Source: an optimization exercise on an open RTL-to-GDS flow (aim: small area, a short achievable clock period and few clock cycles). Production flows keep margins and buffers that such runs may drop.
In this exercise RTL edits were held to simulation tests only and were not proved equivalent to the original.
Not every run is shown, and edits may drop behaviour that the tests do not exercise.

<file path="flow/design.v">
`timescale 1ns / 1ps
module reg_file #(
    parameter REG_WIDTH  = 4,                    
    parameter NUM_REGS   = 4,                    
    parameter ADDR_WIDTH = $clog2(NUM_REGS)      
)(
    input wire                  i_clk,           
    input wire                  i_rst,           
    input wire                  i_wr_en,         
    input wire [ADDR_WIDTH-1:0] i_wr_addr,       
    input wire  [REG_WIDTH-1:0] i_wr_data,       
    input wire [ADDR_WIDTH-1:0] i_rd_addr_a,     
    output wire [REG_WIDTH-1:0] o_rd_data_a,     
    input wire [ADDR_WIDTH-1:0] i_rd_addr_b,     
    output wire [REG_WIDTH-1:0] o_rd_data_b      
);
    reg [REG_WIDTH-1:0] r_mem [NUM_REGS-1:0];
    integer n;
    always @(posedge i_clk) begin
        if (i_rst) begin
            for (n = 0; n < NUM_REGS; n = n + 1) r_mem[n] <= {REG_WIDTH{1'b0}};
        end else if (i_wr_en) begin
            r_mem[i_wr_addr] <= i_wr_data;
        end
    end
    assign o_rd_data_a = r_mem[i_rd_addr_a];
    assign o_rd_data_b = r_mem[i_rd_addr_b];
endmodule
`timescale 1ns / 1ps
module bcd_adder #(
    parameter NUM_DIGITS = 4                 
)(
    input wire  [NUM_DIGITS*4-1:0] i_num_a,  
    input wire  [NUM_DIGITS*4-1:0] i_num_b,  
    input wire                     i_carry,  
    output wire [NUM_DIGITS*4-1:0] o_num,    
    output wire                    o_carry   
);
    wire [4:0] S [NUM_DIGITS-1:0];
    wire [NUM_DIGITS-1:0] G;
    wire [NUM_DIGITS-1:0] P;
    wire [NUM_DIGITS:0] C;
    assign C[0]    = i_carry;
    assign o_carry = C[NUM_DIGITS];
    genvar n, m;
    generate
        for (n = 0; n < NUM_DIGITS; n = n + 1) begin
            assign S[n] = (i_num_a[4*n+:4] + i_num_b[4*n+:4]);
            assign G[n] = (S[n] > 5'd9);
            assign P[n] = (S[n] == 5'd9);
        end
    endgenerate
    generate
        for (n = 0; n < NUM_DIGITS; n = n + 1) begin
            reg [n:0] and_terms;
            for (m = 0; m <= n; m = m + 1) begin
                always @* begin
                    if (m == n) and_terms[m] = (&P[n:0] & C[0]);
                    else        and_terms[m] = (&P[n:n-m] & G[n-m-1]);
                end
            end
            assign C[n+1] = (|and_terms | G[n]);
        end
    endgenerate
    generate
        for (n = 0; n < NUM_DIGITS; n = n + 1) begin
            wire       correct = (G[n] | P[n] & C[n]);
            wire [4:0] result  = (S[n] + {2'b0, {2{correct}}, C[n]});
            assign o_num[4*n+:4] = result[3:0];
        end
    endgenerate
endmodule
`timescale 1ns / 1ps
module bcd_9s_complementor #(
    parameter NUM_DIGITS = 4                 
)(
    input wire  [4*NUM_DIGITS-1:0] i_num,    
    output wire [4*NUM_DIGITS-1:0] o_num     
);
    generate
        genvar n;
        for (n = 0; n < NUM_DIGITS; n = n + 1) begin
            assign o_num[4*n+:4] = (4'd9 - i_num[4*n+:4]);
        end
    endgenerate
endmodule
`timescale 1ns / 1ps
module bcd_comparator #(
    parameter NUM_DIGITS = 4                 
)(
    input wire [NUM_DIGITS*4-1:0] i_num_a,   
    input wire [NUM_DIGITS*4-1:0] i_num_b,   
    output wire                   o_gt,      
    output wire                   o_eq       
);
    assign o_gt = (i_num_a > i_num_b);
    assign o_eq = (i_num_a == i_num_b);
endmodule
`timescale 1ns / 1ps
module bcd_left_shifter #(
    parameter NUM_DIGITS = 4,                    
    parameter NUM_STAGES = $clog2(NUM_DIGITS)    
)(
    input wire  [NUM_DIGITS*4-1:0] i_num,        
    input wire               [3:0] i_digit,      
    input wire    [NUM_STAGES-1:0] i_amt,        
    output wire [NUM_DIGITS*4-1:0] o_num,        
    output wire              [3:0] o_digit       
);
    wire [3:0] dummy_digit;
    assign {o_digit, o_num, dummy_digit} = ({4'b0, i_num, i_digit} << (i_amt * 4));
endmodule
`timescale 1ns / 1ps
module bcd_right_shifter #(
    parameter NUM_DIGITS = 4,                    
    parameter NUM_STAGES = $clog2(NUM_DIGITS)    
)(
    input wire  [NUM_DIGITS*4-1:0] i_num,        
    input wire               [3:0] i_digit,      
    input wire    [NUM_STAGES-1:0] i_amt,        
    output wire [NUM_DIGITS*4-1:0] o_num,        
    output wire              [3:0] o_digit       
);
    wire [3:0] dummy_digit;
    assign {dummy_digit, o_num, o_digit} = ({i_digit, i_num, 4'b0} >> (i_amt * 4));
endmodule
`timescale 1ns / 1ps
module bcd_alu #(
    parameter NUM_DIGITS      = 4,                           
    parameter SHIFT_AMT_WIDTH = $clog2(NUM_DIGITS + 1)       
)(
    input wire [2-1:0] i_op_code,       
    input wire        [SHIFT_AMT_WIDTH-1:0] i_shl_amt,       
    input wire        [SHIFT_AMT_WIDTH-1:0] i_shr_amt,       
    input wire                        [3:0] i_shl_digit,     
    input wire                        [3:0] i_shr_digit,     
    input wire                              i_add_cin,       
    input wire           [NUM_DIGITS*4-1:0] i_num_a,         
    input wire           [NUM_DIGITS*4-1:0] i_num_b,         
    output reg           [NUM_DIGITS*4-1:0] o_num,           
    output wire                       [3:0] o_shl_digit,     
    output wire                       [3:0] o_shr_digit,     
    output wire                             o_shl_zero,      
    output wire                             o_shr_zero,      
    output wire                             o_add_zero,      
    output wire                             o_add_cout,      
    output wire                             o_cmp_gt,        
    output wire                             o_cmp_eq         
);
    wire [NUM_DIGITS*4-1:0] shl_num_out;
    assign o_shl_zero = (shl_num_out == 0);
    bcd_left_shifter #(
        .NUM_DIGITS(NUM_DIGITS),
        .NUM_STAGES(SHIFT_AMT_WIDTH)
    ) u_shl (
        .i_num(i_num_a),
        .i_digit(i_shl_digit),
        .i_amt(i_shl_amt),
        .o_num(shl_num_out),
        .o_digit(o_shl_digit)
    );
    wire [NUM_DIGITS*4-1:0] shr_num_out;
    assign o_shr_zero = (shr_num_out == 0);
    bcd_right_shifter #(
        .NUM_DIGITS(NUM_DIGITS),
        .NUM_STAGES(SHIFT_AMT_WIDTH)
    ) u_shr (
        .i_num(i_num_a),
        .i_digit(i_shr_digit),
        .i_amt(i_shr_amt),
        .o_num(shr_num_out),
        .o_digit(o_shr_digit)
    );
    wire [NUM_DIGITS*4-1:0] add_num_out;
    assign o_add_zero = (add_num_out == 0);
    bcd_adder #(
        .NUM_DIGITS(NUM_DIGITS)
    ) u_add (
        .i_num_a(i_num_a),
        .i_num_b(i_num_b),
        .i_carry(i_add_cin),
        .o_num(add_num_out),
        .o_carry(o_add_cout)
    );
    bcd_comparator #(
        .NUM_DIGITS(NUM_DIGITS)
    ) u_cmp (
        .i_num_a(i_num_a),
        .i_num_b(i_num_b),
        .o_gt(o_cmp_gt),
        .o_eq(o_cmp_eq)
    );
    always @* begin
        o_num = 0;
        case (i_op_code)
            2'h0: begin
                o_num = shl_num_out;
            end
            2'h1: begin
                o_num = shr_num_out;
            end
            2'h2: begin
                o_num = add_num_out;
            end
        endcase
    end
endmodule
`timescale 1ns / 1ps
module bcdu_controller #(
    parameter NUM_DIGITS      = 4,       
    parameter ADDR_WIDTH      = 2,       
    parameter SHIFT_AMT_WIDTH = 3        
)(
    input wire                               i_clk,          
    input wire                               i_rst,          
    input wire                               i_valid,        
    input wire                        [15:0] i_instr,        
    input wire                         [3:0] i_digit,        
    output wire                              o_wr_en,        
    output wire             [ADDR_WIDTH-1:0] o_wr_addr,      
    output wire             [ADDR_WIDTH-1:0] o_rd_addr_a,    
    output wire             [ADDR_WIDTH-1:0] o_rd_addr_b,    
    output wire                              o_ncp_en,       
    output wire [2-1:0] o_alu_op_code,  
    output wire        [SHIFT_AMT_WIDTH-1:0] o_shl_amt,      
    output wire        [SHIFT_AMT_WIDTH-1:0] o_shr_amt,      
    output wire                        [3:0] o_shl_digit,    
    output wire                        [3:0] o_shr_digit,    
    output wire                              o_add_cin,      
    output wire        [5-1:0] o_flags_mask,   
    output wire                              o_flags_save,   
    output wire                              o_ready         
);
    reg       r_mcycle_en, n_mcycle_en;
    reg       r_mcycle_cnt_ld, n_mcycle_cnt_ld;
    reg [3:0] r_mcycle_cnt, n_mcycle_cnt;
    wire [4-1:0] op_code = i_instr[15-:4];
    wire [ADDR_WIDTH-1:0] addr0 = i_instr[8+:ADDR_WIDTH];
    wire [ADDR_WIDTH-1:0] addr1 = i_instr[4+:ADDR_WIDTH];
    wire [ADDR_WIDTH-1:0] addr2 = i_instr[0+:ADDR_WIDTH];
    wire                       shift_wr       = i_instr[7];                      
    wire                       shift_digit_ld = i_instr[6];                      
    wire                 [3:0] shift_digit    = i_instr[3:0];                    
    wire [SHIFT_AMT_WIDTH-1:0] shift_amt      = i_instr[SHIFT_AMT_WIDTH-1:0];    
    wire [SHIFT_AMT_WIDTH-1:0] shift_inv_amt  = (NUM_DIGITS - shift_amt);        
    wire [3:0] acc_digit = i_instr[3:0];
    wire sub = (op_code == 4'h4);
    reg r_wr_en, n_wr_en;                               
    reg [ADDR_WIDTH-1:0] r_wr_addr, n_wr_addr;          
    reg [ADDR_WIDTH-1:0] r_rd_addr_a, n_rd_addr_a;      
    reg [ADDR_WIDTH-1:0] r_rd_addr_b, n_rd_addr_b;      
    assign o_wr_en     = r_wr_en;
    assign o_wr_addr   = r_wr_addr;
    assign o_rd_addr_a = (r_mcycle_en ? r_rd_addr_a : n_rd_addr_a);
    assign o_rd_addr_b = (r_mcycle_en ? r_rd_addr_b : n_rd_addr_b);
    reg r_ncp_en, n_ncp_en;
    assign o_ncp_en = (r_mcycle_en ? r_ncp_en: n_ncp_en);
    reg [2-1:0] r_alu_op_code, n_alu_op_code;
    assign o_alu_op_code = r_alu_op_code;
    reg [SHIFT_AMT_WIDTH-1:0] r_shl_amt, n_shl_amt;
    reg [SHIFT_AMT_WIDTH-1:0] r_shr_amt, n_shr_amt;
    assign o_shl_amt = r_shl_amt;
    assign o_shr_amt = r_shr_amt;
    reg [3:0] r_shl_digit, n_shl_digit;
    reg [3:0] r_shr_digit, n_shr_digit;
    assign o_shl_digit = r_shl_digit;
    assign o_shr_digit = r_shr_digit;
    reg r_add_cin, n_add_cin;
    assign o_add_cin = r_add_cin;
    reg [5-1:0] r_flags_mask, n_flags_mask;
    reg                       r_flags_save, n_flags_save;
    assign o_flags_mask = r_flags_mask;
    assign o_flags_save = r_flags_save;
    assign o_ready = ~r_mcycle_en;
    always @* begin
        n_mcycle_en     = r_mcycle_en;
        n_mcycle_cnt_ld = 1'b0;
        n_mcycle_cnt    = r_mcycle_cnt;
        n_wr_en     = 1'b0;
        n_wr_addr   = addr0;
        n_rd_addr_a = addr0;
        n_rd_addr_b = addr2;
        n_ncp_en    = 1'b0;
        n_alu_op_code = 2'h3;
        n_shl_amt     = 0;
        n_shr_amt     = 0;
        n_shl_digit   = 4'd0;
        n_shr_digit   = 4'd0;
        n_add_cin     = 1'b0;
        n_flags_mask  = 0;
        n_flags_save  = 1'b0;
        if (r_mcycle_cnt_ld) n_mcycle_cnt = i_digit;
        if (r_mcycle_en) begin
            n_flags_save = 1'b1;
            if (r_mcycle_cnt == 4'd0) n_mcycle_en  = 1'b0;
            else                      n_mcycle_cnt = (r_mcycle_cnt - 4'd1);
        end else if (i_valid) begin
            case (op_code)
                4'h1: begin  
                    n_mcycle_cnt_ld = 1'b1;
                    n_wr_en = shift_wr;
                    n_alu_op_code = 2'h0;
                    n_flags_mask[0] = 1'b1;
                    n_flags_mask[1] = 1'b1;
                    if (shift_digit_ld) begin
                        n_shl_digit = (shift_digit > 4'd9) ? i_digit : shift_digit;
                        n_shl_amt   = 1;
                        n_shr_amt   = (NUM_DIGITS - 1);
                    end else begin
                        n_shl_amt = shift_amt;
                        n_shr_amt = shift_inv_amt;
                    end
                end
                4'h2: begin  
                    n_mcycle_cnt_ld = 1'b1;
                    n_wr_en = shift_wr;
                    n_alu_op_code = 2'h1;
                    n_flags_mask[0] = 1'b1;
                    n_flags_mask[1] = 1'b1;
                    if (shift_digit_ld) begin
                        n_shr_digit = shift_digit;
                        n_shr_amt   = 1;
                        n_shl_amt   = (NUM_DIGITS - 1);
                    end else begin
                        n_shr_amt = shift_amt;
                        n_shl_amt = shift_inv_amt;
                    end
                end
                4'h3, 4'h4: begin  
                    n_wr_en     = 1'b1;
                    n_rd_addr_a = addr1;
                    n_ncp_en    = sub;
                    n_alu_op_code = 2'h2;
                    n_add_cin     = sub;
                    n_flags_mask[0] = 1'b1;
                    n_flags_mask[2] = 1'b1;
                end
                4'h5: begin  
                    n_rd_addr_b = addr1;
                    n_flags_mask[3] = 1'b1;
                    n_flags_mask[4] = 1'b1;
                end
                4'h6: begin  
                    n_wr_en = 1'b1;
                end
                4'h7: begin  
                    n_wr_en     = 1'b1;
                    n_rd_addr_a = addr1;
                    n_alu_op_code = 2'h0;
                end
                4'h8: begin  
                    if ((acc_digit != 0) || (i_digit != 0) || (r_mcycle_cnt != 0)) n_wr_en = 1'b1;
                    n_rd_addr_b = addr1;
                    n_alu_op_code = 2'h2;
                    n_flags_mask[0] = 1'b1;
                    n_flags_mask[2] = 1'b1;
                    if (acc_digit > 4'd1) begin
                        n_mcycle_en  = 1'b1;
                        n_mcycle_cnt = (acc_digit - 4'd2);
                    end else if ((i_digit > 4'd2) && (i_digit <= 4'd9)) begin
                        n_mcycle_en  = 1'b1;
                        n_mcycle_cnt = (i_digit - 4'd2);
                    end else if (r_mcycle_cnt > 4'd1) begin
                        n_mcycle_en  = 1'b1;
                        n_mcycle_cnt = (r_mcycle_cnt - 4'd2);
                    end
                end
            endcase
        end
    end
    always @(posedge i_clk) begin
        if (i_rst) begin
            r_mcycle_en     <= 1'b0;
            r_mcycle_cnt_ld <= 1'b0;
            r_mcycle_cnt    <= 0;
            r_wr_en         <= 1'b0;
            r_wr_addr       <= 0;
            r_rd_addr_a     <= 0;
            r_rd_addr_b     <= 0;
            r_ncp_en        <= 1'b0;
            r_alu_op_code   <= 2'h3;
            r_shl_amt       <= 0;
            r_shr_amt       <= 0;
            r_shl_digit     <= 4'd0;
            r_shr_digit     <= 4'd0;
            r_add_cin       <= 1'b0;
            r_flags_mask    <= 0;
            r_flags_save    <= 1'b0;
        end else begin
            r_mcycle_en     <= n_mcycle_en;
            r_mcycle_cnt_ld <= n_mcycle_cnt_ld;
            r_mcycle_cnt    <= n_mcycle_cnt;
            r_flags_save    <= n_flags_save;
            if (!r_mcycle_en) begin
                r_wr_en       <= n_wr_en;
                r_wr_addr     <= n_wr_addr;
                r_rd_addr_a   <= n_rd_addr_a;
                r_rd_addr_b   <= n_rd_addr_b;
                r_ncp_en      <= n_ncp_en;
                r_alu_op_code <= n_alu_op_code;
                r_shl_amt     <= n_shl_amt;
                r_shr_amt     <= n_shr_amt;
                r_shl_digit   <= n_shl_digit;
                r_shr_digit   <= n_shr_digit;
                r_add_cin     <= n_add_cin;
                r_flags_mask  <= n_flags_mask;
            end
        end
    end
endmodule
`timescale 1ns / 1ps
module bcdu #(
    parameter NUM_DIGITS = 4,        
    parameter NUM_REGS   = 4         
)(
    input wire                        i_clk,     
    input wire                        i_rst,     
    input wire                        i_valid,   
    input wire                 [15:0] i_instr,   
    output wire                 [3:0] o_digit,   
    output wire [5-1:0] o_flags,   
    output wire                       o_ready    
);
    wire wr_en;  
    localparam ADDR_WIDTH = $clog2(NUM_REGS);  
    wire [ADDR_WIDTH-1:0] wr_addr;
    wire [ADDR_WIDTH-1:0] rd_addr_a;
    wire [ADDR_WIDTH-1:0] rd_addr_b;
    wire [NUM_DIGITS*4-1:0] wr_num;
    wire [NUM_DIGITS*4-1:0] rd_num_a;
    wire [NUM_DIGITS*4-1:0] rd_num_b;
    reg_file #(
        .REG_WIDTH(NUM_DIGITS * 4),
        .NUM_REGS(NUM_REGS),
        .ADDR_WIDTH(ADDR_WIDTH)
    ) u_reg_file (
        .i_clk(i_clk),
        .i_rst(i_rst),
        .i_wr_en(wr_en),
        .i_wr_addr(wr_addr),
        .i_wr_data(wr_num),
        .i_rd_addr_a(rd_addr_a),
        .o_rd_data_a(rd_num_a),
        .i_rd_addr_b(rd_addr_b),
        .o_rd_data_b(rd_num_b)
    );
    wire [NUM_DIGITS*4-1:0] num_a_mux = ((wr_en && (wr_addr == rd_addr_a)) ? wr_num: rd_num_a);
    wire [NUM_DIGITS*4-1:0] num_b_mux = ((wr_en && (wr_addr == rd_addr_b)) ? wr_num: rd_num_b);
    wire [NUM_DIGITS*4-1:0] ncp_num_b;
    bcd_9s_complementor #(
        .NUM_DIGITS(NUM_DIGITS)
    ) u_ncp (
        .i_num(num_b_mux),
        .o_num(ncp_num_b)
    );
    wire ncp_en;  
    reg  [NUM_DIGITS*4-1:0] r_num_a;
    wire [NUM_DIGITS*4-1:0] n_num_a = num_a_mux;
    reg  [NUM_DIGITS*4-1:0] r_num_b;
    wire [NUM_DIGITS*4-1:0] n_num_b = (ncp_en ? ncp_num_b : num_b_mux);
    wire [2-1:0] alu_op_code;  
    localparam SHIFT_AMT_WIDTH = $clog2(NUM_DIGITS + 1);
    wire [SHIFT_AMT_WIDTH-1:0] shl_amt;
    wire [SHIFT_AMT_WIDTH-1:0] shr_amt;
    wire [3:0] shl_digit_in;
    wire [3:0] shr_digit_in;
    wire [3:0] shl_digit_out;
    wire [3:0] shr_digit_out;
    wire op_shl = (alu_op_code == 2'h0);  
    wire op_shr = (alu_op_code == 2'h1);  
    reg  [3:0] r_digit_out;
    wire [3:0] n_digit_out = (op_shl ? shl_digit_out : (op_shr ? shr_digit_out : 4'hF));
    wire add_cin;  
    wire shl_zero;
    wire shr_zero;
    wire add_zero;
    wire add_cout;
    wire cmp_gt;
    wire cmp_eq;
    wire zero  = (op_shl ? shl_zero : (op_shr ? shr_zero : add_zero));
    wire trunc = ~(op_shl ? shr_zero : shl_zero);
    reg  [5-1:0] r_flags, n_flags;
    wire [5-1:0] flags_mask;
    wire                       flags_save;
    assign o_digit = r_digit_out;
    assign o_flags = r_flags;
    bcd_alu #(
        .NUM_DIGITS(NUM_DIGITS),
        .SHIFT_AMT_WIDTH(SHIFT_AMT_WIDTH)
    ) u_alu (
        .i_op_code(alu_op_code),
        .i_shl_amt(shl_amt),
        .i_shr_amt(shr_amt),
        .i_shl_digit(shl_digit_in),
        .i_shr_digit(shr_digit_in),
        .i_add_cin(add_cin),
        .i_num_a(r_num_a),
        .i_num_b(r_num_b),
        .o_num(wr_num),
        .o_shl_digit(shl_digit_out),
        .o_shr_digit(shr_digit_out),
        .o_shl_zero(shl_zero),
        .o_shr_zero(shr_zero),
        .o_add_zero(add_zero),
        .o_add_cout(add_cout),
        .o_cmp_gt(cmp_gt),
        .o_cmp_eq(cmp_eq)
    );
    bcdu_controller #(
        .NUM_DIGITS(NUM_DIGITS),
        .ADDR_WIDTH(ADDR_WIDTH),
        .SHIFT_AMT_WIDTH(SHIFT_AMT_WIDTH)
    ) u_ctrl (
        .i_clk(i_clk),
        .i_rst(i_rst),
        .i_valid(i_valid),
        .i_instr(i_instr),
        .i_digit(n_digit_out),
        .o_wr_en(wr_en),
        .o_wr_addr(wr_addr),
        .o_rd_addr_a(rd_addr_a),
        .o_rd_addr_b(rd_addr_b),
        .o_ncp_en(ncp_en),
        .o_alu_op_code(alu_op_code),
        .o_shl_amt(shl_amt),
        .o_shr_amt(shr_amt),
        .o_shl_digit(shl_digit_in),
        .o_shr_digit(shr_digit_in),
        .o_add_cin(add_cin),
        .o_flags_mask(flags_mask),
        .o_flags_save(flags_save),
        .o_ready(o_ready)
    );
    wire sub = add_cin;
    always @* begin
        n_flags = ({cmp_eq, cmp_gt, add_cout, trunc, zero} & flags_mask);
        if (flags_save) begin
            if      (!sub && r_flags[2]) n_flags[2] = 1'b1;
            else if (sub && !r_flags[2]) n_flags[2] = 1'b0;
        end
    end
    always @(posedge i_clk) begin
        if (i_rst) begin
            r_num_a     <= 0;
            r_num_b     <= 0;
            r_digit_out <= 4'hF;
            r_flags     <= 0;
        end else begin
            r_num_a     <= n_num_a;
            r_num_b     <= n_num_b;
            r_digit_out <= n_digit_out;
            r_flags     <= n_flags;
        end
    end
endmodule
`timescale 1ns / 1ps
module input_interpreter #(
    parameter NUM_DIGITS  = 4,   
    parameter STACK_DEPTH = 7    
)(
    input wire                   i_clk,                  
    input wire                   i_rst,                  
    input wire                   i_valid,                
    input wire  [5-1:0] i_symbol,               
    input wire             [3:0] i_stack_ptr,            
    input wire                   i_operation_done,       
    output wire                  o_bcdu_instr_valid,     
    output wire           [15:0] o_bcdu_instr,           
    output wire                  o_loopback_en,          
    output wire [5-1:0] o_loopback_symbol,      
    output wire                  o_print_start,          
    output wire                  o_add_start,            
    output wire                  o_sub_start,            
    output wire                  o_mul_start,            
    output wire                  o_div_start,            
    output wire                  o_comma_inc,            
    output wire                  o_comma_clr,            
    output wire                  o_sign_set,             
    output wire                  o_sign_clr,             
    output reg             [3:0] o_stack_ptr_next,       
    output wire                  o_ready                 
);
    localparam DIGIT_CNT_WIDTH = $clog2(NUM_DIGITS / 2 + 1);
    reg [5-1:0] r_symbol_buf, n_symbol_buf;
    reg [DIGIT_CNT_WIDTH-1:0] r_digit_cnt, n_digit_cnt;
    reg r_got_comma, n_got_comma;
    reg r_got_sign, n_got_sign;
    reg r_got_operator, n_got_operator;
    reg r_got_last_num, n_got_last_num;
    reg r_clr, n_clr;
    reg r_internal_rst, n_internal_rst;
    reg        r_bcdu_instr_valid, n_bcdu_instr_valid;
    reg [15:0] r_bcdu_instr, n_bcdu_instr;
    assign o_bcdu_instr_valid = r_bcdu_instr_valid;
    assign o_bcdu_instr       = r_bcdu_instr;
    reg                  r_loopback_en, n_loopback_en;
    reg [5-1:0] r_loopback_symbol, n_loopback_symbol;
    assign o_loopback_en     = r_loopback_en;
    assign o_loopback_symbol = r_loopback_symbol;
    reg r_print_start, n_print_start;
    reg r_add_start, n_add_start;
    reg r_sub_start, n_sub_start;
    reg r_mul_start, n_mul_start;
    reg r_div_start, n_div_start;
    assign o_print_start = r_print_start;
    assign o_add_start   = r_add_start;
    assign o_sub_start   = r_sub_start;
    assign o_mul_start   = r_mul_start;
    assign o_div_start   = r_div_start;
    reg r_comma_inc, n_comma_inc;
    reg r_comma_clr, n_comma_clr;
    reg r_sign_set, n_sign_set;
    reg r_sign_clr, n_sign_clr;
    reg r_ready, n_ready;
    assign o_comma_inc     = r_comma_inc;
    assign o_comma_clr     = r_comma_clr;
    assign o_sign_set      = r_sign_set;
    assign o_sign_clr      = r_sign_clr;
    assign o_ready         = r_ready;
    always @* begin
        n_symbol_buf   = r_symbol_buf;
        n_digit_cnt    = r_digit_cnt;
        n_got_comma    = r_got_comma;
        n_got_sign     = r_got_sign;
        n_got_operator = 1'b0;
        n_got_last_num = r_got_last_num;
        n_clr          = r_clr;
        n_internal_rst = 1'b0;
        n_bcdu_instr_valid = 1'b0;
        n_bcdu_instr       = {4'h0, 12'b0};
        n_loopback_en     = 1'b0;
        n_loopback_symbol = 5'h00;
        n_print_start = 1'b0;
        n_add_start   = 1'b0;
        n_sub_start   = 1'b0;
        n_mul_start   = 1'b0;
        n_div_start   = 1'b0;
        n_comma_inc = 1'b0;
        n_comma_clr = 1'b0;
        n_sign_set  = 1'b0;
        n_sign_clr  = 1'b0;
        n_ready     = r_ready;
        o_stack_ptr_next = i_stack_ptr;
        n_internal_rst = 1'b0;
        if (i_operation_done) n_ready = 1'b1;
        if (r_clr) begin
            if (r_loopback_symbol == 5'h0D) begin
                n_loopback_en     = 1'b1;
                n_loopback_symbol = 5'h0A;
            end
            if (i_stack_ptr == 0) n_internal_rst = 1'b1;
            else                  o_stack_ptr_next = (i_stack_ptr - 1);
            n_comma_clr = 1'b1;
            n_sign_clr  = 1'b1;
            n_bcdu_instr_valid = 1'b1;
            n_bcdu_instr       = {4'h6, i_stack_ptr, 8'b0};
        end
        if (i_valid && r_ready) begin
            if ((i_symbol >= 5'h10) && (i_symbol <= 5'h19) && (r_symbol_buf != 5'h0D) && (i_stack_ptr != STACK_DEPTH)) begin
                if (r_digit_cnt < (NUM_DIGITS / 2)) begin
                    n_digit_cnt = (r_digit_cnt + 1);
                    n_bcdu_instr_valid = 1'b1;
                    n_bcdu_instr       = {4'h1, i_stack_ptr, 2'b11, {6-5{1'b0}}, i_symbol};
                    n_loopback_en     = 1'b1;
                    n_loopback_symbol = i_symbol;
                    if (r_got_comma) n_comma_inc = 1'b1;
                    if ((r_symbol_buf == 5'h1D) && !r_got_sign) begin
                        n_got_sign = 1'b1;
                        n_sign_set = 1'b1;
                    end
                    n_symbol_buf = i_symbol;
                end
            end else if ((i_symbol == 5'h1C) && !r_got_comma) begin
                n_got_comma = 1'b1;
                n_loopback_en     = 1'b1;
                n_loopback_symbol = i_symbol;
                if ((r_symbol_buf == 5'h1D) && !r_got_sign) begin
                    n_got_sign = 1'b1;
                    n_sign_set = 1'b1;
                end
                n_symbol_buf = i_symbol;
            end else if (((i_symbol == 5'h1B) || (i_symbol == 5'h1D)) && ((r_symbol_buf == 5'h00) || (r_symbol_buf == 5'h02))) begin
                n_loopback_en     = 1'b1;
                n_loopback_symbol = i_symbol;
                n_symbol_buf = i_symbol;
            end else if (((i_symbol == 5'h1A) || (i_symbol == 5'h1F)) && (r_symbol_buf == 5'h02)) begin
                n_loopback_en     = 1'b1;
                n_loopback_symbol = i_symbol;
                n_symbol_buf = i_symbol;
            end else if ((i_symbol == 5'h02) && (r_symbol_buf != 5'h02) && (r_symbol_buf != 5'h00)) begin
                if (i_stack_ptr != (STACK_DEPTH - 1)) begin
                    n_digit_cnt = 0;
                    n_got_comma = 1'b0;
                    n_got_sign  = 1'b0;
                end
                n_loopback_en     = 1'b1;
                n_loopback_symbol = i_symbol;
                if ((((r_symbol_buf >= 5'h10) && (r_symbol_buf <= 5'h19)) || (r_symbol_buf == 5'h0D)) && (i_stack_ptr != STACK_DEPTH)) o_stack_ptr_next = (i_stack_ptr + 1);
                if (((r_symbol_buf == 5'h1B) || (r_symbol_buf == 5'h1D) || (r_symbol_buf == 5'h1A) || (r_symbol_buf == 5'h1F)) && (i_stack_ptr > 1)) begin
                    n_add_start = (r_symbol_buf == 5'h1B);
                    n_sub_start = (r_symbol_buf == 5'h1D);
                    n_mul_start = (r_symbol_buf == 5'h1A);
                    n_div_start = (r_symbol_buf == 5'h1F);
                    n_ready     = 1'b0;
                    if (i_stack_ptr != 0) o_stack_ptr_next = (i_stack_ptr - 1);
                end
                n_symbol_buf = i_symbol;
            end else if ((i_symbol == 5'h0D) && (r_symbol_buf == 5'h02)) begin
                n_loopback_en     = 1'b1;
                n_loopback_symbol = i_symbol;
                n_print_start = 1'b1;
                n_ready = 1'b0;
                o_stack_ptr_next = (i_stack_ptr - 1);
                n_symbol_buf = i_symbol;
            end else if (i_symbol == 5'h07) begin
                n_loopback_en     = 1'b1;
                n_loopback_symbol = 5'h0D;
                n_clr = 1'b1;
                n_ready = 1'b0;
            end
        end
    end
    always @(posedge i_clk) begin
        if (i_rst || r_internal_rst) begin
            r_symbol_buf   <= 5'h00;
            r_digit_cnt    <= 0;
            r_got_comma    <= 1'b0;
            r_got_sign     <= 1'b0;
            r_got_operator <= 1'b0;
            r_got_last_num <= 1'b0;
            r_clr          <= 1'b0;
            r_internal_rst <= 1'b0;
            r_bcdu_instr_valid <= 1'b0;
            r_bcdu_instr       <= {4'h0, 12'b0};
            r_loopback_en     <= 1'b0;
            r_loopback_symbol <= 5'h00;
            r_print_start <= 1'b0;
            r_add_start   <= 1'b0;
            r_sub_start   <= 1'b0;
            r_mul_start   <= 1'b0;
            r_div_start   <= 1'b0;
            r_comma_inc <= 1'b0;
            r_comma_clr <= 1'b0;
            r_sign_set  <= 1'b0;
            r_sign_clr  <= 1'b0;
            r_ready     <= 1'b1;
        end else begin
            r_symbol_buf   <= n_symbol_buf;
            r_digit_cnt    <= n_digit_cnt;
            r_got_comma    <= n_got_comma;
            r_got_sign     <= n_got_sign;
            r_got_operator <= n_got_operator;
            r_got_last_num <= n_got_last_num;
            r_clr          <= n_clr;
            r_internal_rst <= n_internal_rst;
            r_bcdu_instr_valid <= n_bcdu_instr_valid;
            r_bcdu_instr       <= n_bcdu_instr;
            r_loopback_en     <= n_loopback_en;
            r_loopback_symbol <= n_loopback_symbol;
            r_print_start <= n_print_start;
            r_add_start   <= n_add_start;
            r_sub_start   <= n_sub_start;
            r_mul_start   <= n_mul_start;
            r_div_start   <= n_div_start;
            r_comma_inc <= n_comma_inc;
            r_comma_clr <= n_comma_clr;
            r_sign_set  <= n_sign_set;
            r_sign_clr  <= n_sign_clr;
            r_ready     <= n_ready;
        end
    end
endmodule
`timescale 1ns / 1ps
module output_formatter #(
    parameter NUM_DIGITS      = 4,  
    parameter COMMA_POS_WIDTH = 2   
)(
    input wire                       i_clk,                  
    input wire                       i_rst,                  
    input wire                       i_loopback_en,          
    input wire      [5-1:0] i_loopback_symbol,      
    input wire                       i_stream_start,         
    input wire                       i_sign,                 
    input wire [COMMA_POS_WIDTH-1:0] i_comma,                
    input wire                 [3:0] i_bcdu_addr,            
    input wire                 [3:0] i_bcdu_digit,           
    input wire [5-1:0] i_bcdu_flags,           
    output wire               [15:0] o_bcdu_instr,           
    output wire                      o_bcdu_instr_valid,     
    output wire     [5-1:0] o_symbol,               
    output wire                      o_symbol_valid,         
    output wire                      o_stream_done           
);
    localparam STATE_WIDTH = 3;
    localparam STATE_LOOPBACK = 0,
               STATE_NEW_LINE = 1,
               STATE_SIGN     = 2,
               STATE_DIGITS   = 3,
               STATE_DONE     = 4;
    reg [STATE_WIDTH-1:0] state_reg, state_next;
    localparam DIGIT_IDX_WIDTH = $clog2(NUM_DIGITS);
    localparam SHIFT_AMT_WIDTH = $clog2(NUM_DIGITS + 1);
    reg [DIGIT_IDX_WIDTH-1:0] digit_idx_reg, digit_idx_next;
    reg [SHIFT_AMT_WIDTH-1:0] shift_amt_reg, shift_amt_next;
    assign o_bcdu_instr       = {4'h2, i_bcdu_addr, 2'b00, {6-SHIFT_AMT_WIDTH{1'b0}}, shift_amt_reg};
    assign o_bcdu_instr_valid = ((state_reg == STATE_DIGITS) && (shift_amt_reg != 0));
    reg  got_msd_reg, got_msd_next;
    wire got_msd = (got_msd_reg ? 1'b1 : got_msd_next);
    reg  got_comma_reg, got_comma_next;
    wire got_comma = (got_comma_reg ? 1'b1 : got_comma_next);
    reg [5-1:0] symbol_buf_reg, symbol_buf_next;
    reg [5-1:0] symbol_out_reg, symbol_out_next;
    reg                      symbol_out_valid_reg, symbol_out_valid_next;
    assign o_symbol       = symbol_out_reg;
    assign o_symbol_valid = symbol_out_valid_reg;
    assign o_stream_done = (state_reg == STATE_DONE);
    wire zero_left = ((i_bcdu_digit == 4'd0) && !i_bcdu_flags[1]);
    reg zero_left_reg;
    always @(posedge i_clk) begin
        if (i_rst) zero_left_reg <= 1'b0;
        else if ((state_reg == STATE_DIGITS) && !zero_left_reg) zero_left_reg <= zero_left;
        else if (state_reg == STATE_LOOPBACK) zero_left_reg <= 1'b0;
    end
    function automatic [5-1:0] digit_to_symbol;
        input [3:0] digit;
        digit_to_symbol = {{5-4{1'b1}}, digit};
    endfunction
    always @* begin
        state_next            = state_reg;
        digit_idx_next        = digit_idx_reg;
        shift_amt_next        = shift_amt_reg;
        got_msd_next          = got_msd_reg;
        got_comma_next        = got_comma_reg;
        symbol_buf_next       = symbol_buf_reg;
        symbol_out_next       = symbol_out_reg;
        symbol_out_valid_next = 1'b0;
        case (state_reg)
            STATE_LOOPBACK: begin
                digit_idx_next = (NUM_DIGITS - 1);
                shift_amt_next = NUM_DIGITS;
                got_msd_next   = 1'b0;
                got_comma_next = 1'b0;
                if (i_loopback_en) begin
                    symbol_out_next       = i_loopback_symbol;
                    symbol_out_valid_next = 1'b1;
                end
                if (i_stream_start) state_next = STATE_NEW_LINE;
            end
            STATE_NEW_LINE: begin
                symbol_out_next       = 5'h0A;
                symbol_out_valid_next = 1'b1;
                state_next = STATE_SIGN;
            end
            STATE_SIGN: begin
                if (i_sign == 1'b1) begin
                    symbol_out_next       = 5'h1D;
                    symbol_out_valid_next = 1'b1;
                end
                state_next = STATE_DIGITS;
            end
            STATE_DIGITS: begin
                if (shift_amt_reg != 0) shift_amt_next = (shift_amt_reg - 1);
                if (i_bcdu_digit != 4'hF) begin
                    digit_idx_next = (digit_idx_reg - 1);
                    if (!got_msd_reg && ((i_bcdu_digit != 4'd0) || (i_comma == digit_idx_reg))) got_msd_next = 1'b1;
                    if ((i_comma != 0) && ((i_comma - 1) == digit_idx_reg)) begin
                        got_comma_next = 1'b1;
                        symbol_buf_next = digit_to_symbol(i_bcdu_digit);
                        symbol_out_next = 5'h1C;
                        if (!zero_left) symbol_out_valid_next = 1'b1;
                    end else if (got_msd_reg || got_msd_next) begin
                        symbol_out_valid_next = 1'b1;
                        if (got_comma_reg) begin
                            symbol_buf_next = digit_to_symbol(i_bcdu_digit);
                            symbol_out_next = symbol_buf_reg;
                        end else begin
                            symbol_out_next = digit_to_symbol(i_bcdu_digit);
                        end
                    end
                end
                if ((digit_idx_reg == 0) || ((got_comma_reg || got_comma_next) && zero_left)) state_next = STATE_DONE;
            end
            STATE_DONE: begin
                state_next = STATE_LOOPBACK;
                if (got_comma_reg && !zero_left_reg) begin
                    symbol_out_next       = symbol_buf_reg;
                    symbol_out_valid_next = 1'b1;
                end
            end
        endcase
    end
    always @(posedge i_clk) begin
        if (i_rst) begin
            state_reg            <= STATE_LOOPBACK;
            digit_idx_reg        <= (NUM_DIGITS - 1);
            shift_amt_reg        <= NUM_DIGITS;
            got_msd_reg          <= 1'b0;
            got_comma_reg        <= 1'b0;
            symbol_buf_reg       <= 5'h00;
            symbol_out_reg       <= 5'h00;
            symbol_out_valid_reg <= 1'b0;
        end else begin
            state_reg            <= state_next;
            digit_idx_reg        <= digit_idx_next;
            shift_amt_reg        <= shift_amt_next;
            got_msd_reg          <= got_msd_next;
            got_comma_reg        <= got_comma_next;
            symbol_buf_reg       <= symbol_buf_next;
            symbol_out_reg       <= symbol_out_next;
            symbol_out_valid_reg <= symbol_out_valid_next;
        end
    end
endmodule
`timescale 1ns / 1ps
module add_sub_seq #(
    parameter COMMA_POS_WIDTH = 4    
)(
    input wire                        i_clk,             
    input wire                        i_rst,             
    input wire                        i_start,           
    input wire                        i_sub,             
    input wire                        i_sign_a,          
    input wire                        i_sign_b,          
    input wire  [COMMA_POS_WIDTH-1:0] i_comma_pos_a,     
    input wire  [COMMA_POS_WIDTH-1:0] i_comma_pos_b,     
    input wire                  [3:0] i_digits_addr_a,   
    input wire                  [3:0] i_digits_addr_b,   
    input wire                        i_gt_flag,         
    input wire                        i_eq_flag,         
    input wire                        i_instr_accept,    
    output wire                       o_instr_valid,     
    output wire                [15:0] o_instr,           
    output wire                       o_sign,            
    output wire [COMMA_POS_WIDTH-1:0] o_comma_pos,       
    output wire                       o_ready            
);
    localparam STATE_IDLE    = 3'h0;     
    localparam STATE_COMPARE = 3'h1;     
    localparam STATE_ADD_SUB = 3'h2;     
    localparam STATE_WAIT    = 3'h3;     
    localparam STATE_CLEAR   = 3'h4;     
    localparam STATE_CORRECT = 3'h5;     
    reg [2:0] r_state, n_state;
    reg                       r_start;
    reg                       r_sub;
    reg                       r_sign_a;
    reg                       r_sign_b;
    reg [COMMA_POS_WIDTH-1:0] r_comma_pos_a;
    reg [COMMA_POS_WIDTH-1:0] r_comma_pos_b;
    reg                 [3:0] r_digits_addr_a;
    reg                 [3:0] r_digits_addr_b;
    always @(posedge i_clk) begin
        if (i_rst) begin
            r_start         <= 1'b0;
            r_sub           <= 1'b0;
            r_sign_a        <= 1'b0;
            r_sign_b        <= 1'b0;
            r_comma_pos_a   <= 0;
            r_comma_pos_b   <= 0;
            r_digits_addr_a <= 4'b0;
            r_digits_addr_b <= 4'b0;
        end else if (r_state == STATE_IDLE) begin
            if (i_start) begin
                r_start         <= 1'b1;
                r_sub           <= i_sub;
                r_sign_a        <= i_sign_a;
                r_sign_b        <= i_sign_b;
                r_comma_pos_a   <= i_comma_pos_a;
                r_comma_pos_b   <= i_comma_pos_b;
                r_digits_addr_a <= i_digits_addr_a;
                r_digits_addr_b <= i_digits_addr_b;
            end
        end else begin
            r_start <= 1'b0;
        end
    end
    reg        r_instr_valid, n_instr_valid;
    reg [15:0] r_instr, n_instr;
    assign o_instr_valid = r_instr_valid;
    assign o_instr       = r_instr;
    assign o_ready = (r_state == STATE_IDLE);
    always @(posedge i_clk) begin
        if (i_rst) begin
            r_state       <= STATE_IDLE;
            r_instr_valid <= 1'b0;
            r_instr       <= {4'h0, 12'b0};
        end else begin
            r_state       <= n_state;
            r_instr_valid <= n_instr_valid;
            r_instr       <= n_instr;
        end
    end
    reg                       r_sign;
    reg [COMMA_POS_WIDTH-1:0] r_comma_pos;
    assign o_sign      = r_sign;
    assign o_comma_pos = r_comma_pos;
    wire comma_pos_a_gt_b = (r_comma_pos_a > r_comma_pos_b);
    always @(posedge i_clk) begin
        if (i_rst) begin
            r_sign      <= 1'b0;
            r_comma_pos <= 0;
        end else if (r_state == STATE_CLEAR) begin
            r_sign      <= ~i_eq_flag & ((i_gt_flag & r_sign_a) | (~i_gt_flag & (r_sub ^ r_sign_b)));
            r_comma_pos <= comma_pos_a_gt_b ? r_comma_pos_a : r_comma_pos_b;
        end
    end
    wire subtract = (r_sub & ~(r_sign_a ^ r_sign_b)) | (~r_sub & (r_sign_a ^ r_sign_b));
    always @* begin
        n_state       = r_state;
        n_instr_valid = 1'b0;
        n_instr       = {4'h0, 12'b0};
        if (r_state == STATE_WAIT) n_state = STATE_CLEAR;
        if (i_instr_accept) begin
            case (r_state)
                STATE_IDLE: begin
                    if (i_start || r_start) begin
                        n_state       = STATE_COMPARE;
                        n_instr_valid = 1'b1;
                    end
                    if (r_start) begin
                        if (r_comma_pos_a > r_comma_pos_b) n_instr = {4'h1, r_digits_addr_b, 2'b10, {6-COMMA_POS_WIDTH{1'b0}}, r_comma_pos_a - r_comma_pos_b};
                        else                               n_instr = {4'h1, r_digits_addr_a, 2'b10, {6-COMMA_POS_WIDTH{1'b0}}, r_comma_pos_b - r_comma_pos_a};
                    end else begin
                        if (i_comma_pos_a > i_comma_pos_b) n_instr = {4'h1, i_digits_addr_b, 2'b10, {6-COMMA_POS_WIDTH{1'b0}}, i_comma_pos_a - i_comma_pos_b};
                        else                               n_instr = {4'h1, i_digits_addr_a, 2'b10, {6-COMMA_POS_WIDTH{1'b0}}, i_comma_pos_b - i_comma_pos_a};
                    end
                end
                STATE_COMPARE: begin
                    n_state       = STATE_ADD_SUB;
                    n_instr_valid = 1'b1;
                    n_instr       = {4'h5, i_digits_addr_a, i_digits_addr_b, 4'b0};
                end
                STATE_ADD_SUB: begin
                    n_state       = STATE_WAIT;
                    n_instr_valid = 1'b1;
                    n_instr       = {(subtract ? 4'h4 : 4'h3), r_digits_addr_a, r_digits_addr_a, r_digits_addr_b};
                end
                STATE_CLEAR: begin
                    n_state       = STATE_CLEAR;
                    n_instr_valid = 1'b1;
                    n_instr       = {4'h6, r_digits_addr_b, 8'b0};
                    if (!i_gt_flag && subtract) n_state = STATE_CORRECT;
                    else                        n_state = STATE_IDLE;
                end
                STATE_CORRECT: begin
                    n_state       = STATE_IDLE;
                    n_instr_valid = 1'b1;
                    n_instr       = {4'h4, r_digits_addr_a, r_digits_addr_b, r_digits_addr_a};
                end
            endcase
        end
    end
endmodule
`timescale 1ns / 1ps
module mul_seq #(
    parameter       NUM_DIGITS      = 4,     
    parameter       COMMA_POS_WIDTH = 4,     
    parameter [3:0] ACC_ADDR        = 7      
)(
    input wire                        i_clk,             
    input wire                        i_rst,             
    input wire                        i_start,           
    input wire                        i_sign_a,          
    input wire                        i_sign_b,          
    input wire  [COMMA_POS_WIDTH-1:0] i_comma_pos_a,     
    input wire  [COMMA_POS_WIDTH-1:0] i_comma_pos_b,     
    input wire                  [3:0] i_digits_addr_a,   
    input wire                  [3:0] i_digits_addr_b,   
    input wire                        i_instr_accept,    
    output wire                       o_instr_valid,     
    output wire                [15:0] o_instr,           
    output wire                       o_sign,            
    output wire [COMMA_POS_WIDTH-1:0] o_comma_pos,       
    output wire                       o_ready            
);
    localparam STATE_IDLE      = 3'h0;   
    localparam STATE_LD_DIGIT  = 3'h1;   
    localparam STATE_SHIFT_ACC = 3'h2;   
    localparam STATE_START_ACC = 3'h3;   
    localparam STATE_WAIT      = 3'h4;   
    localparam STATE_MOVE      = 3'h5;   
    reg [2:0] r_state, n_state;
    reg [$clog2(NUM_DIGITS)-1:0] r_digit_cnt, n_digit_cnt;
    reg       r_start;
    reg [3:0] r_digits_addr_a;
    reg [3:0] r_digits_addr_b;
    always @(posedge i_clk) begin
        if (i_rst) begin
            r_start         <= 1'b0;
            r_digits_addr_a <= 4'b0;
            r_digits_addr_b <= 4'b0;
        end else if (r_state == STATE_IDLE) begin
            if (i_start) begin
                r_start         <= 1'b1;
                r_digits_addr_a <= i_digits_addr_a;
                r_digits_addr_b <= i_digits_addr_b;
            end
        end else begin
            r_start <= 1'b0;
        end
    end
    reg        r_instr_valid, n_instr_valid;
    reg [15:0] r_instr, n_instr;
    assign o_instr_valid = r_instr_valid;
    assign o_instr       = r_instr;
    assign o_ready = (r_state == STATE_IDLE);
    always @(posedge i_clk) begin
        if (i_rst) begin
            r_state       <= STATE_IDLE;
            r_digit_cnt   <= NUM_DIGITS;
            r_instr_valid <= 1'b0;
            r_instr       <= {4'h0, 12'b0};
        end else begin
            r_state       <= n_state;
            r_digit_cnt   <= n_digit_cnt;
            r_instr_valid <= n_instr_valid;
            r_instr       <= n_instr;
        end
    end
    reg                       r_sign;
    reg [COMMA_POS_WIDTH-1:0] r_comma_pos;
    assign o_sign      = r_sign;
    assign o_comma_pos = r_comma_pos;
    always @(posedge i_clk) begin
        if (i_rst) begin
            r_sign      <= 1'b0;
            r_comma_pos <= 0;
        end else if ((r_state == STATE_IDLE) && i_start) begin
            r_sign      <= i_sign_a ^ i_sign_b;
            r_comma_pos <= i_comma_pos_a + i_comma_pos_b;
        end
    end
    always @* begin
        n_state       = r_state;
        n_digit_cnt   = r_digit_cnt;
        n_instr_valid = 1'b0;
        n_instr       = {4'h0, 12'b0};
        if (i_instr_accept) begin
            case (r_state)
                STATE_IDLE: begin
                    if (i_start || r_start) begin
                        n_state       = STATE_LD_DIGIT;
                        n_digit_cnt   = NUM_DIGITS;
                        n_instr_valid = 1'b1;
                        n_instr       = {4'h6, ACC_ADDR, 8'b0};
                    end
                end
                STATE_LD_DIGIT: begin
                    if (r_digit_cnt != 4'd0) begin
                        n_state       = STATE_SHIFT_ACC;
                        n_digit_cnt   = r_digit_cnt - 1;
                        n_instr_valid = 1'b1;
                        n_instr       = {4'h1, r_digits_addr_b, 2'b11, 6'b0};
                    end else begin
                        n_state = STATE_MOVE;
                    end
                end
                STATE_SHIFT_ACC: begin
                    n_state       = STATE_START_ACC;
                    n_instr_valid = 1'b1;
                    n_instr       = {4'h1, ACC_ADDR, 2'b11, 6'b0};
                end
                STATE_START_ACC: begin
                    n_state       = STATE_WAIT;
                    n_instr_valid = 1'b1;
                    n_instr       = {4'h8, ACC_ADDR, r_digits_addr_a, 4'b0};
                end
                STATE_WAIT: begin
                    n_state = STATE_LD_DIGIT;
                end
                STATE_MOVE: begin
                    n_state       = STATE_IDLE;
                    n_instr_valid = 1'b1;
                    n_instr       = {4'h7, r_digits_addr_a, ACC_ADDR, 4'b0};
                end
            endcase
        end
    end
endmodule
`timescale 1ns / 1ps
module div_seq #(
    parameter       NUM_DIGITS      = 4,     
    parameter       COMMA_POS_WIDTH = 4,     
    parameter [3:0] REM_ADDR        = 6,     
    parameter [3:0] QUO_ADDR        = 7      
)(
    input wire                        i_clk,             
    input wire                        i_rst,             
    input wire                        i_start,           
    input wire                        i_sign_a,          
    input wire                        i_sign_b,          
    input wire  [COMMA_POS_WIDTH-1:0] i_comma_pos_a,     
    input wire  [COMMA_POS_WIDTH-1:0] i_comma_pos_b,     
    input wire                  [3:0] i_digits_addr_a,   
    input wire                  [3:0] i_digits_addr_b,   
    input wire  [5-1:0] i_flags,           
    input wire                        i_instr_accept,    
    output wire                       o_instr_valid,     
    output wire                [15:0] o_instr,           
    output wire                       o_sign,            
    output wire [COMMA_POS_WIDTH-1:0] o_comma_pos,       
    output wire                       o_ready            
);
    localparam STATE_IDLE     = 4'h0;    
    localparam STATE_ZERO_CMP = 4'h1;    
    localparam STATE_QUO_CLR  = 4'h2;    
    localparam STATE_DIV_SHL  = 4'h3;    
    localparam STATE_REM_SHL  = 4'h4;    
    localparam STATE_REM_SUB  = 4'h5;    
    localparam STATE_QUO_SHL  = 4'h6;    
    localparam STATE_REM_ADD  = 4'h7;    
    localparam STATE_DVSR_CLR = 4'h8;    
    localparam STATE_QUO_MOV  = 4'h9;    
    localparam [5:0] DIV_DIGIT_LIMIT = 6'd63;
    reg [3:0] r_state, n_state;
    reg [3:0] r_sub_cnt, n_sub_cnt;
    reg [5:0] r_quo_digit_cnt, n_quo_digit_cnt;
    reg [5:0] r_div_digit_cnt, n_div_digit_cnt;
    reg r_got_msd, n_got_msd;
    reg                       r_start;
    reg [COMMA_POS_WIDTH-1:0] r_comma_pos_a;
    reg [COMMA_POS_WIDTH-1:0] r_comma_pos_b;
    reg                 [3:0] r_digits_addr_a;
    reg                 [3:0] r_digits_addr_b;
    always @(posedge i_clk) begin
        if (i_rst) begin
            r_start         <= 1'b0;
            r_comma_pos_a   <= 0;
            r_comma_pos_b   <= 0;
            r_digits_addr_a <= 4'b0;
            r_digits_addr_b <= 4'b0;
        end else if (r_state == STATE_IDLE) begin
            if (i_start) begin
                r_start         <= 1'b1;
                r_comma_pos_a   <= i_comma_pos_a;
                r_comma_pos_b   <= i_comma_pos_b;
                r_digits_addr_a <= i_digits_addr_a;
                r_digits_addr_b <= i_digits_addr_b;
            end
        end else begin
            r_start <= 1'b0;
        end
    end
    reg        r_instr_valid, n_instr_valid;
    reg [15:0] r_instr, n_instr;
    assign o_instr_valid = r_instr_valid;
    assign o_instr       = r_instr;
    assign o_ready = (r_state == STATE_IDLE);
    always @(posedge i_clk) begin
        if (i_rst) begin
            r_state         <= STATE_IDLE;
            r_sub_cnt       <= 4'd0;
            r_quo_digit_cnt <= 6'd0;
            r_div_digit_cnt <= 6'd0;
            r_got_msd       <= 1'b0;
            r_instr_valid   <= 1'b0;
            r_instr         <= {4'h0, 12'b0};
        end else begin
            r_state         <= n_state;
            r_sub_cnt       <= n_sub_cnt;
            r_quo_digit_cnt <= n_quo_digit_cnt;
            r_div_digit_cnt <= n_div_digit_cnt;
            r_got_msd       <= n_got_msd;
            r_instr_valid   <= n_instr_valid;
            r_instr         <= n_instr;
        end
    end
    reg                       r_sign;
    reg [COMMA_POS_WIDTH-1:0] r_comma_pos;
    assign o_sign      = r_sign;
    assign o_comma_pos = r_comma_pos;
    always @(posedge i_clk) begin
        if (i_rst) begin
            r_sign      <= 1'b0;
            r_comma_pos <= 0;
        end else begin
            if ((r_state == STATE_IDLE) && i_start) r_sign <= i_sign_a ^ i_sign_b;
            if (r_state == STATE_QUO_MOV) r_comma_pos <= (r_div_digit_cnt - NUM_DIGITS) + r_comma_pos_a - r_comma_pos_b;
            if ((r_state == STATE_QUO_MOV) && (r_div_digit_cnt == DIV_DIGIT_LIMIT)) begin
                r_sign      <= 1'b0;
                r_comma_pos <= 0;
            end
        end
    end
    always @* begin
        n_state         = r_state;
        n_sub_cnt       = r_sub_cnt;
        n_quo_digit_cnt = r_quo_digit_cnt;
        n_div_digit_cnt = r_div_digit_cnt;
        n_got_msd       = r_got_msd;
        n_instr_valid   = 1'b0;
        n_instr         = {4'h0, 12'b0};
        if (i_instr_accept) begin
            case (r_state)
                STATE_IDLE: begin
                    if (i_start || r_start) begin
                        n_state         = STATE_ZERO_CMP;
                        n_sub_cnt       = 4'd0;
                        n_quo_digit_cnt = 6'd0;
                        n_div_digit_cnt = 6'd0;
                        n_got_msd       = 1'b0;
                        n_instr_valid   = 1'b1;
                        n_instr         = {4'h6, REM_ADDR, 8'b0};
                    end
                end
                STATE_ZERO_CMP: begin
                    n_state       = STATE_QUO_CLR;
                    n_instr_valid = 1'b1;
                    n_instr       = {4'h5, REM_ADDR, r_digits_addr_b, 4'b0};
                end
                STATE_QUO_CLR: begin
                    n_state       = STATE_DIV_SHL;
                    n_instr_valid = 1'b1;
                    n_instr       = {4'h6, QUO_ADDR, 8'b0};
                end
                STATE_DIV_SHL: begin
                    if ((r_quo_digit_cnt != NUM_DIGITS) && (r_div_digit_cnt != DIV_DIGIT_LIMIT)) begin
                        n_state         = STATE_REM_SHL;
                        n_div_digit_cnt = r_div_digit_cnt + 1;
                        n_instr_valid   = 1'b1;
                        n_instr         = {4'h1, r_digits_addr_a, 2'b11, 6'b0};
                    end else begin
                        n_state       = STATE_QUO_MOV;
                        n_instr_valid = 1'b1;
                        n_instr       = {4'h6, r_digits_addr_b, 8'b0};
                    end
                end
                STATE_REM_SHL: begin
                    if (i_flags[4]) begin
                        n_state       = STATE_QUO_MOV;
                        n_instr_valid = 1'b1;
                        n_instr       = {4'h6, r_digits_addr_b, 8'b0};
                    end else begin
                        n_state       = STATE_REM_SUB;
                        n_instr_valid = 1'b1;
                        n_instr       = {4'h1, REM_ADDR, 2'b11, 6'hA};
                    end
                end
                STATE_REM_SUB: begin
                    if ((r_sub_cnt == 4'd1) && !i_flags[1] && !r_got_msd) begin
                        n_state       = STATE_DIV_SHL;
                        n_sub_cnt     = 4'd0;
                        n_instr_valid = 1'b1;
                        n_instr       = {4'h3, REM_ADDR, REM_ADDR, r_digits_addr_b};
                    end else if ((r_sub_cnt >= 4'd2) && i_flags[0] && (r_div_digit_cnt > NUM_DIGITS)) begin
                        n_state       = STATE_DVSR_CLR;
                        n_sub_cnt     = 4'd0;
                        n_instr_valid = 1'b1;
                        n_instr       = {4'h1, QUO_ADDR, 4'b1100, r_sub_cnt - 4'd2};
                    end else if ((r_sub_cnt < 4'd3) || i_flags[2]) begin
                        n_sub_cnt     = r_sub_cnt + 1;
                        n_instr_valid = 1'b1;
                        n_instr       = {4'h4, REM_ADDR, REM_ADDR, r_digits_addr_b};
                    end else begin
                        n_state = STATE_QUO_SHL;
                    end
                    if (r_sub_cnt == 4'd2) n_got_msd = 1'b1;
                end
                STATE_QUO_SHL: begin
                    n_state         = STATE_REM_ADD;
                    n_sub_cnt       = 4'd3;
                    n_quo_digit_cnt = r_quo_digit_cnt + 1;
                    n_instr_valid   = 1'b1;
                    n_instr         = {4'h1, QUO_ADDR, 4'b1100, r_sub_cnt - 4'd3};
                end
                STATE_REM_ADD: begin
                    if (r_sub_cnt != 0) begin
                        n_sub_cnt     = r_sub_cnt - 1;
                        n_instr_valid = 1'b1;
                        n_instr       = {4'h3, REM_ADDR, REM_ADDR, r_digits_addr_b};
                    end else begin
                        n_state = STATE_DIV_SHL;
                    end
                end
                STATE_DVSR_CLR: begin
                    n_state       = STATE_QUO_MOV;
                    n_instr_valid = 1'b1;
                    n_instr       = {4'h6, r_digits_addr_b, 8'b0};
                end
                STATE_QUO_MOV: begin
                    n_state       = STATE_IDLE;
                    n_instr_valid = 1'b1;
                    n_instr       = {4'h7, r_digits_addr_a, QUO_ADDR, 4'b0};
                end
            endcase
        end
    end
endmodule
`timescale 1ns / 1ps
module calc_core #(
    parameter NUM_DIGITS  = 4,   
    parameter STACK_DEPTH = 7    
)(
    input wire                   i_clk,           
    input wire                   i_rst,           
    input wire                   i_valid,         
    input wire  [5-1:0] i_symbol,        
    output wire [5-1:0] o_symbol,        
    output wire                  o_symbol_valid,  
    output wire                  o_ready          
);
    localparam COMMA_POS_WIDTH = $clog2(NUM_DIGITS);
    localparam ADDR_WIDTH      = $clog2(STACK_DEPTH);
    reg  [3:0] stack_ptr_reg;
    wire [3:0] stack_ptr_next;
    wire [3:0] stack_ptr      = stack_ptr_reg;
    wire [3:0] prev_stack_ptr = ((stack_ptr_reg == 0) ? 0 : (stack_ptr_reg - 1));
    reg                     wr_sign_comma_en;
    reg [COMMA_POS_WIDTH:0] wr_sign_comma;
    wire rd_prev_sign;
    wire rd_sign;
    wire [COMMA_POS_WIDTH-1:0] rd_prev_comma;
    wire [COMMA_POS_WIDTH-1:0] rd_comma;
    reg_file #(
        .REG_WIDTH(COMMA_POS_WIDTH + 1),
        .NUM_REGS(1 << ADDR_WIDTH),   
        .ADDR_WIDTH(ADDR_WIDTH)
    ) sign_comma_reg_file_inst (
        .i_clk(i_clk),
        .i_rst(i_rst),
        .i_wr_en(wr_sign_comma_en),
        .i_wr_addr(stack_ptr[ADDR_WIDTH-1:0]),
        .i_wr_data(wr_sign_comma),
        .i_rd_addr_a(prev_stack_ptr[ADDR_WIDTH-1:0]),
        .o_rd_data_a({rd_prev_sign, rd_prev_comma}),
        .i_rd_addr_b(stack_ptr[ADDR_WIDTH-1:0]),
        .o_rd_data_b({rd_sign, rd_comma})
    );
    reg                        bcdu_instr_valid;
    reg                 [15:0] bcdu_instr;
    wire                 [3:0] bcdu_digit;
    wire [5-1:0] bcdu_flags;
    wire                       bcdu_ready;
    bcdu #(
        .NUM_DIGITS(NUM_DIGITS),
        .NUM_REGS(STACK_DEPTH + 2)
    ) bcdu_inst (
        .i_clk(i_clk),
        .i_rst(i_rst),
        .i_valid(bcdu_instr_valid),
        .i_instr(bcdu_instr),
        .o_digit(bcdu_digit),
        .o_flags(bcdu_flags),
        .o_ready(bcdu_ready)
    );
    wire        inp_dec_bcdu_instr_valid;
    wire [15:0] inp_dec_bcdu_instr;
    wire                      loopback_en;
    wire [5-1:0] loopback_symbol;
    wire print_start;
    wire print_done;
    wire add_start;
    wire sub_start;
    wire mul_start;
    wire div_start;
    reg add_sub_done_reg, add_sub_done_next, add_sub_done;
    reg mul_done_reg, mul_done_next, mul_done;
    reg div_done_reg, div_done_next, div_done;
    always @(posedge i_clk) begin
        if (i_rst) begin
            add_sub_done_reg <= 1'b1;
            mul_done_reg     <= 1'b1;
            div_done_reg     <= 1'b1;
        end else begin 
            add_sub_done_reg <= add_sub_done_next;
            mul_done_reg     <= mul_done_next;
            div_done_reg     <= div_done_next;
        end
    end
    wire comma_inc;
    wire comma_clr;
    wire sign_set;
    wire sign_clr;
    wire op_done = print_done | add_sub_done | mul_done | div_done;
    input_interpreter #(
        .NUM_DIGITS(NUM_DIGITS),
        .STACK_DEPTH(STACK_DEPTH)
    ) u_input_interpreter (
        .i_clk(i_clk),
        .i_rst(i_rst),
        .i_valid(i_valid),
        .i_symbol(i_symbol),
        .i_stack_ptr(stack_ptr),
        .i_operation_done(op_done),
        .o_bcdu_instr_valid(inp_dec_bcdu_instr_valid),
        .o_bcdu_instr(inp_dec_bcdu_instr),
        .o_loopback_en(loopback_en),
        .o_loopback_symbol(loopback_symbol),
        .o_print_start(print_start),
        .o_add_start(add_start),
        .o_sub_start(sub_start),
        .o_mul_start(mul_start),
        .o_div_start(div_start),
        .o_comma_inc(comma_inc),
        .o_comma_clr(comma_clr),
        .o_sign_set(sign_set),
        .o_sign_clr(sign_clr),
        .o_stack_ptr_next(stack_ptr_next),
        .o_ready(o_ready)
    );
    wire        out_fmt_bcdu_instr_valid;
    wire [15:0] out_fmt_bcdu_instr;
    output_formatter #(
        .NUM_DIGITS(NUM_DIGITS),
        .COMMA_POS_WIDTH(COMMA_POS_WIDTH)
    ) u_output_formatter (
        .i_clk(i_clk),
        .i_rst(i_rst),
        .i_loopback_en(loopback_en),
        .i_loopback_symbol(loopback_symbol),
        .i_stream_start(print_start),
        .i_sign(rd_sign),
        .i_comma(rd_comma),
        .i_bcdu_addr(stack_ptr),
        .i_bcdu_digit(bcdu_digit),
        .i_bcdu_flags(bcdu_flags),
        .o_bcdu_instr(out_fmt_bcdu_instr),
        .o_bcdu_instr_valid(out_fmt_bcdu_instr_valid),
        .o_symbol(o_symbol),
        .o_symbol_valid(o_symbol_valid),
        .o_stream_done(print_done)
    );
    wire                       add_sub_instr_valid;
    wire                [15:0] add_sub_instr;
    wire                       add_sub_sign;
    wire [COMMA_POS_WIDTH-1:0] add_sub_comma_pos;
    wire                       add_sub_ready;
    add_sub_seq #(
        .COMMA_POS_WIDTH(COMMA_POS_WIDTH)
    ) u_add_sub_seq (
        .i_clk(i_clk),
        .i_rst(i_rst),
        .i_start(add_start | sub_start),
        .i_sub(sub_start),
        .i_sign_a(rd_prev_sign),
        .i_sign_b(rd_sign),
        .i_comma_pos_a(rd_prev_comma),
        .i_comma_pos_b(rd_comma),
        .i_digits_addr_a(prev_stack_ptr),
        .i_digits_addr_b(stack_ptr),
        .i_gt_flag(bcdu_flags[3]),
        .i_eq_flag(bcdu_flags[4]),
        .i_instr_accept(bcdu_ready),
        .o_instr_valid(add_sub_instr_valid),
        .o_instr(add_sub_instr),
        .o_sign(add_sub_sign),
        .o_comma_pos(add_sub_comma_pos),
        .o_ready(add_sub_ready)
    );
    wire                       mul_instr_valid;
    wire                [15:0] mul_instr;
    wire                       mul_sign;
    wire [COMMA_POS_WIDTH-1:0] mul_comma_pos;
    wire                       mul_ready;
    mul_seq #(
        .NUM_DIGITS(NUM_DIGITS),
        .COMMA_POS_WIDTH(COMMA_POS_WIDTH),
        .ACC_ADDR(STACK_DEPTH)
    ) u_mul_seq (
        .i_clk(i_clk),
        .i_rst(i_rst),
        .i_start(mul_start),
        .i_sign_a(rd_prev_sign),
        .i_sign_b(rd_sign),
        .i_comma_pos_a(rd_prev_comma),
        .i_comma_pos_b(rd_comma),
        .i_digits_addr_a(prev_stack_ptr),
        .i_digits_addr_b(stack_ptr),
        .i_instr_accept(bcdu_ready),
        .o_instr_valid(mul_instr_valid),
        .o_instr(mul_instr),
        .o_sign(mul_sign),
        .o_comma_pos(mul_comma_pos),
        .o_ready(mul_ready)
    );
    wire                       div_instr_valid;
    wire                [15:0] div_instr;
    wire                       div_sign;
    wire [COMMA_POS_WIDTH-1:0] div_comma_pos;
    wire                       div_ready;
    div_seq #(
        .NUM_DIGITS(NUM_DIGITS),
        .COMMA_POS_WIDTH(COMMA_POS_WIDTH),
        .REM_ADDR(STACK_DEPTH),
        .QUO_ADDR(STACK_DEPTH + 1)
    ) u_div_seq (
        .i_clk(i_clk),
        .i_rst(i_rst),
        .i_start(div_start),
        .i_sign_a(rd_prev_sign),
        .i_sign_b(rd_sign),
        .i_comma_pos_a(rd_prev_comma),
        .i_comma_pos_b(rd_comma),
        .i_flags(bcdu_flags),
        .i_digits_addr_a(prev_stack_ptr),
        .i_digits_addr_b(stack_ptr),
        .i_instr_accept(bcdu_ready),
        .o_instr_valid(div_instr_valid),
        .o_instr(div_instr),
        .o_sign(div_sign),
        .o_comma_pos(div_comma_pos),
        .o_ready(div_ready)
    );
    localparam BCDU_INSTR_SRC_WIDTH = 3;
    localparam BCDU_INSTR_SRC_INP_DEC = 0,
               BCDU_INSTR_SRC_OUT_FMT = 1,
               BCDU_INSTR_SRC_ADD_SUB_SEQ = 2,
               BCDU_INSTR_SRC_MUL_SEQ = 3,
               BCDU_INSTR_SRC_DIV_SEQ = 4;
    reg [BCDU_INSTR_SRC_WIDTH-1:0] bcdu_instr_src_reg, bcdu_instr_src_next;
    always @* begin
        bcdu_instr_src_next = bcdu_instr_src_reg;
        if                 (print_start) bcdu_instr_src_next = BCDU_INSTR_SRC_OUT_FMT;
        else if (add_start || sub_start) bcdu_instr_src_next = BCDU_INSTR_SRC_ADD_SUB_SEQ;
        else if              (mul_start) bcdu_instr_src_next = BCDU_INSTR_SRC_MUL_SEQ;
        else if              (div_start) bcdu_instr_src_next = BCDU_INSTR_SRC_DIV_SEQ;
        else if                (op_done) bcdu_instr_src_next = BCDU_INSTR_SRC_INP_DEC;
        bcdu_instr_valid = inp_dec_bcdu_instr_valid;
        bcdu_instr       = inp_dec_bcdu_instr;
        case (bcdu_instr_src_reg)
            BCDU_INSTR_SRC_OUT_FMT: begin
                bcdu_instr_valid = out_fmt_bcdu_instr_valid;
                bcdu_instr       = out_fmt_bcdu_instr;
            end
            BCDU_INSTR_SRC_ADD_SUB_SEQ: begin
                bcdu_instr_valid = add_sub_instr_valid;
                bcdu_instr       = add_sub_instr;
            end
            BCDU_INSTR_SRC_MUL_SEQ: begin
                bcdu_instr_valid = mul_instr_valid;
                bcdu_instr       = mul_instr;
            end
            BCDU_INSTR_SRC_DIV_SEQ: begin
                bcdu_instr_valid = div_instr_valid;
                bcdu_instr       = div_instr;
            end
        endcase
    end
    always @(posedge i_clk) begin
        if (i_rst) bcdu_instr_src_reg <= BCDU_INSTR_SRC_INP_DEC;
        else       bcdu_instr_src_reg <= bcdu_instr_src_next;
    end
    always @(posedge i_clk) begin
        if (i_rst) stack_ptr_reg <= 0;
        else if ((add_sub_done_reg && !add_sub_ready) || (mul_done_reg && !mul_ready) || (div_done_reg && !div_ready)) stack_ptr_reg <= stack_ptr_reg - 1;
        else if ((!add_sub_done_reg && add_sub_ready) || (!mul_done_reg && mul_ready) || (!div_done_reg && div_ready)) stack_ptr_reg <= stack_ptr_reg + 1;
        else stack_ptr_reg <= stack_ptr_next;
    end
    always @* begin
        wr_sign_comma_en = 1'b0;
        wr_sign_comma    = {rd_sign, rd_comma};
        add_sub_done_next = add_sub_ready;
        add_sub_done      = 1'b0;
        mul_done_next = mul_ready;
        mul_done      = 1'b0;
        div_done_next = div_ready;
        div_done      = 1'b0;
        if (comma_clr) begin
            wr_sign_comma_en                   = 1'b1;
            wr_sign_comma[COMMA_POS_WIDTH-1:0] = 0;
        end else if (comma_inc) begin
            wr_sign_comma_en                   = 1'b1;
            wr_sign_comma[COMMA_POS_WIDTH-1:0] = (rd_comma + 1);
        end
        if (sign_clr) begin
            wr_sign_comma_en               = 1'b1;
            wr_sign_comma[COMMA_POS_WIDTH] = 1'b0;
        end else if (sign_set) begin
            wr_sign_comma_en               = 1'b1;
            wr_sign_comma[COMMA_POS_WIDTH] = 1'b1;
        end
        if (!add_sub_done_reg && add_sub_ready) begin
            wr_sign_comma_en = 1'b1;
            wr_sign_comma    = {add_sub_sign, add_sub_comma_pos};
            add_sub_done     = 1'b1;
        end else if (add_sub_done_reg && !add_sub_ready) begin
            wr_sign_comma_en = 1'b1;
            wr_sign_comma    = 0;
        end
        if (!mul_done_reg && mul_ready) begin
            wr_sign_comma_en = 1'b1;
            wr_sign_comma    = {mul_sign, mul_comma_pos};
            mul_done         = 1'b1;
        end else if (mul_done_reg && !mul_ready) begin
            wr_sign_comma_en = 1'b1;
            wr_sign_comma    = 0;
        end
        if (!div_done_reg && div_ready) begin
            wr_sign_comma_en = 1'b1;
            wr_sign_comma    = {div_sign, div_comma_pos};
            div_done         = 1'b1;
        end else if (div_done_reg && !div_ready) begin
            wr_sign_comma_en = 1'b1;
            wr_sign_comma    = 0;
        end
    end
endmodule
`timescale 1ns / 1ps
module rpn_calc (
    input wire                   i_clk,           
    input wire                   i_rst,           
    input wire                   i_valid,         
    input wire  [5-1:0] i_symbol,        
    output wire [5-1:0] o_symbol,        
    output wire                  o_symbol_valid,  
    output wire                  o_ready          
);
    localparam NUM_DIGITS  = 20;
    localparam STACK_DEPTH = 6;
    calc_core #(
        .NUM_DIGITS(NUM_DIGITS),
        .STACK_DEPTH(STACK_DEPTH)
    ) u_calc_core (
        .i_clk(i_clk),
        .i_rst(i_rst),
        .i_valid(i_valid),
        .i_symbol(i_symbol),
        .o_symbol(o_symbol),
        .o_symbol_valid(o_symbol_valid),
        .o_ready(o_ready)
    );
endmodule
</file>
<file path="flow/run.sh">
#!/bin/bash
# synth_recipe.tcl (not shown) runs the flow's synth.tcl, then flattens the netlist and writes it again
# the make line also repeats each setting of config.mk as NAME=value (left out here)
make -C /OpenROAD-flow-scripts/flow DESIGN_CONFIG=/design/flow/config.mk WORK_HOME=/design/flow/orfs CLKGATE_MAP_FILE= SYNTH_SCRIPT=/design/flow/synth_recipe.tcl finish
</file>
<file path="flow/config.mk">
export PLATFORM = sky130hd
export DESIGN_NAME = rpn_calc
export DESIGN_NICKNAME = rpn_calc
export VERILOG_FILES = /design/flow/design.v
export SDC_FILE = /design/flow/constraint.sdc
export NUM_CORES = 4
export LEC_CHECK = 0
export CAP_MARGIN = 20
export CORE_MARGIN = 2
export CORE_UTILIZATION = 40
export PLACE_DENSITY = 0.6
export SLEW_MARGIN = 20
</file>
<file path="flow/constraint.sdc">
create_clock -name core_clock -period 9.0 [get_ports {i_clk}]
set_input_delay 1.8000 -clock core_clock [delete_from_list [all_inputs] [get_ports {i_clk}]]
set_output_delay 1.8000 -clock core_clock [all_outputs]
set_load 0.01 [all_outputs]
</file>
==> run_1/pinout.png <==
Drawn at 1 px/um. Pins as bars across the die edge, other pins in grey.
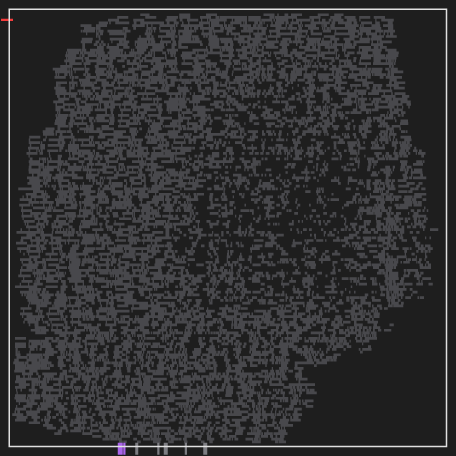
- purple: i_symbol (pins 5; direction input; edge bottom)
- red: i_clk (pins 1; direction input; edge left)
PortBufs: 14
Die X: 436 um
Chip Height: 436 um

==> run_1/m3.png <==
Drawn at 1 px/um. Cells faint in the background.
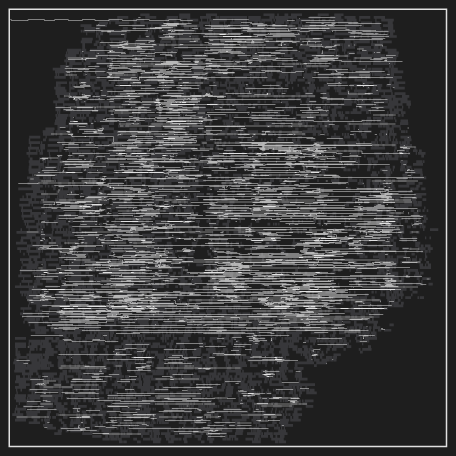
- nets with wire on the layer: 1,151
- longest straight run: 286 um
Routed WL: 343,000 um
GR Util met3: 10.7%

==> impl_metrics.json, run 1 <==
{
  "worst_setup_path_end_kind": "register",
  "num_rows": 158,
  "hold_class": "reg -> reg",
  "grt_pass1_vias": 65400,
  "hold_depth": 1,
  "hold_slack_ns": 0.416,
  "clock_latency_ns": 0.83,
  "met1_usage_pct": 48.0,
  "dp.cells": 10400,
  "ys_seq_area_share_pct": 39.1,
  "inverters": 326,
  "ys_ff_latch": 1114,
  "max_freq_mhz": 128,
  "grt_util_met2_pct": 49.1,
  "biggestCellCategory": "multi-input combinational cells",
  "holdBufCountCts": 0,
  "cp-start-kind": "register",
  "crit_slowest_cell": "nor4_1",
  "syn-num-nets": 8721,
  "grt_max_degree": 113,
  "post-cts-setup-buffers": 0,
  "rr_worst_depth": 22,
  "antenna_found_initial": 42,
  "ys_top_cells_by_area": "edfxtp_1 28%, dfxtp_1 11%, mux2i_1 6.9%",
  "reg2reg_setup_slack_ns": 1.16,
  "clk_path_buf_depth": 3,
  "seqCellArea_um2": 29200,
  "path_depth": 22,
  "netlist.area_leader.share_pct": 27.7,
  "path_delay_family": "simple AND/OR/NAND/NOR gates",
  "rsz0062_at_grt": "no",
  "highest_layer": "met5",
  "avgViaCountPerCell": 6.51,
  "grt_most_used_layer": "met2",
  "synthSimpleGateAreaFrac_pct": 19.8,
  "async_flop_share_pct": 0,
  "status": "finished clean",
  "drt-wirelength-per-cell_um": 32.1,
  "slew_headroom_pct": 10.4,
  "multi_input_area_um2": 41900,
  "synth_edf_count": 688,
  "cp.required_ns": 9.72,
  "synth_compound_area_share_pct": 15.3,
  "synthTopCellsByCount": "1,256 x nor2_1, 1,156 x nand2_1, 688 x edfxtp_1, 517 x mux2i_1, 482 x a21oi_1",
  "clk_share_pct": 5.44,
  "fin_skew_ns": 0.0561,
  "reg2reg_from": "u_calc_core.bcdu_inst.r_num_a[40]",
  "instances_no_fill": 10700,
  "yosysMostFrequentCell": "nor2_1"
}
Testbench counts for the RTL of run 1, summed over its fixed seeds: cycles 116,805.
==> run_1/cts.png <==
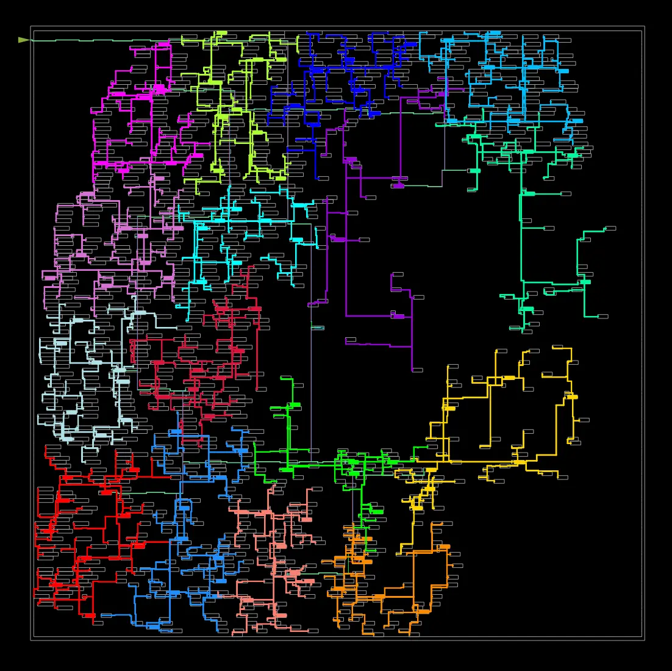
Seq cells: 1,114
total CTS buffers: 132
# H-tree levels: 4
cell chosen for the clock root: clkbuf_16
clock sink count: 1,114

--- run 2: outline of the changes from run 1 ---
flow/design.v: 1722 -> 1178 lines; modules unchanged: 1
  bcd_adder: edited, 43 -> 48 lines
  bcd_double: new, 30 lines
  bcd_times5: new, 32 lines
  input_interpreter: edited, 216 -> 233 lines
  output_formatter: edited, 140 -> 140 lines
  calc_core: edited, 308 -> 665 lines
  removed: reg_file, bcd_9s_complementor, bcd_comparator, bcd_left_shifter, bcd_right_shifter, bcd_alu, bcdu_controller, bcdu, add_sub_seq, mul_seq, div_seq
==> module bcd_times5 as of run 2 <==
module bcd_times5 #(
    parameter NUM_DIGITS = 4
)(
    input wire  [NUM_DIGITS*4-1:0] i_num,
    output wire [NUM_DIGITS*4+3:0] o_num
);
    function [3:0] x5_digit;
        input [2:0] lh;         
        input       odd;
        case ({odd, lh})
            4'b0_000: x5_digit = 4'd0;
            4'b0_001: x5_digit = 4'd1;
            4'b0_010: x5_digit = 4'd2;
            4'b0_011: x5_digit = 4'd3;
            4'b0_100: x5_digit = 4'd4;
            4'b1_000: x5_digit = 4'd5;
            4'b1_001: x5_digit = 4'd6;
            4'b1_010: x5_digit = 4'd7;
            4'b1_011: x5_digit = 4'd8;
            4'b1_100: x5_digit = 4'd9;
            default:  x5_digit = 4'd0;
        endcase
    endfunction
    genvar n;
    generate
        for (n = 0; n <= NUM_DIGITS; n = n + 1) begin : g_digit
            wire [3:0] cur = (n < NUM_DIGITS) ? i_num[4*n+:4] : 4'd0;
            wire [3:0] low = (n > 0) ? i_num[4*n-4+:4] : 4'd0;
            assign o_num[4*n+:4] = x5_digit(low[3:1], cur[0]);
        end
    endgenerate
endmodule
==> module bcd_double as of run 2 <==
module bcd_double #(
    parameter NUM_DIGITS = 4
)(
    input wire  [NUM_DIGITS*4-1:0] i_num,
    output wire [NUM_DIGITS*4+3:0] o_num
);
    function [2:0] dbl_hi;
        input [3:0] d;
        case (d)
            4'd0, 4'd5: dbl_hi = 3'd0;
            4'd1, 4'd6: dbl_hi = 3'd1;
            4'd2, 4'd7: dbl_hi = 3'd2;
            4'd3, 4'd8: dbl_hi = 3'd3;
            4'd4, 4'd9: dbl_hi = 3'd4;
            default:    dbl_hi = 3'd0;
        endcase
    endfunction
    function dbl_carry;
        input [3:0] d;
        dbl_carry = d[3] | (d[2] & (d[1] | d[0]));
    endfunction
    genvar n;
    generate
        for (n = 0; n <= NUM_DIGITS; n = n + 1) begin : g_digit
            wire [3:0] cur = (n < NUM_DIGITS) ? i_num[4*n+:4] : 4'd0;
            wire [3:0] low = (n > 0) ? i_num[4*n-4+:4] : 4'd0;
            assign o_num[4*n+:4] = {dbl_hi(cur), dbl_carry(low)};
        end
    endgenerate
endmodule
==> module bcd_adder as of run 2 <==
module bcd_adder #(
    parameter NUM_DIGITS = 4                 
)(
    input wire  [NUM_DIGITS*4-1:0] i_num_a,  
    input wire  [NUM_DIGITS*4-1:0] i_num_b,  
    input wire                     i_carry,  
    output wire [NUM_DIGITS*4-1:0] o_num,    
    output wire                    o_carry   
);
    localparam N      = NUM_DIGITS;
    localparam LEVELS = $clog2(N + 1);
    wire [4*N-1:0] s0, s1;    
    wire [N-1:0]   g0, p0;    
    genvar i, l;
    generate
        for (i = 0; i < N; i = i + 1) begin : g_digit
            wire [4:0] t0 = i_num_a[4*i+:4] + i_num_b[4*i+:4];
            wire [4:0] t1 = t0 + 5'd1;
            assign g0[i] = (t0 > 5'd9);
            assign p0[i] = (t0 == 5'd9);
            assign s0[4*i+:4] = (t0 > 5'd9) ? (t0[3:0] + 4'd6) : t0[3:0];
            assign s1[4*i+:4] = (t1 > 5'd9) ? (t1[3:0] + 4'd6) : t1[3:0];
        end
    endgenerate
    wire [(N+1)*(LEVELS+1)-1:0] G, P;
    assign G[N:0] = {g0, i_carry};
    assign P[N:0] = {p0, 1'b0};
    generate
        for (l = 0; l < LEVELS; l = l + 1) begin : g_level
            for (i = 0; i <= N; i = i + 1) begin : g_pos
                if (i >= (1 << l)) begin : g_comb
                    assign G[(l+1)*(N+1)+i] = G[l*(N+1)+i] | (P[l*(N+1)+i] & G[l*(N+1)+i-(1<<l)]);
                    assign P[(l+1)*(N+1)+i] = P[l*(N+1)+i] & P[l*(N+1)+i-(1<<l)];
                end else begin : g_pass
                    assign G[(l+1)*(N+1)+i] = G[l*(N+1)+i];
                    assign P[(l+1)*(N+1)+i] = P[l*(N+1)+i];
                end
            end
        end
    endgenerate
    wire [N:0] c = G[LEVELS*(N+1)+:(N+1)];
    generate
        for (i = 0; i < N; i = i + 1) begin : g_sum
            assign o_num[4*i+:4] = c[i] ? s1[4*i+:4] : s0[4*i+:4];
        end
    endgenerate
    assign o_carry = c[N];
endmodule
==> module output_formatter as of run 2 <==
module output_formatter #(
    parameter NUM_DIGITS      = 4,  
    parameter COMMA_POS_WIDTH = 2   
)(
    input wire                       i_clk,                  
    input wire                       i_rst,                  
    input wire                       i_loopback_en,          
    input wire      [5-1:0] i_loopback_symbol,      
    input wire                       i_stream_start,         
    input wire                       i_sign,                 
    input wire [COMMA_POS_WIDTH-1:0] i_comma,                
    input wire  [NUM_DIGITS*4-1:0]   i_num,                  
    output wire     [5-1:0] o_symbol,               
    output wire                      o_symbol_valid,         
    output wire                      o_stream_done           
);
    localparam STATE_LOOPBACK = 3'd0,
               STATE_NEW_LINE = 3'd1,
               STATE_SIGN     = 3'd2,
               STATE_DIGITS   = 3'd3,
               STATE_DONE     = 3'd4;
    localparam IDX_WIDTH = $clog2(NUM_DIGITS);
    reg [2:0]           state_reg, state_next;
    reg [IDX_WIDTH-1:0] idx_reg, idx_next;
    reg got_msd_reg, got_msd_next;
    reg got_comma_reg, got_comma_next;
    reg zero_left_reg, zero_left_next;
    reg [5-1:0] symbol_buf_reg, symbol_buf_next;
    reg [5-1:0] symbol_out_reg, symbol_out_next;
    reg                  symbol_out_valid_reg, symbol_out_valid_next;
    assign o_symbol       = symbol_out_reg;
    assign o_symbol_valid = symbol_out_valid_reg;
    assign o_stream_done  = (state_reg != STATE_LOOPBACK) && (state_reg != STATE_DONE) && (state_next == STATE_DONE);
    wire [NUM_DIGITS-1:0] nz;           
    wire [NUM_DIGITS-1:0] low_zero;     
    wire [NUM_DIGITS-1:0] first_cand;   
    genvar n;
    generate
        for (n = 0; n < NUM_DIGITS; n = n + 1) begin : g_digit
            assign nz[n]         = |i_num[4*n+:4];
            assign low_zero[n]   = ~|i_num[4*n+3:0];
            assign first_cand[n] = nz[n] | (i_comma == n) | ((i_comma != 0) && (i_comma - 1'b1 == n));
        end
    endgenerate
    reg [IDX_WIDTH-1:0] start_idx;
    integer k;
    always @* begin
        start_idx = 0;
        for (k = 0; k < NUM_DIGITS; k = k + 1)
            if (first_cand[k]) start_idx = k;
    end
    wire       any_cand = |first_cand;
    wire [3:0] digit     = i_num[4*idx_reg+:4];
    wire       zero_left = low_zero[idx_reg];
    wire [5-1:0] digit_sym = {1'b1, digit};
    always @* begin
        state_next            = state_reg;
        idx_next              = idx_reg;
        got_msd_next          = got_msd_reg;
        got_comma_next        = got_comma_reg;
        zero_left_next        = zero_left_reg;
        symbol_buf_next       = symbol_buf_reg;
        symbol_out_next       = symbol_out_reg;
        symbol_out_valid_next = 1'b0;
        case (state_reg)
            STATE_LOOPBACK: begin
                got_msd_next   = 1'b0;
                got_comma_next = 1'b0;
                zero_left_next = 1'b0;
                if (i_loopback_en) begin
                    symbol_out_next       = i_loopback_symbol;
                    symbol_out_valid_next = 1'b1;
                end
                if (i_stream_start) state_next = STATE_NEW_LINE;
            end
            STATE_NEW_LINE: begin
                symbol_out_next       = 5'h0A;
                symbol_out_valid_next = 1'b1;
                idx_next              = start_idx;
                if (i_sign)         state_next = STATE_SIGN;
                else if (any_cand)  state_next = STATE_DIGITS;
                else                state_next = STATE_DONE;
            end
            STATE_SIGN: begin
                symbol_out_next       = 5'h1D;
                symbol_out_valid_next = 1'b1;
                state_next = any_cand ? STATE_DIGITS : STATE_DONE;
            end
            STATE_DIGITS: begin
                idx_next       = idx_reg - 1'b1;
                zero_left_next = zero_left_reg | zero_left;
                if ((digit != 4'd0) || (i_comma == idx_reg)) got_msd_next = 1'b1;
                if ((i_comma != 0) && ((i_comma - 1'b1) == idx_reg)) begin
                    got_comma_next = 1'b1;
                    symbol_buf_next = digit_sym;
                    symbol_out_next = 5'h1C;
                    if (!zero_left) symbol_out_valid_next = 1'b1;
                end else if (got_msd_next) begin
                    symbol_out_valid_next = 1'b1;
                    if (got_comma_reg) begin
                        symbol_buf_next = digit_sym;
                        symbol_out_next = symbol_buf_reg;
                    end else begin
                        symbol_out_next = digit_sym;
                    end
                end
                if ((idx_reg == 0) || (got_comma_next && zero_left)) state_next = STATE_DONE;
            end
            STATE_DONE: begin
                state_next = STATE_LOOPBACK;
                if (got_comma_reg && !zero_left_reg) begin
                    symbol_out_next       = symbol_buf_reg;
                    symbol_out_valid_next = 1'b1;
                end
            end
            default: state_next = STATE_LOOPBACK;
        endcase
    end
    always @(posedge i_clk) begin
        if (i_rst) begin
            state_reg            <= STATE_LOOPBACK;
            idx_reg              <= 0;
            got_msd_reg          <= 1'b0;
            got_comma_reg        <= 1'b0;
            zero_left_reg        <= 1'b0;
            symbol_buf_reg       <= 5'h00;
            symbol_out_reg       <= 5'h00;
            symbol_out_valid_reg <= 1'b0;
        end else begin
            state_reg            <= state_next;
            idx_reg              <= idx_next;
            got_msd_reg          <= got_msd_next;
            got_comma_reg        <= got_comma_next;
            zero_left_reg        <= zero_left_next;
            symbol_buf_reg       <= symbol_buf_next;
            symbol_out_reg       <= symbol_out_next;
            symbol_out_valid_reg <= symbol_out_valid_next;
        end
    end
endmodule
--- a/flow/config.mk
+++ b/flow/config.mk
@@ -10,3 +10,4 @@
 export CORE_UTILIZATION = 40
 export PLACE_DENSITY = 0.6
+export SETUP_SLACK_MARGIN = 3
 export SLEW_MARGIN = 20
==> impl_metrics.json, run 2 <==
{
  "status": "finished clean",
  "seqCellArea_um2": 26500,
  "synth_compound_area_share_pct": 26.2,
  "multi_input_area_um2": 53300,
  "post-cts-setup-buffers": 284,
  "drt-wirelength-per-cell_um": 31.4,
  "hold_slack_ns": 0.473,
  "biggestCellCategory": "multi-input combinational cells",
  "synthSimpleGateAreaFrac_pct": 17.7,
  "rsz0062_at_grt": "yes",
  "max_freq_mhz": 141,
  "io_buffers": 14,
  "netlist.area_leader.share_pct": 26.2,
  "syn-num-nets": 9740,
  "ys_top_cells_by_area": "edfxtp_1 26%, dfxtp_1 7.3%, ha_1 5.6%",
  "cp.required_ns": 9.53,
  "rr_worst_depth": 35,
  "synth_edf_count": 688,
  "synthTopCellsByCount": "1,143 x nand2_1, 1,013 x nor2_1, 744 x a21oi_1, 688 x edfxtp_1, 608 x o21ai_0",
  "ys_seq_area_share_pct": 33.5,
  "reg2reg_from": "u_calc_core.r_rpa[0]",
  "reg2reg_setup_slack_ns": 1.90,
  "crit_slowest_cell": "dfxtp_4",
  "hold_depth": 2,
  "die_x_um": 448,
  "grt_max_degree": 121,
  "grt_pass1_vias": 76000,
  "inverters": 327,
  "grt_most_used_layer": "met2",
  "clk_path_buf_depth": 3
}
Testbench counts for the RTL of run 2, summed over its fixed seeds: cycles 36,894.
==> run_2/clock_wires.png <==
Drawn at 1 px/um.
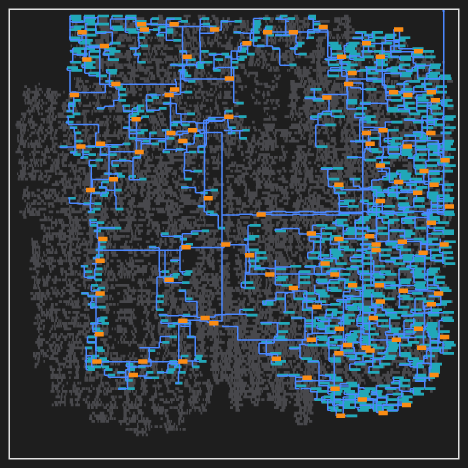
- orange: clock-net drivers (count 109)
- blue: clock wires (length 14,000 um)
- cyan: flip-flops (count 977)
- flops lie: all over the die
- routed clock nets: 110
later-pin clock latency in the skew report: 0.80 ns
skew final: 0.0811 ns

==> run_2/cts.png <==
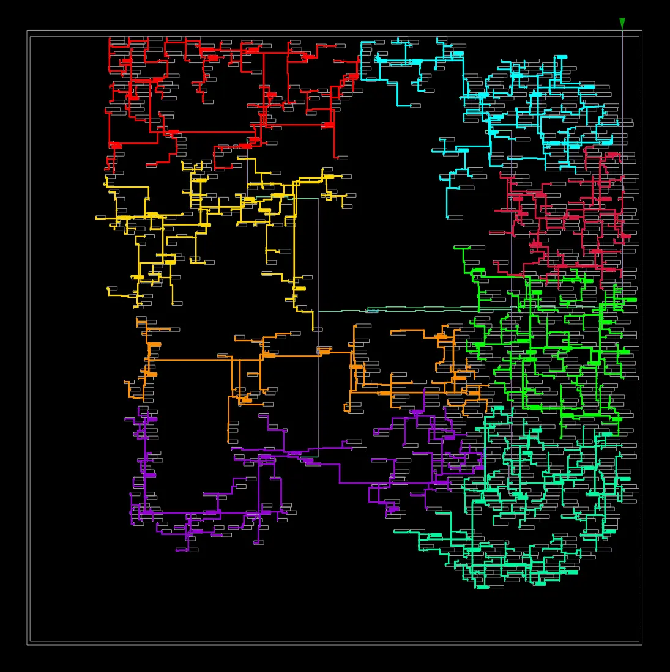
clock sink count: 977
Seq cells: 977
# H-tree levels: 3
total CTS buffers: 109

==> run_2/m3.png <==
Drawn at 1 px/um. Cells faint in the background.
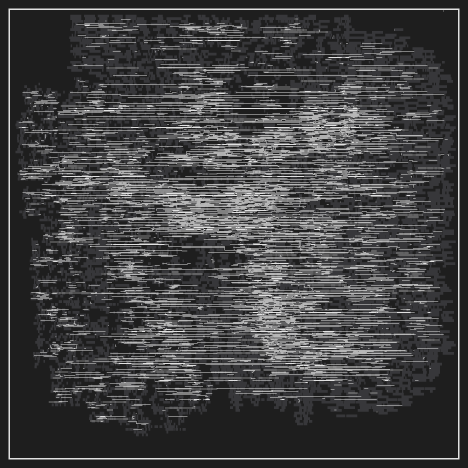
- wire length on this layer: 54.8 mm
- nets with wire on the layer: 1,627
GR Util met3: 13.0%
vias: 83,800

[re-timing with driven ports]
No port has a modelled driver above. Below, the same layouts with a new extraction and two added sets of constraints.
Step 1, drivers: a clkbuf_16 drives i_clk and a buf_2 each remaining input, both assumed.
Step 2 adds t to the input delays and takes it off the output delays; t is the mean of the earliest and latest rising clock arrival at the registers after step 1. Input paths then give back, and output paths get back, about the clock's delay inside the block.
a / b / c = ideal ports / drivers / drivers and shift; a / b = the first two.
run	t (ns)	slack for setup (ns)	worst setup path at the end	clock arrival spread, ns
run 1	0.891	1.161 / 1.161 / 1.161	register to register	0.056 / 0.056
run 2	0.848	1.897 / 1.897 / 1.897	register to register	0.081 / 0.081
After both steps setup and hold are still met in every run listed.
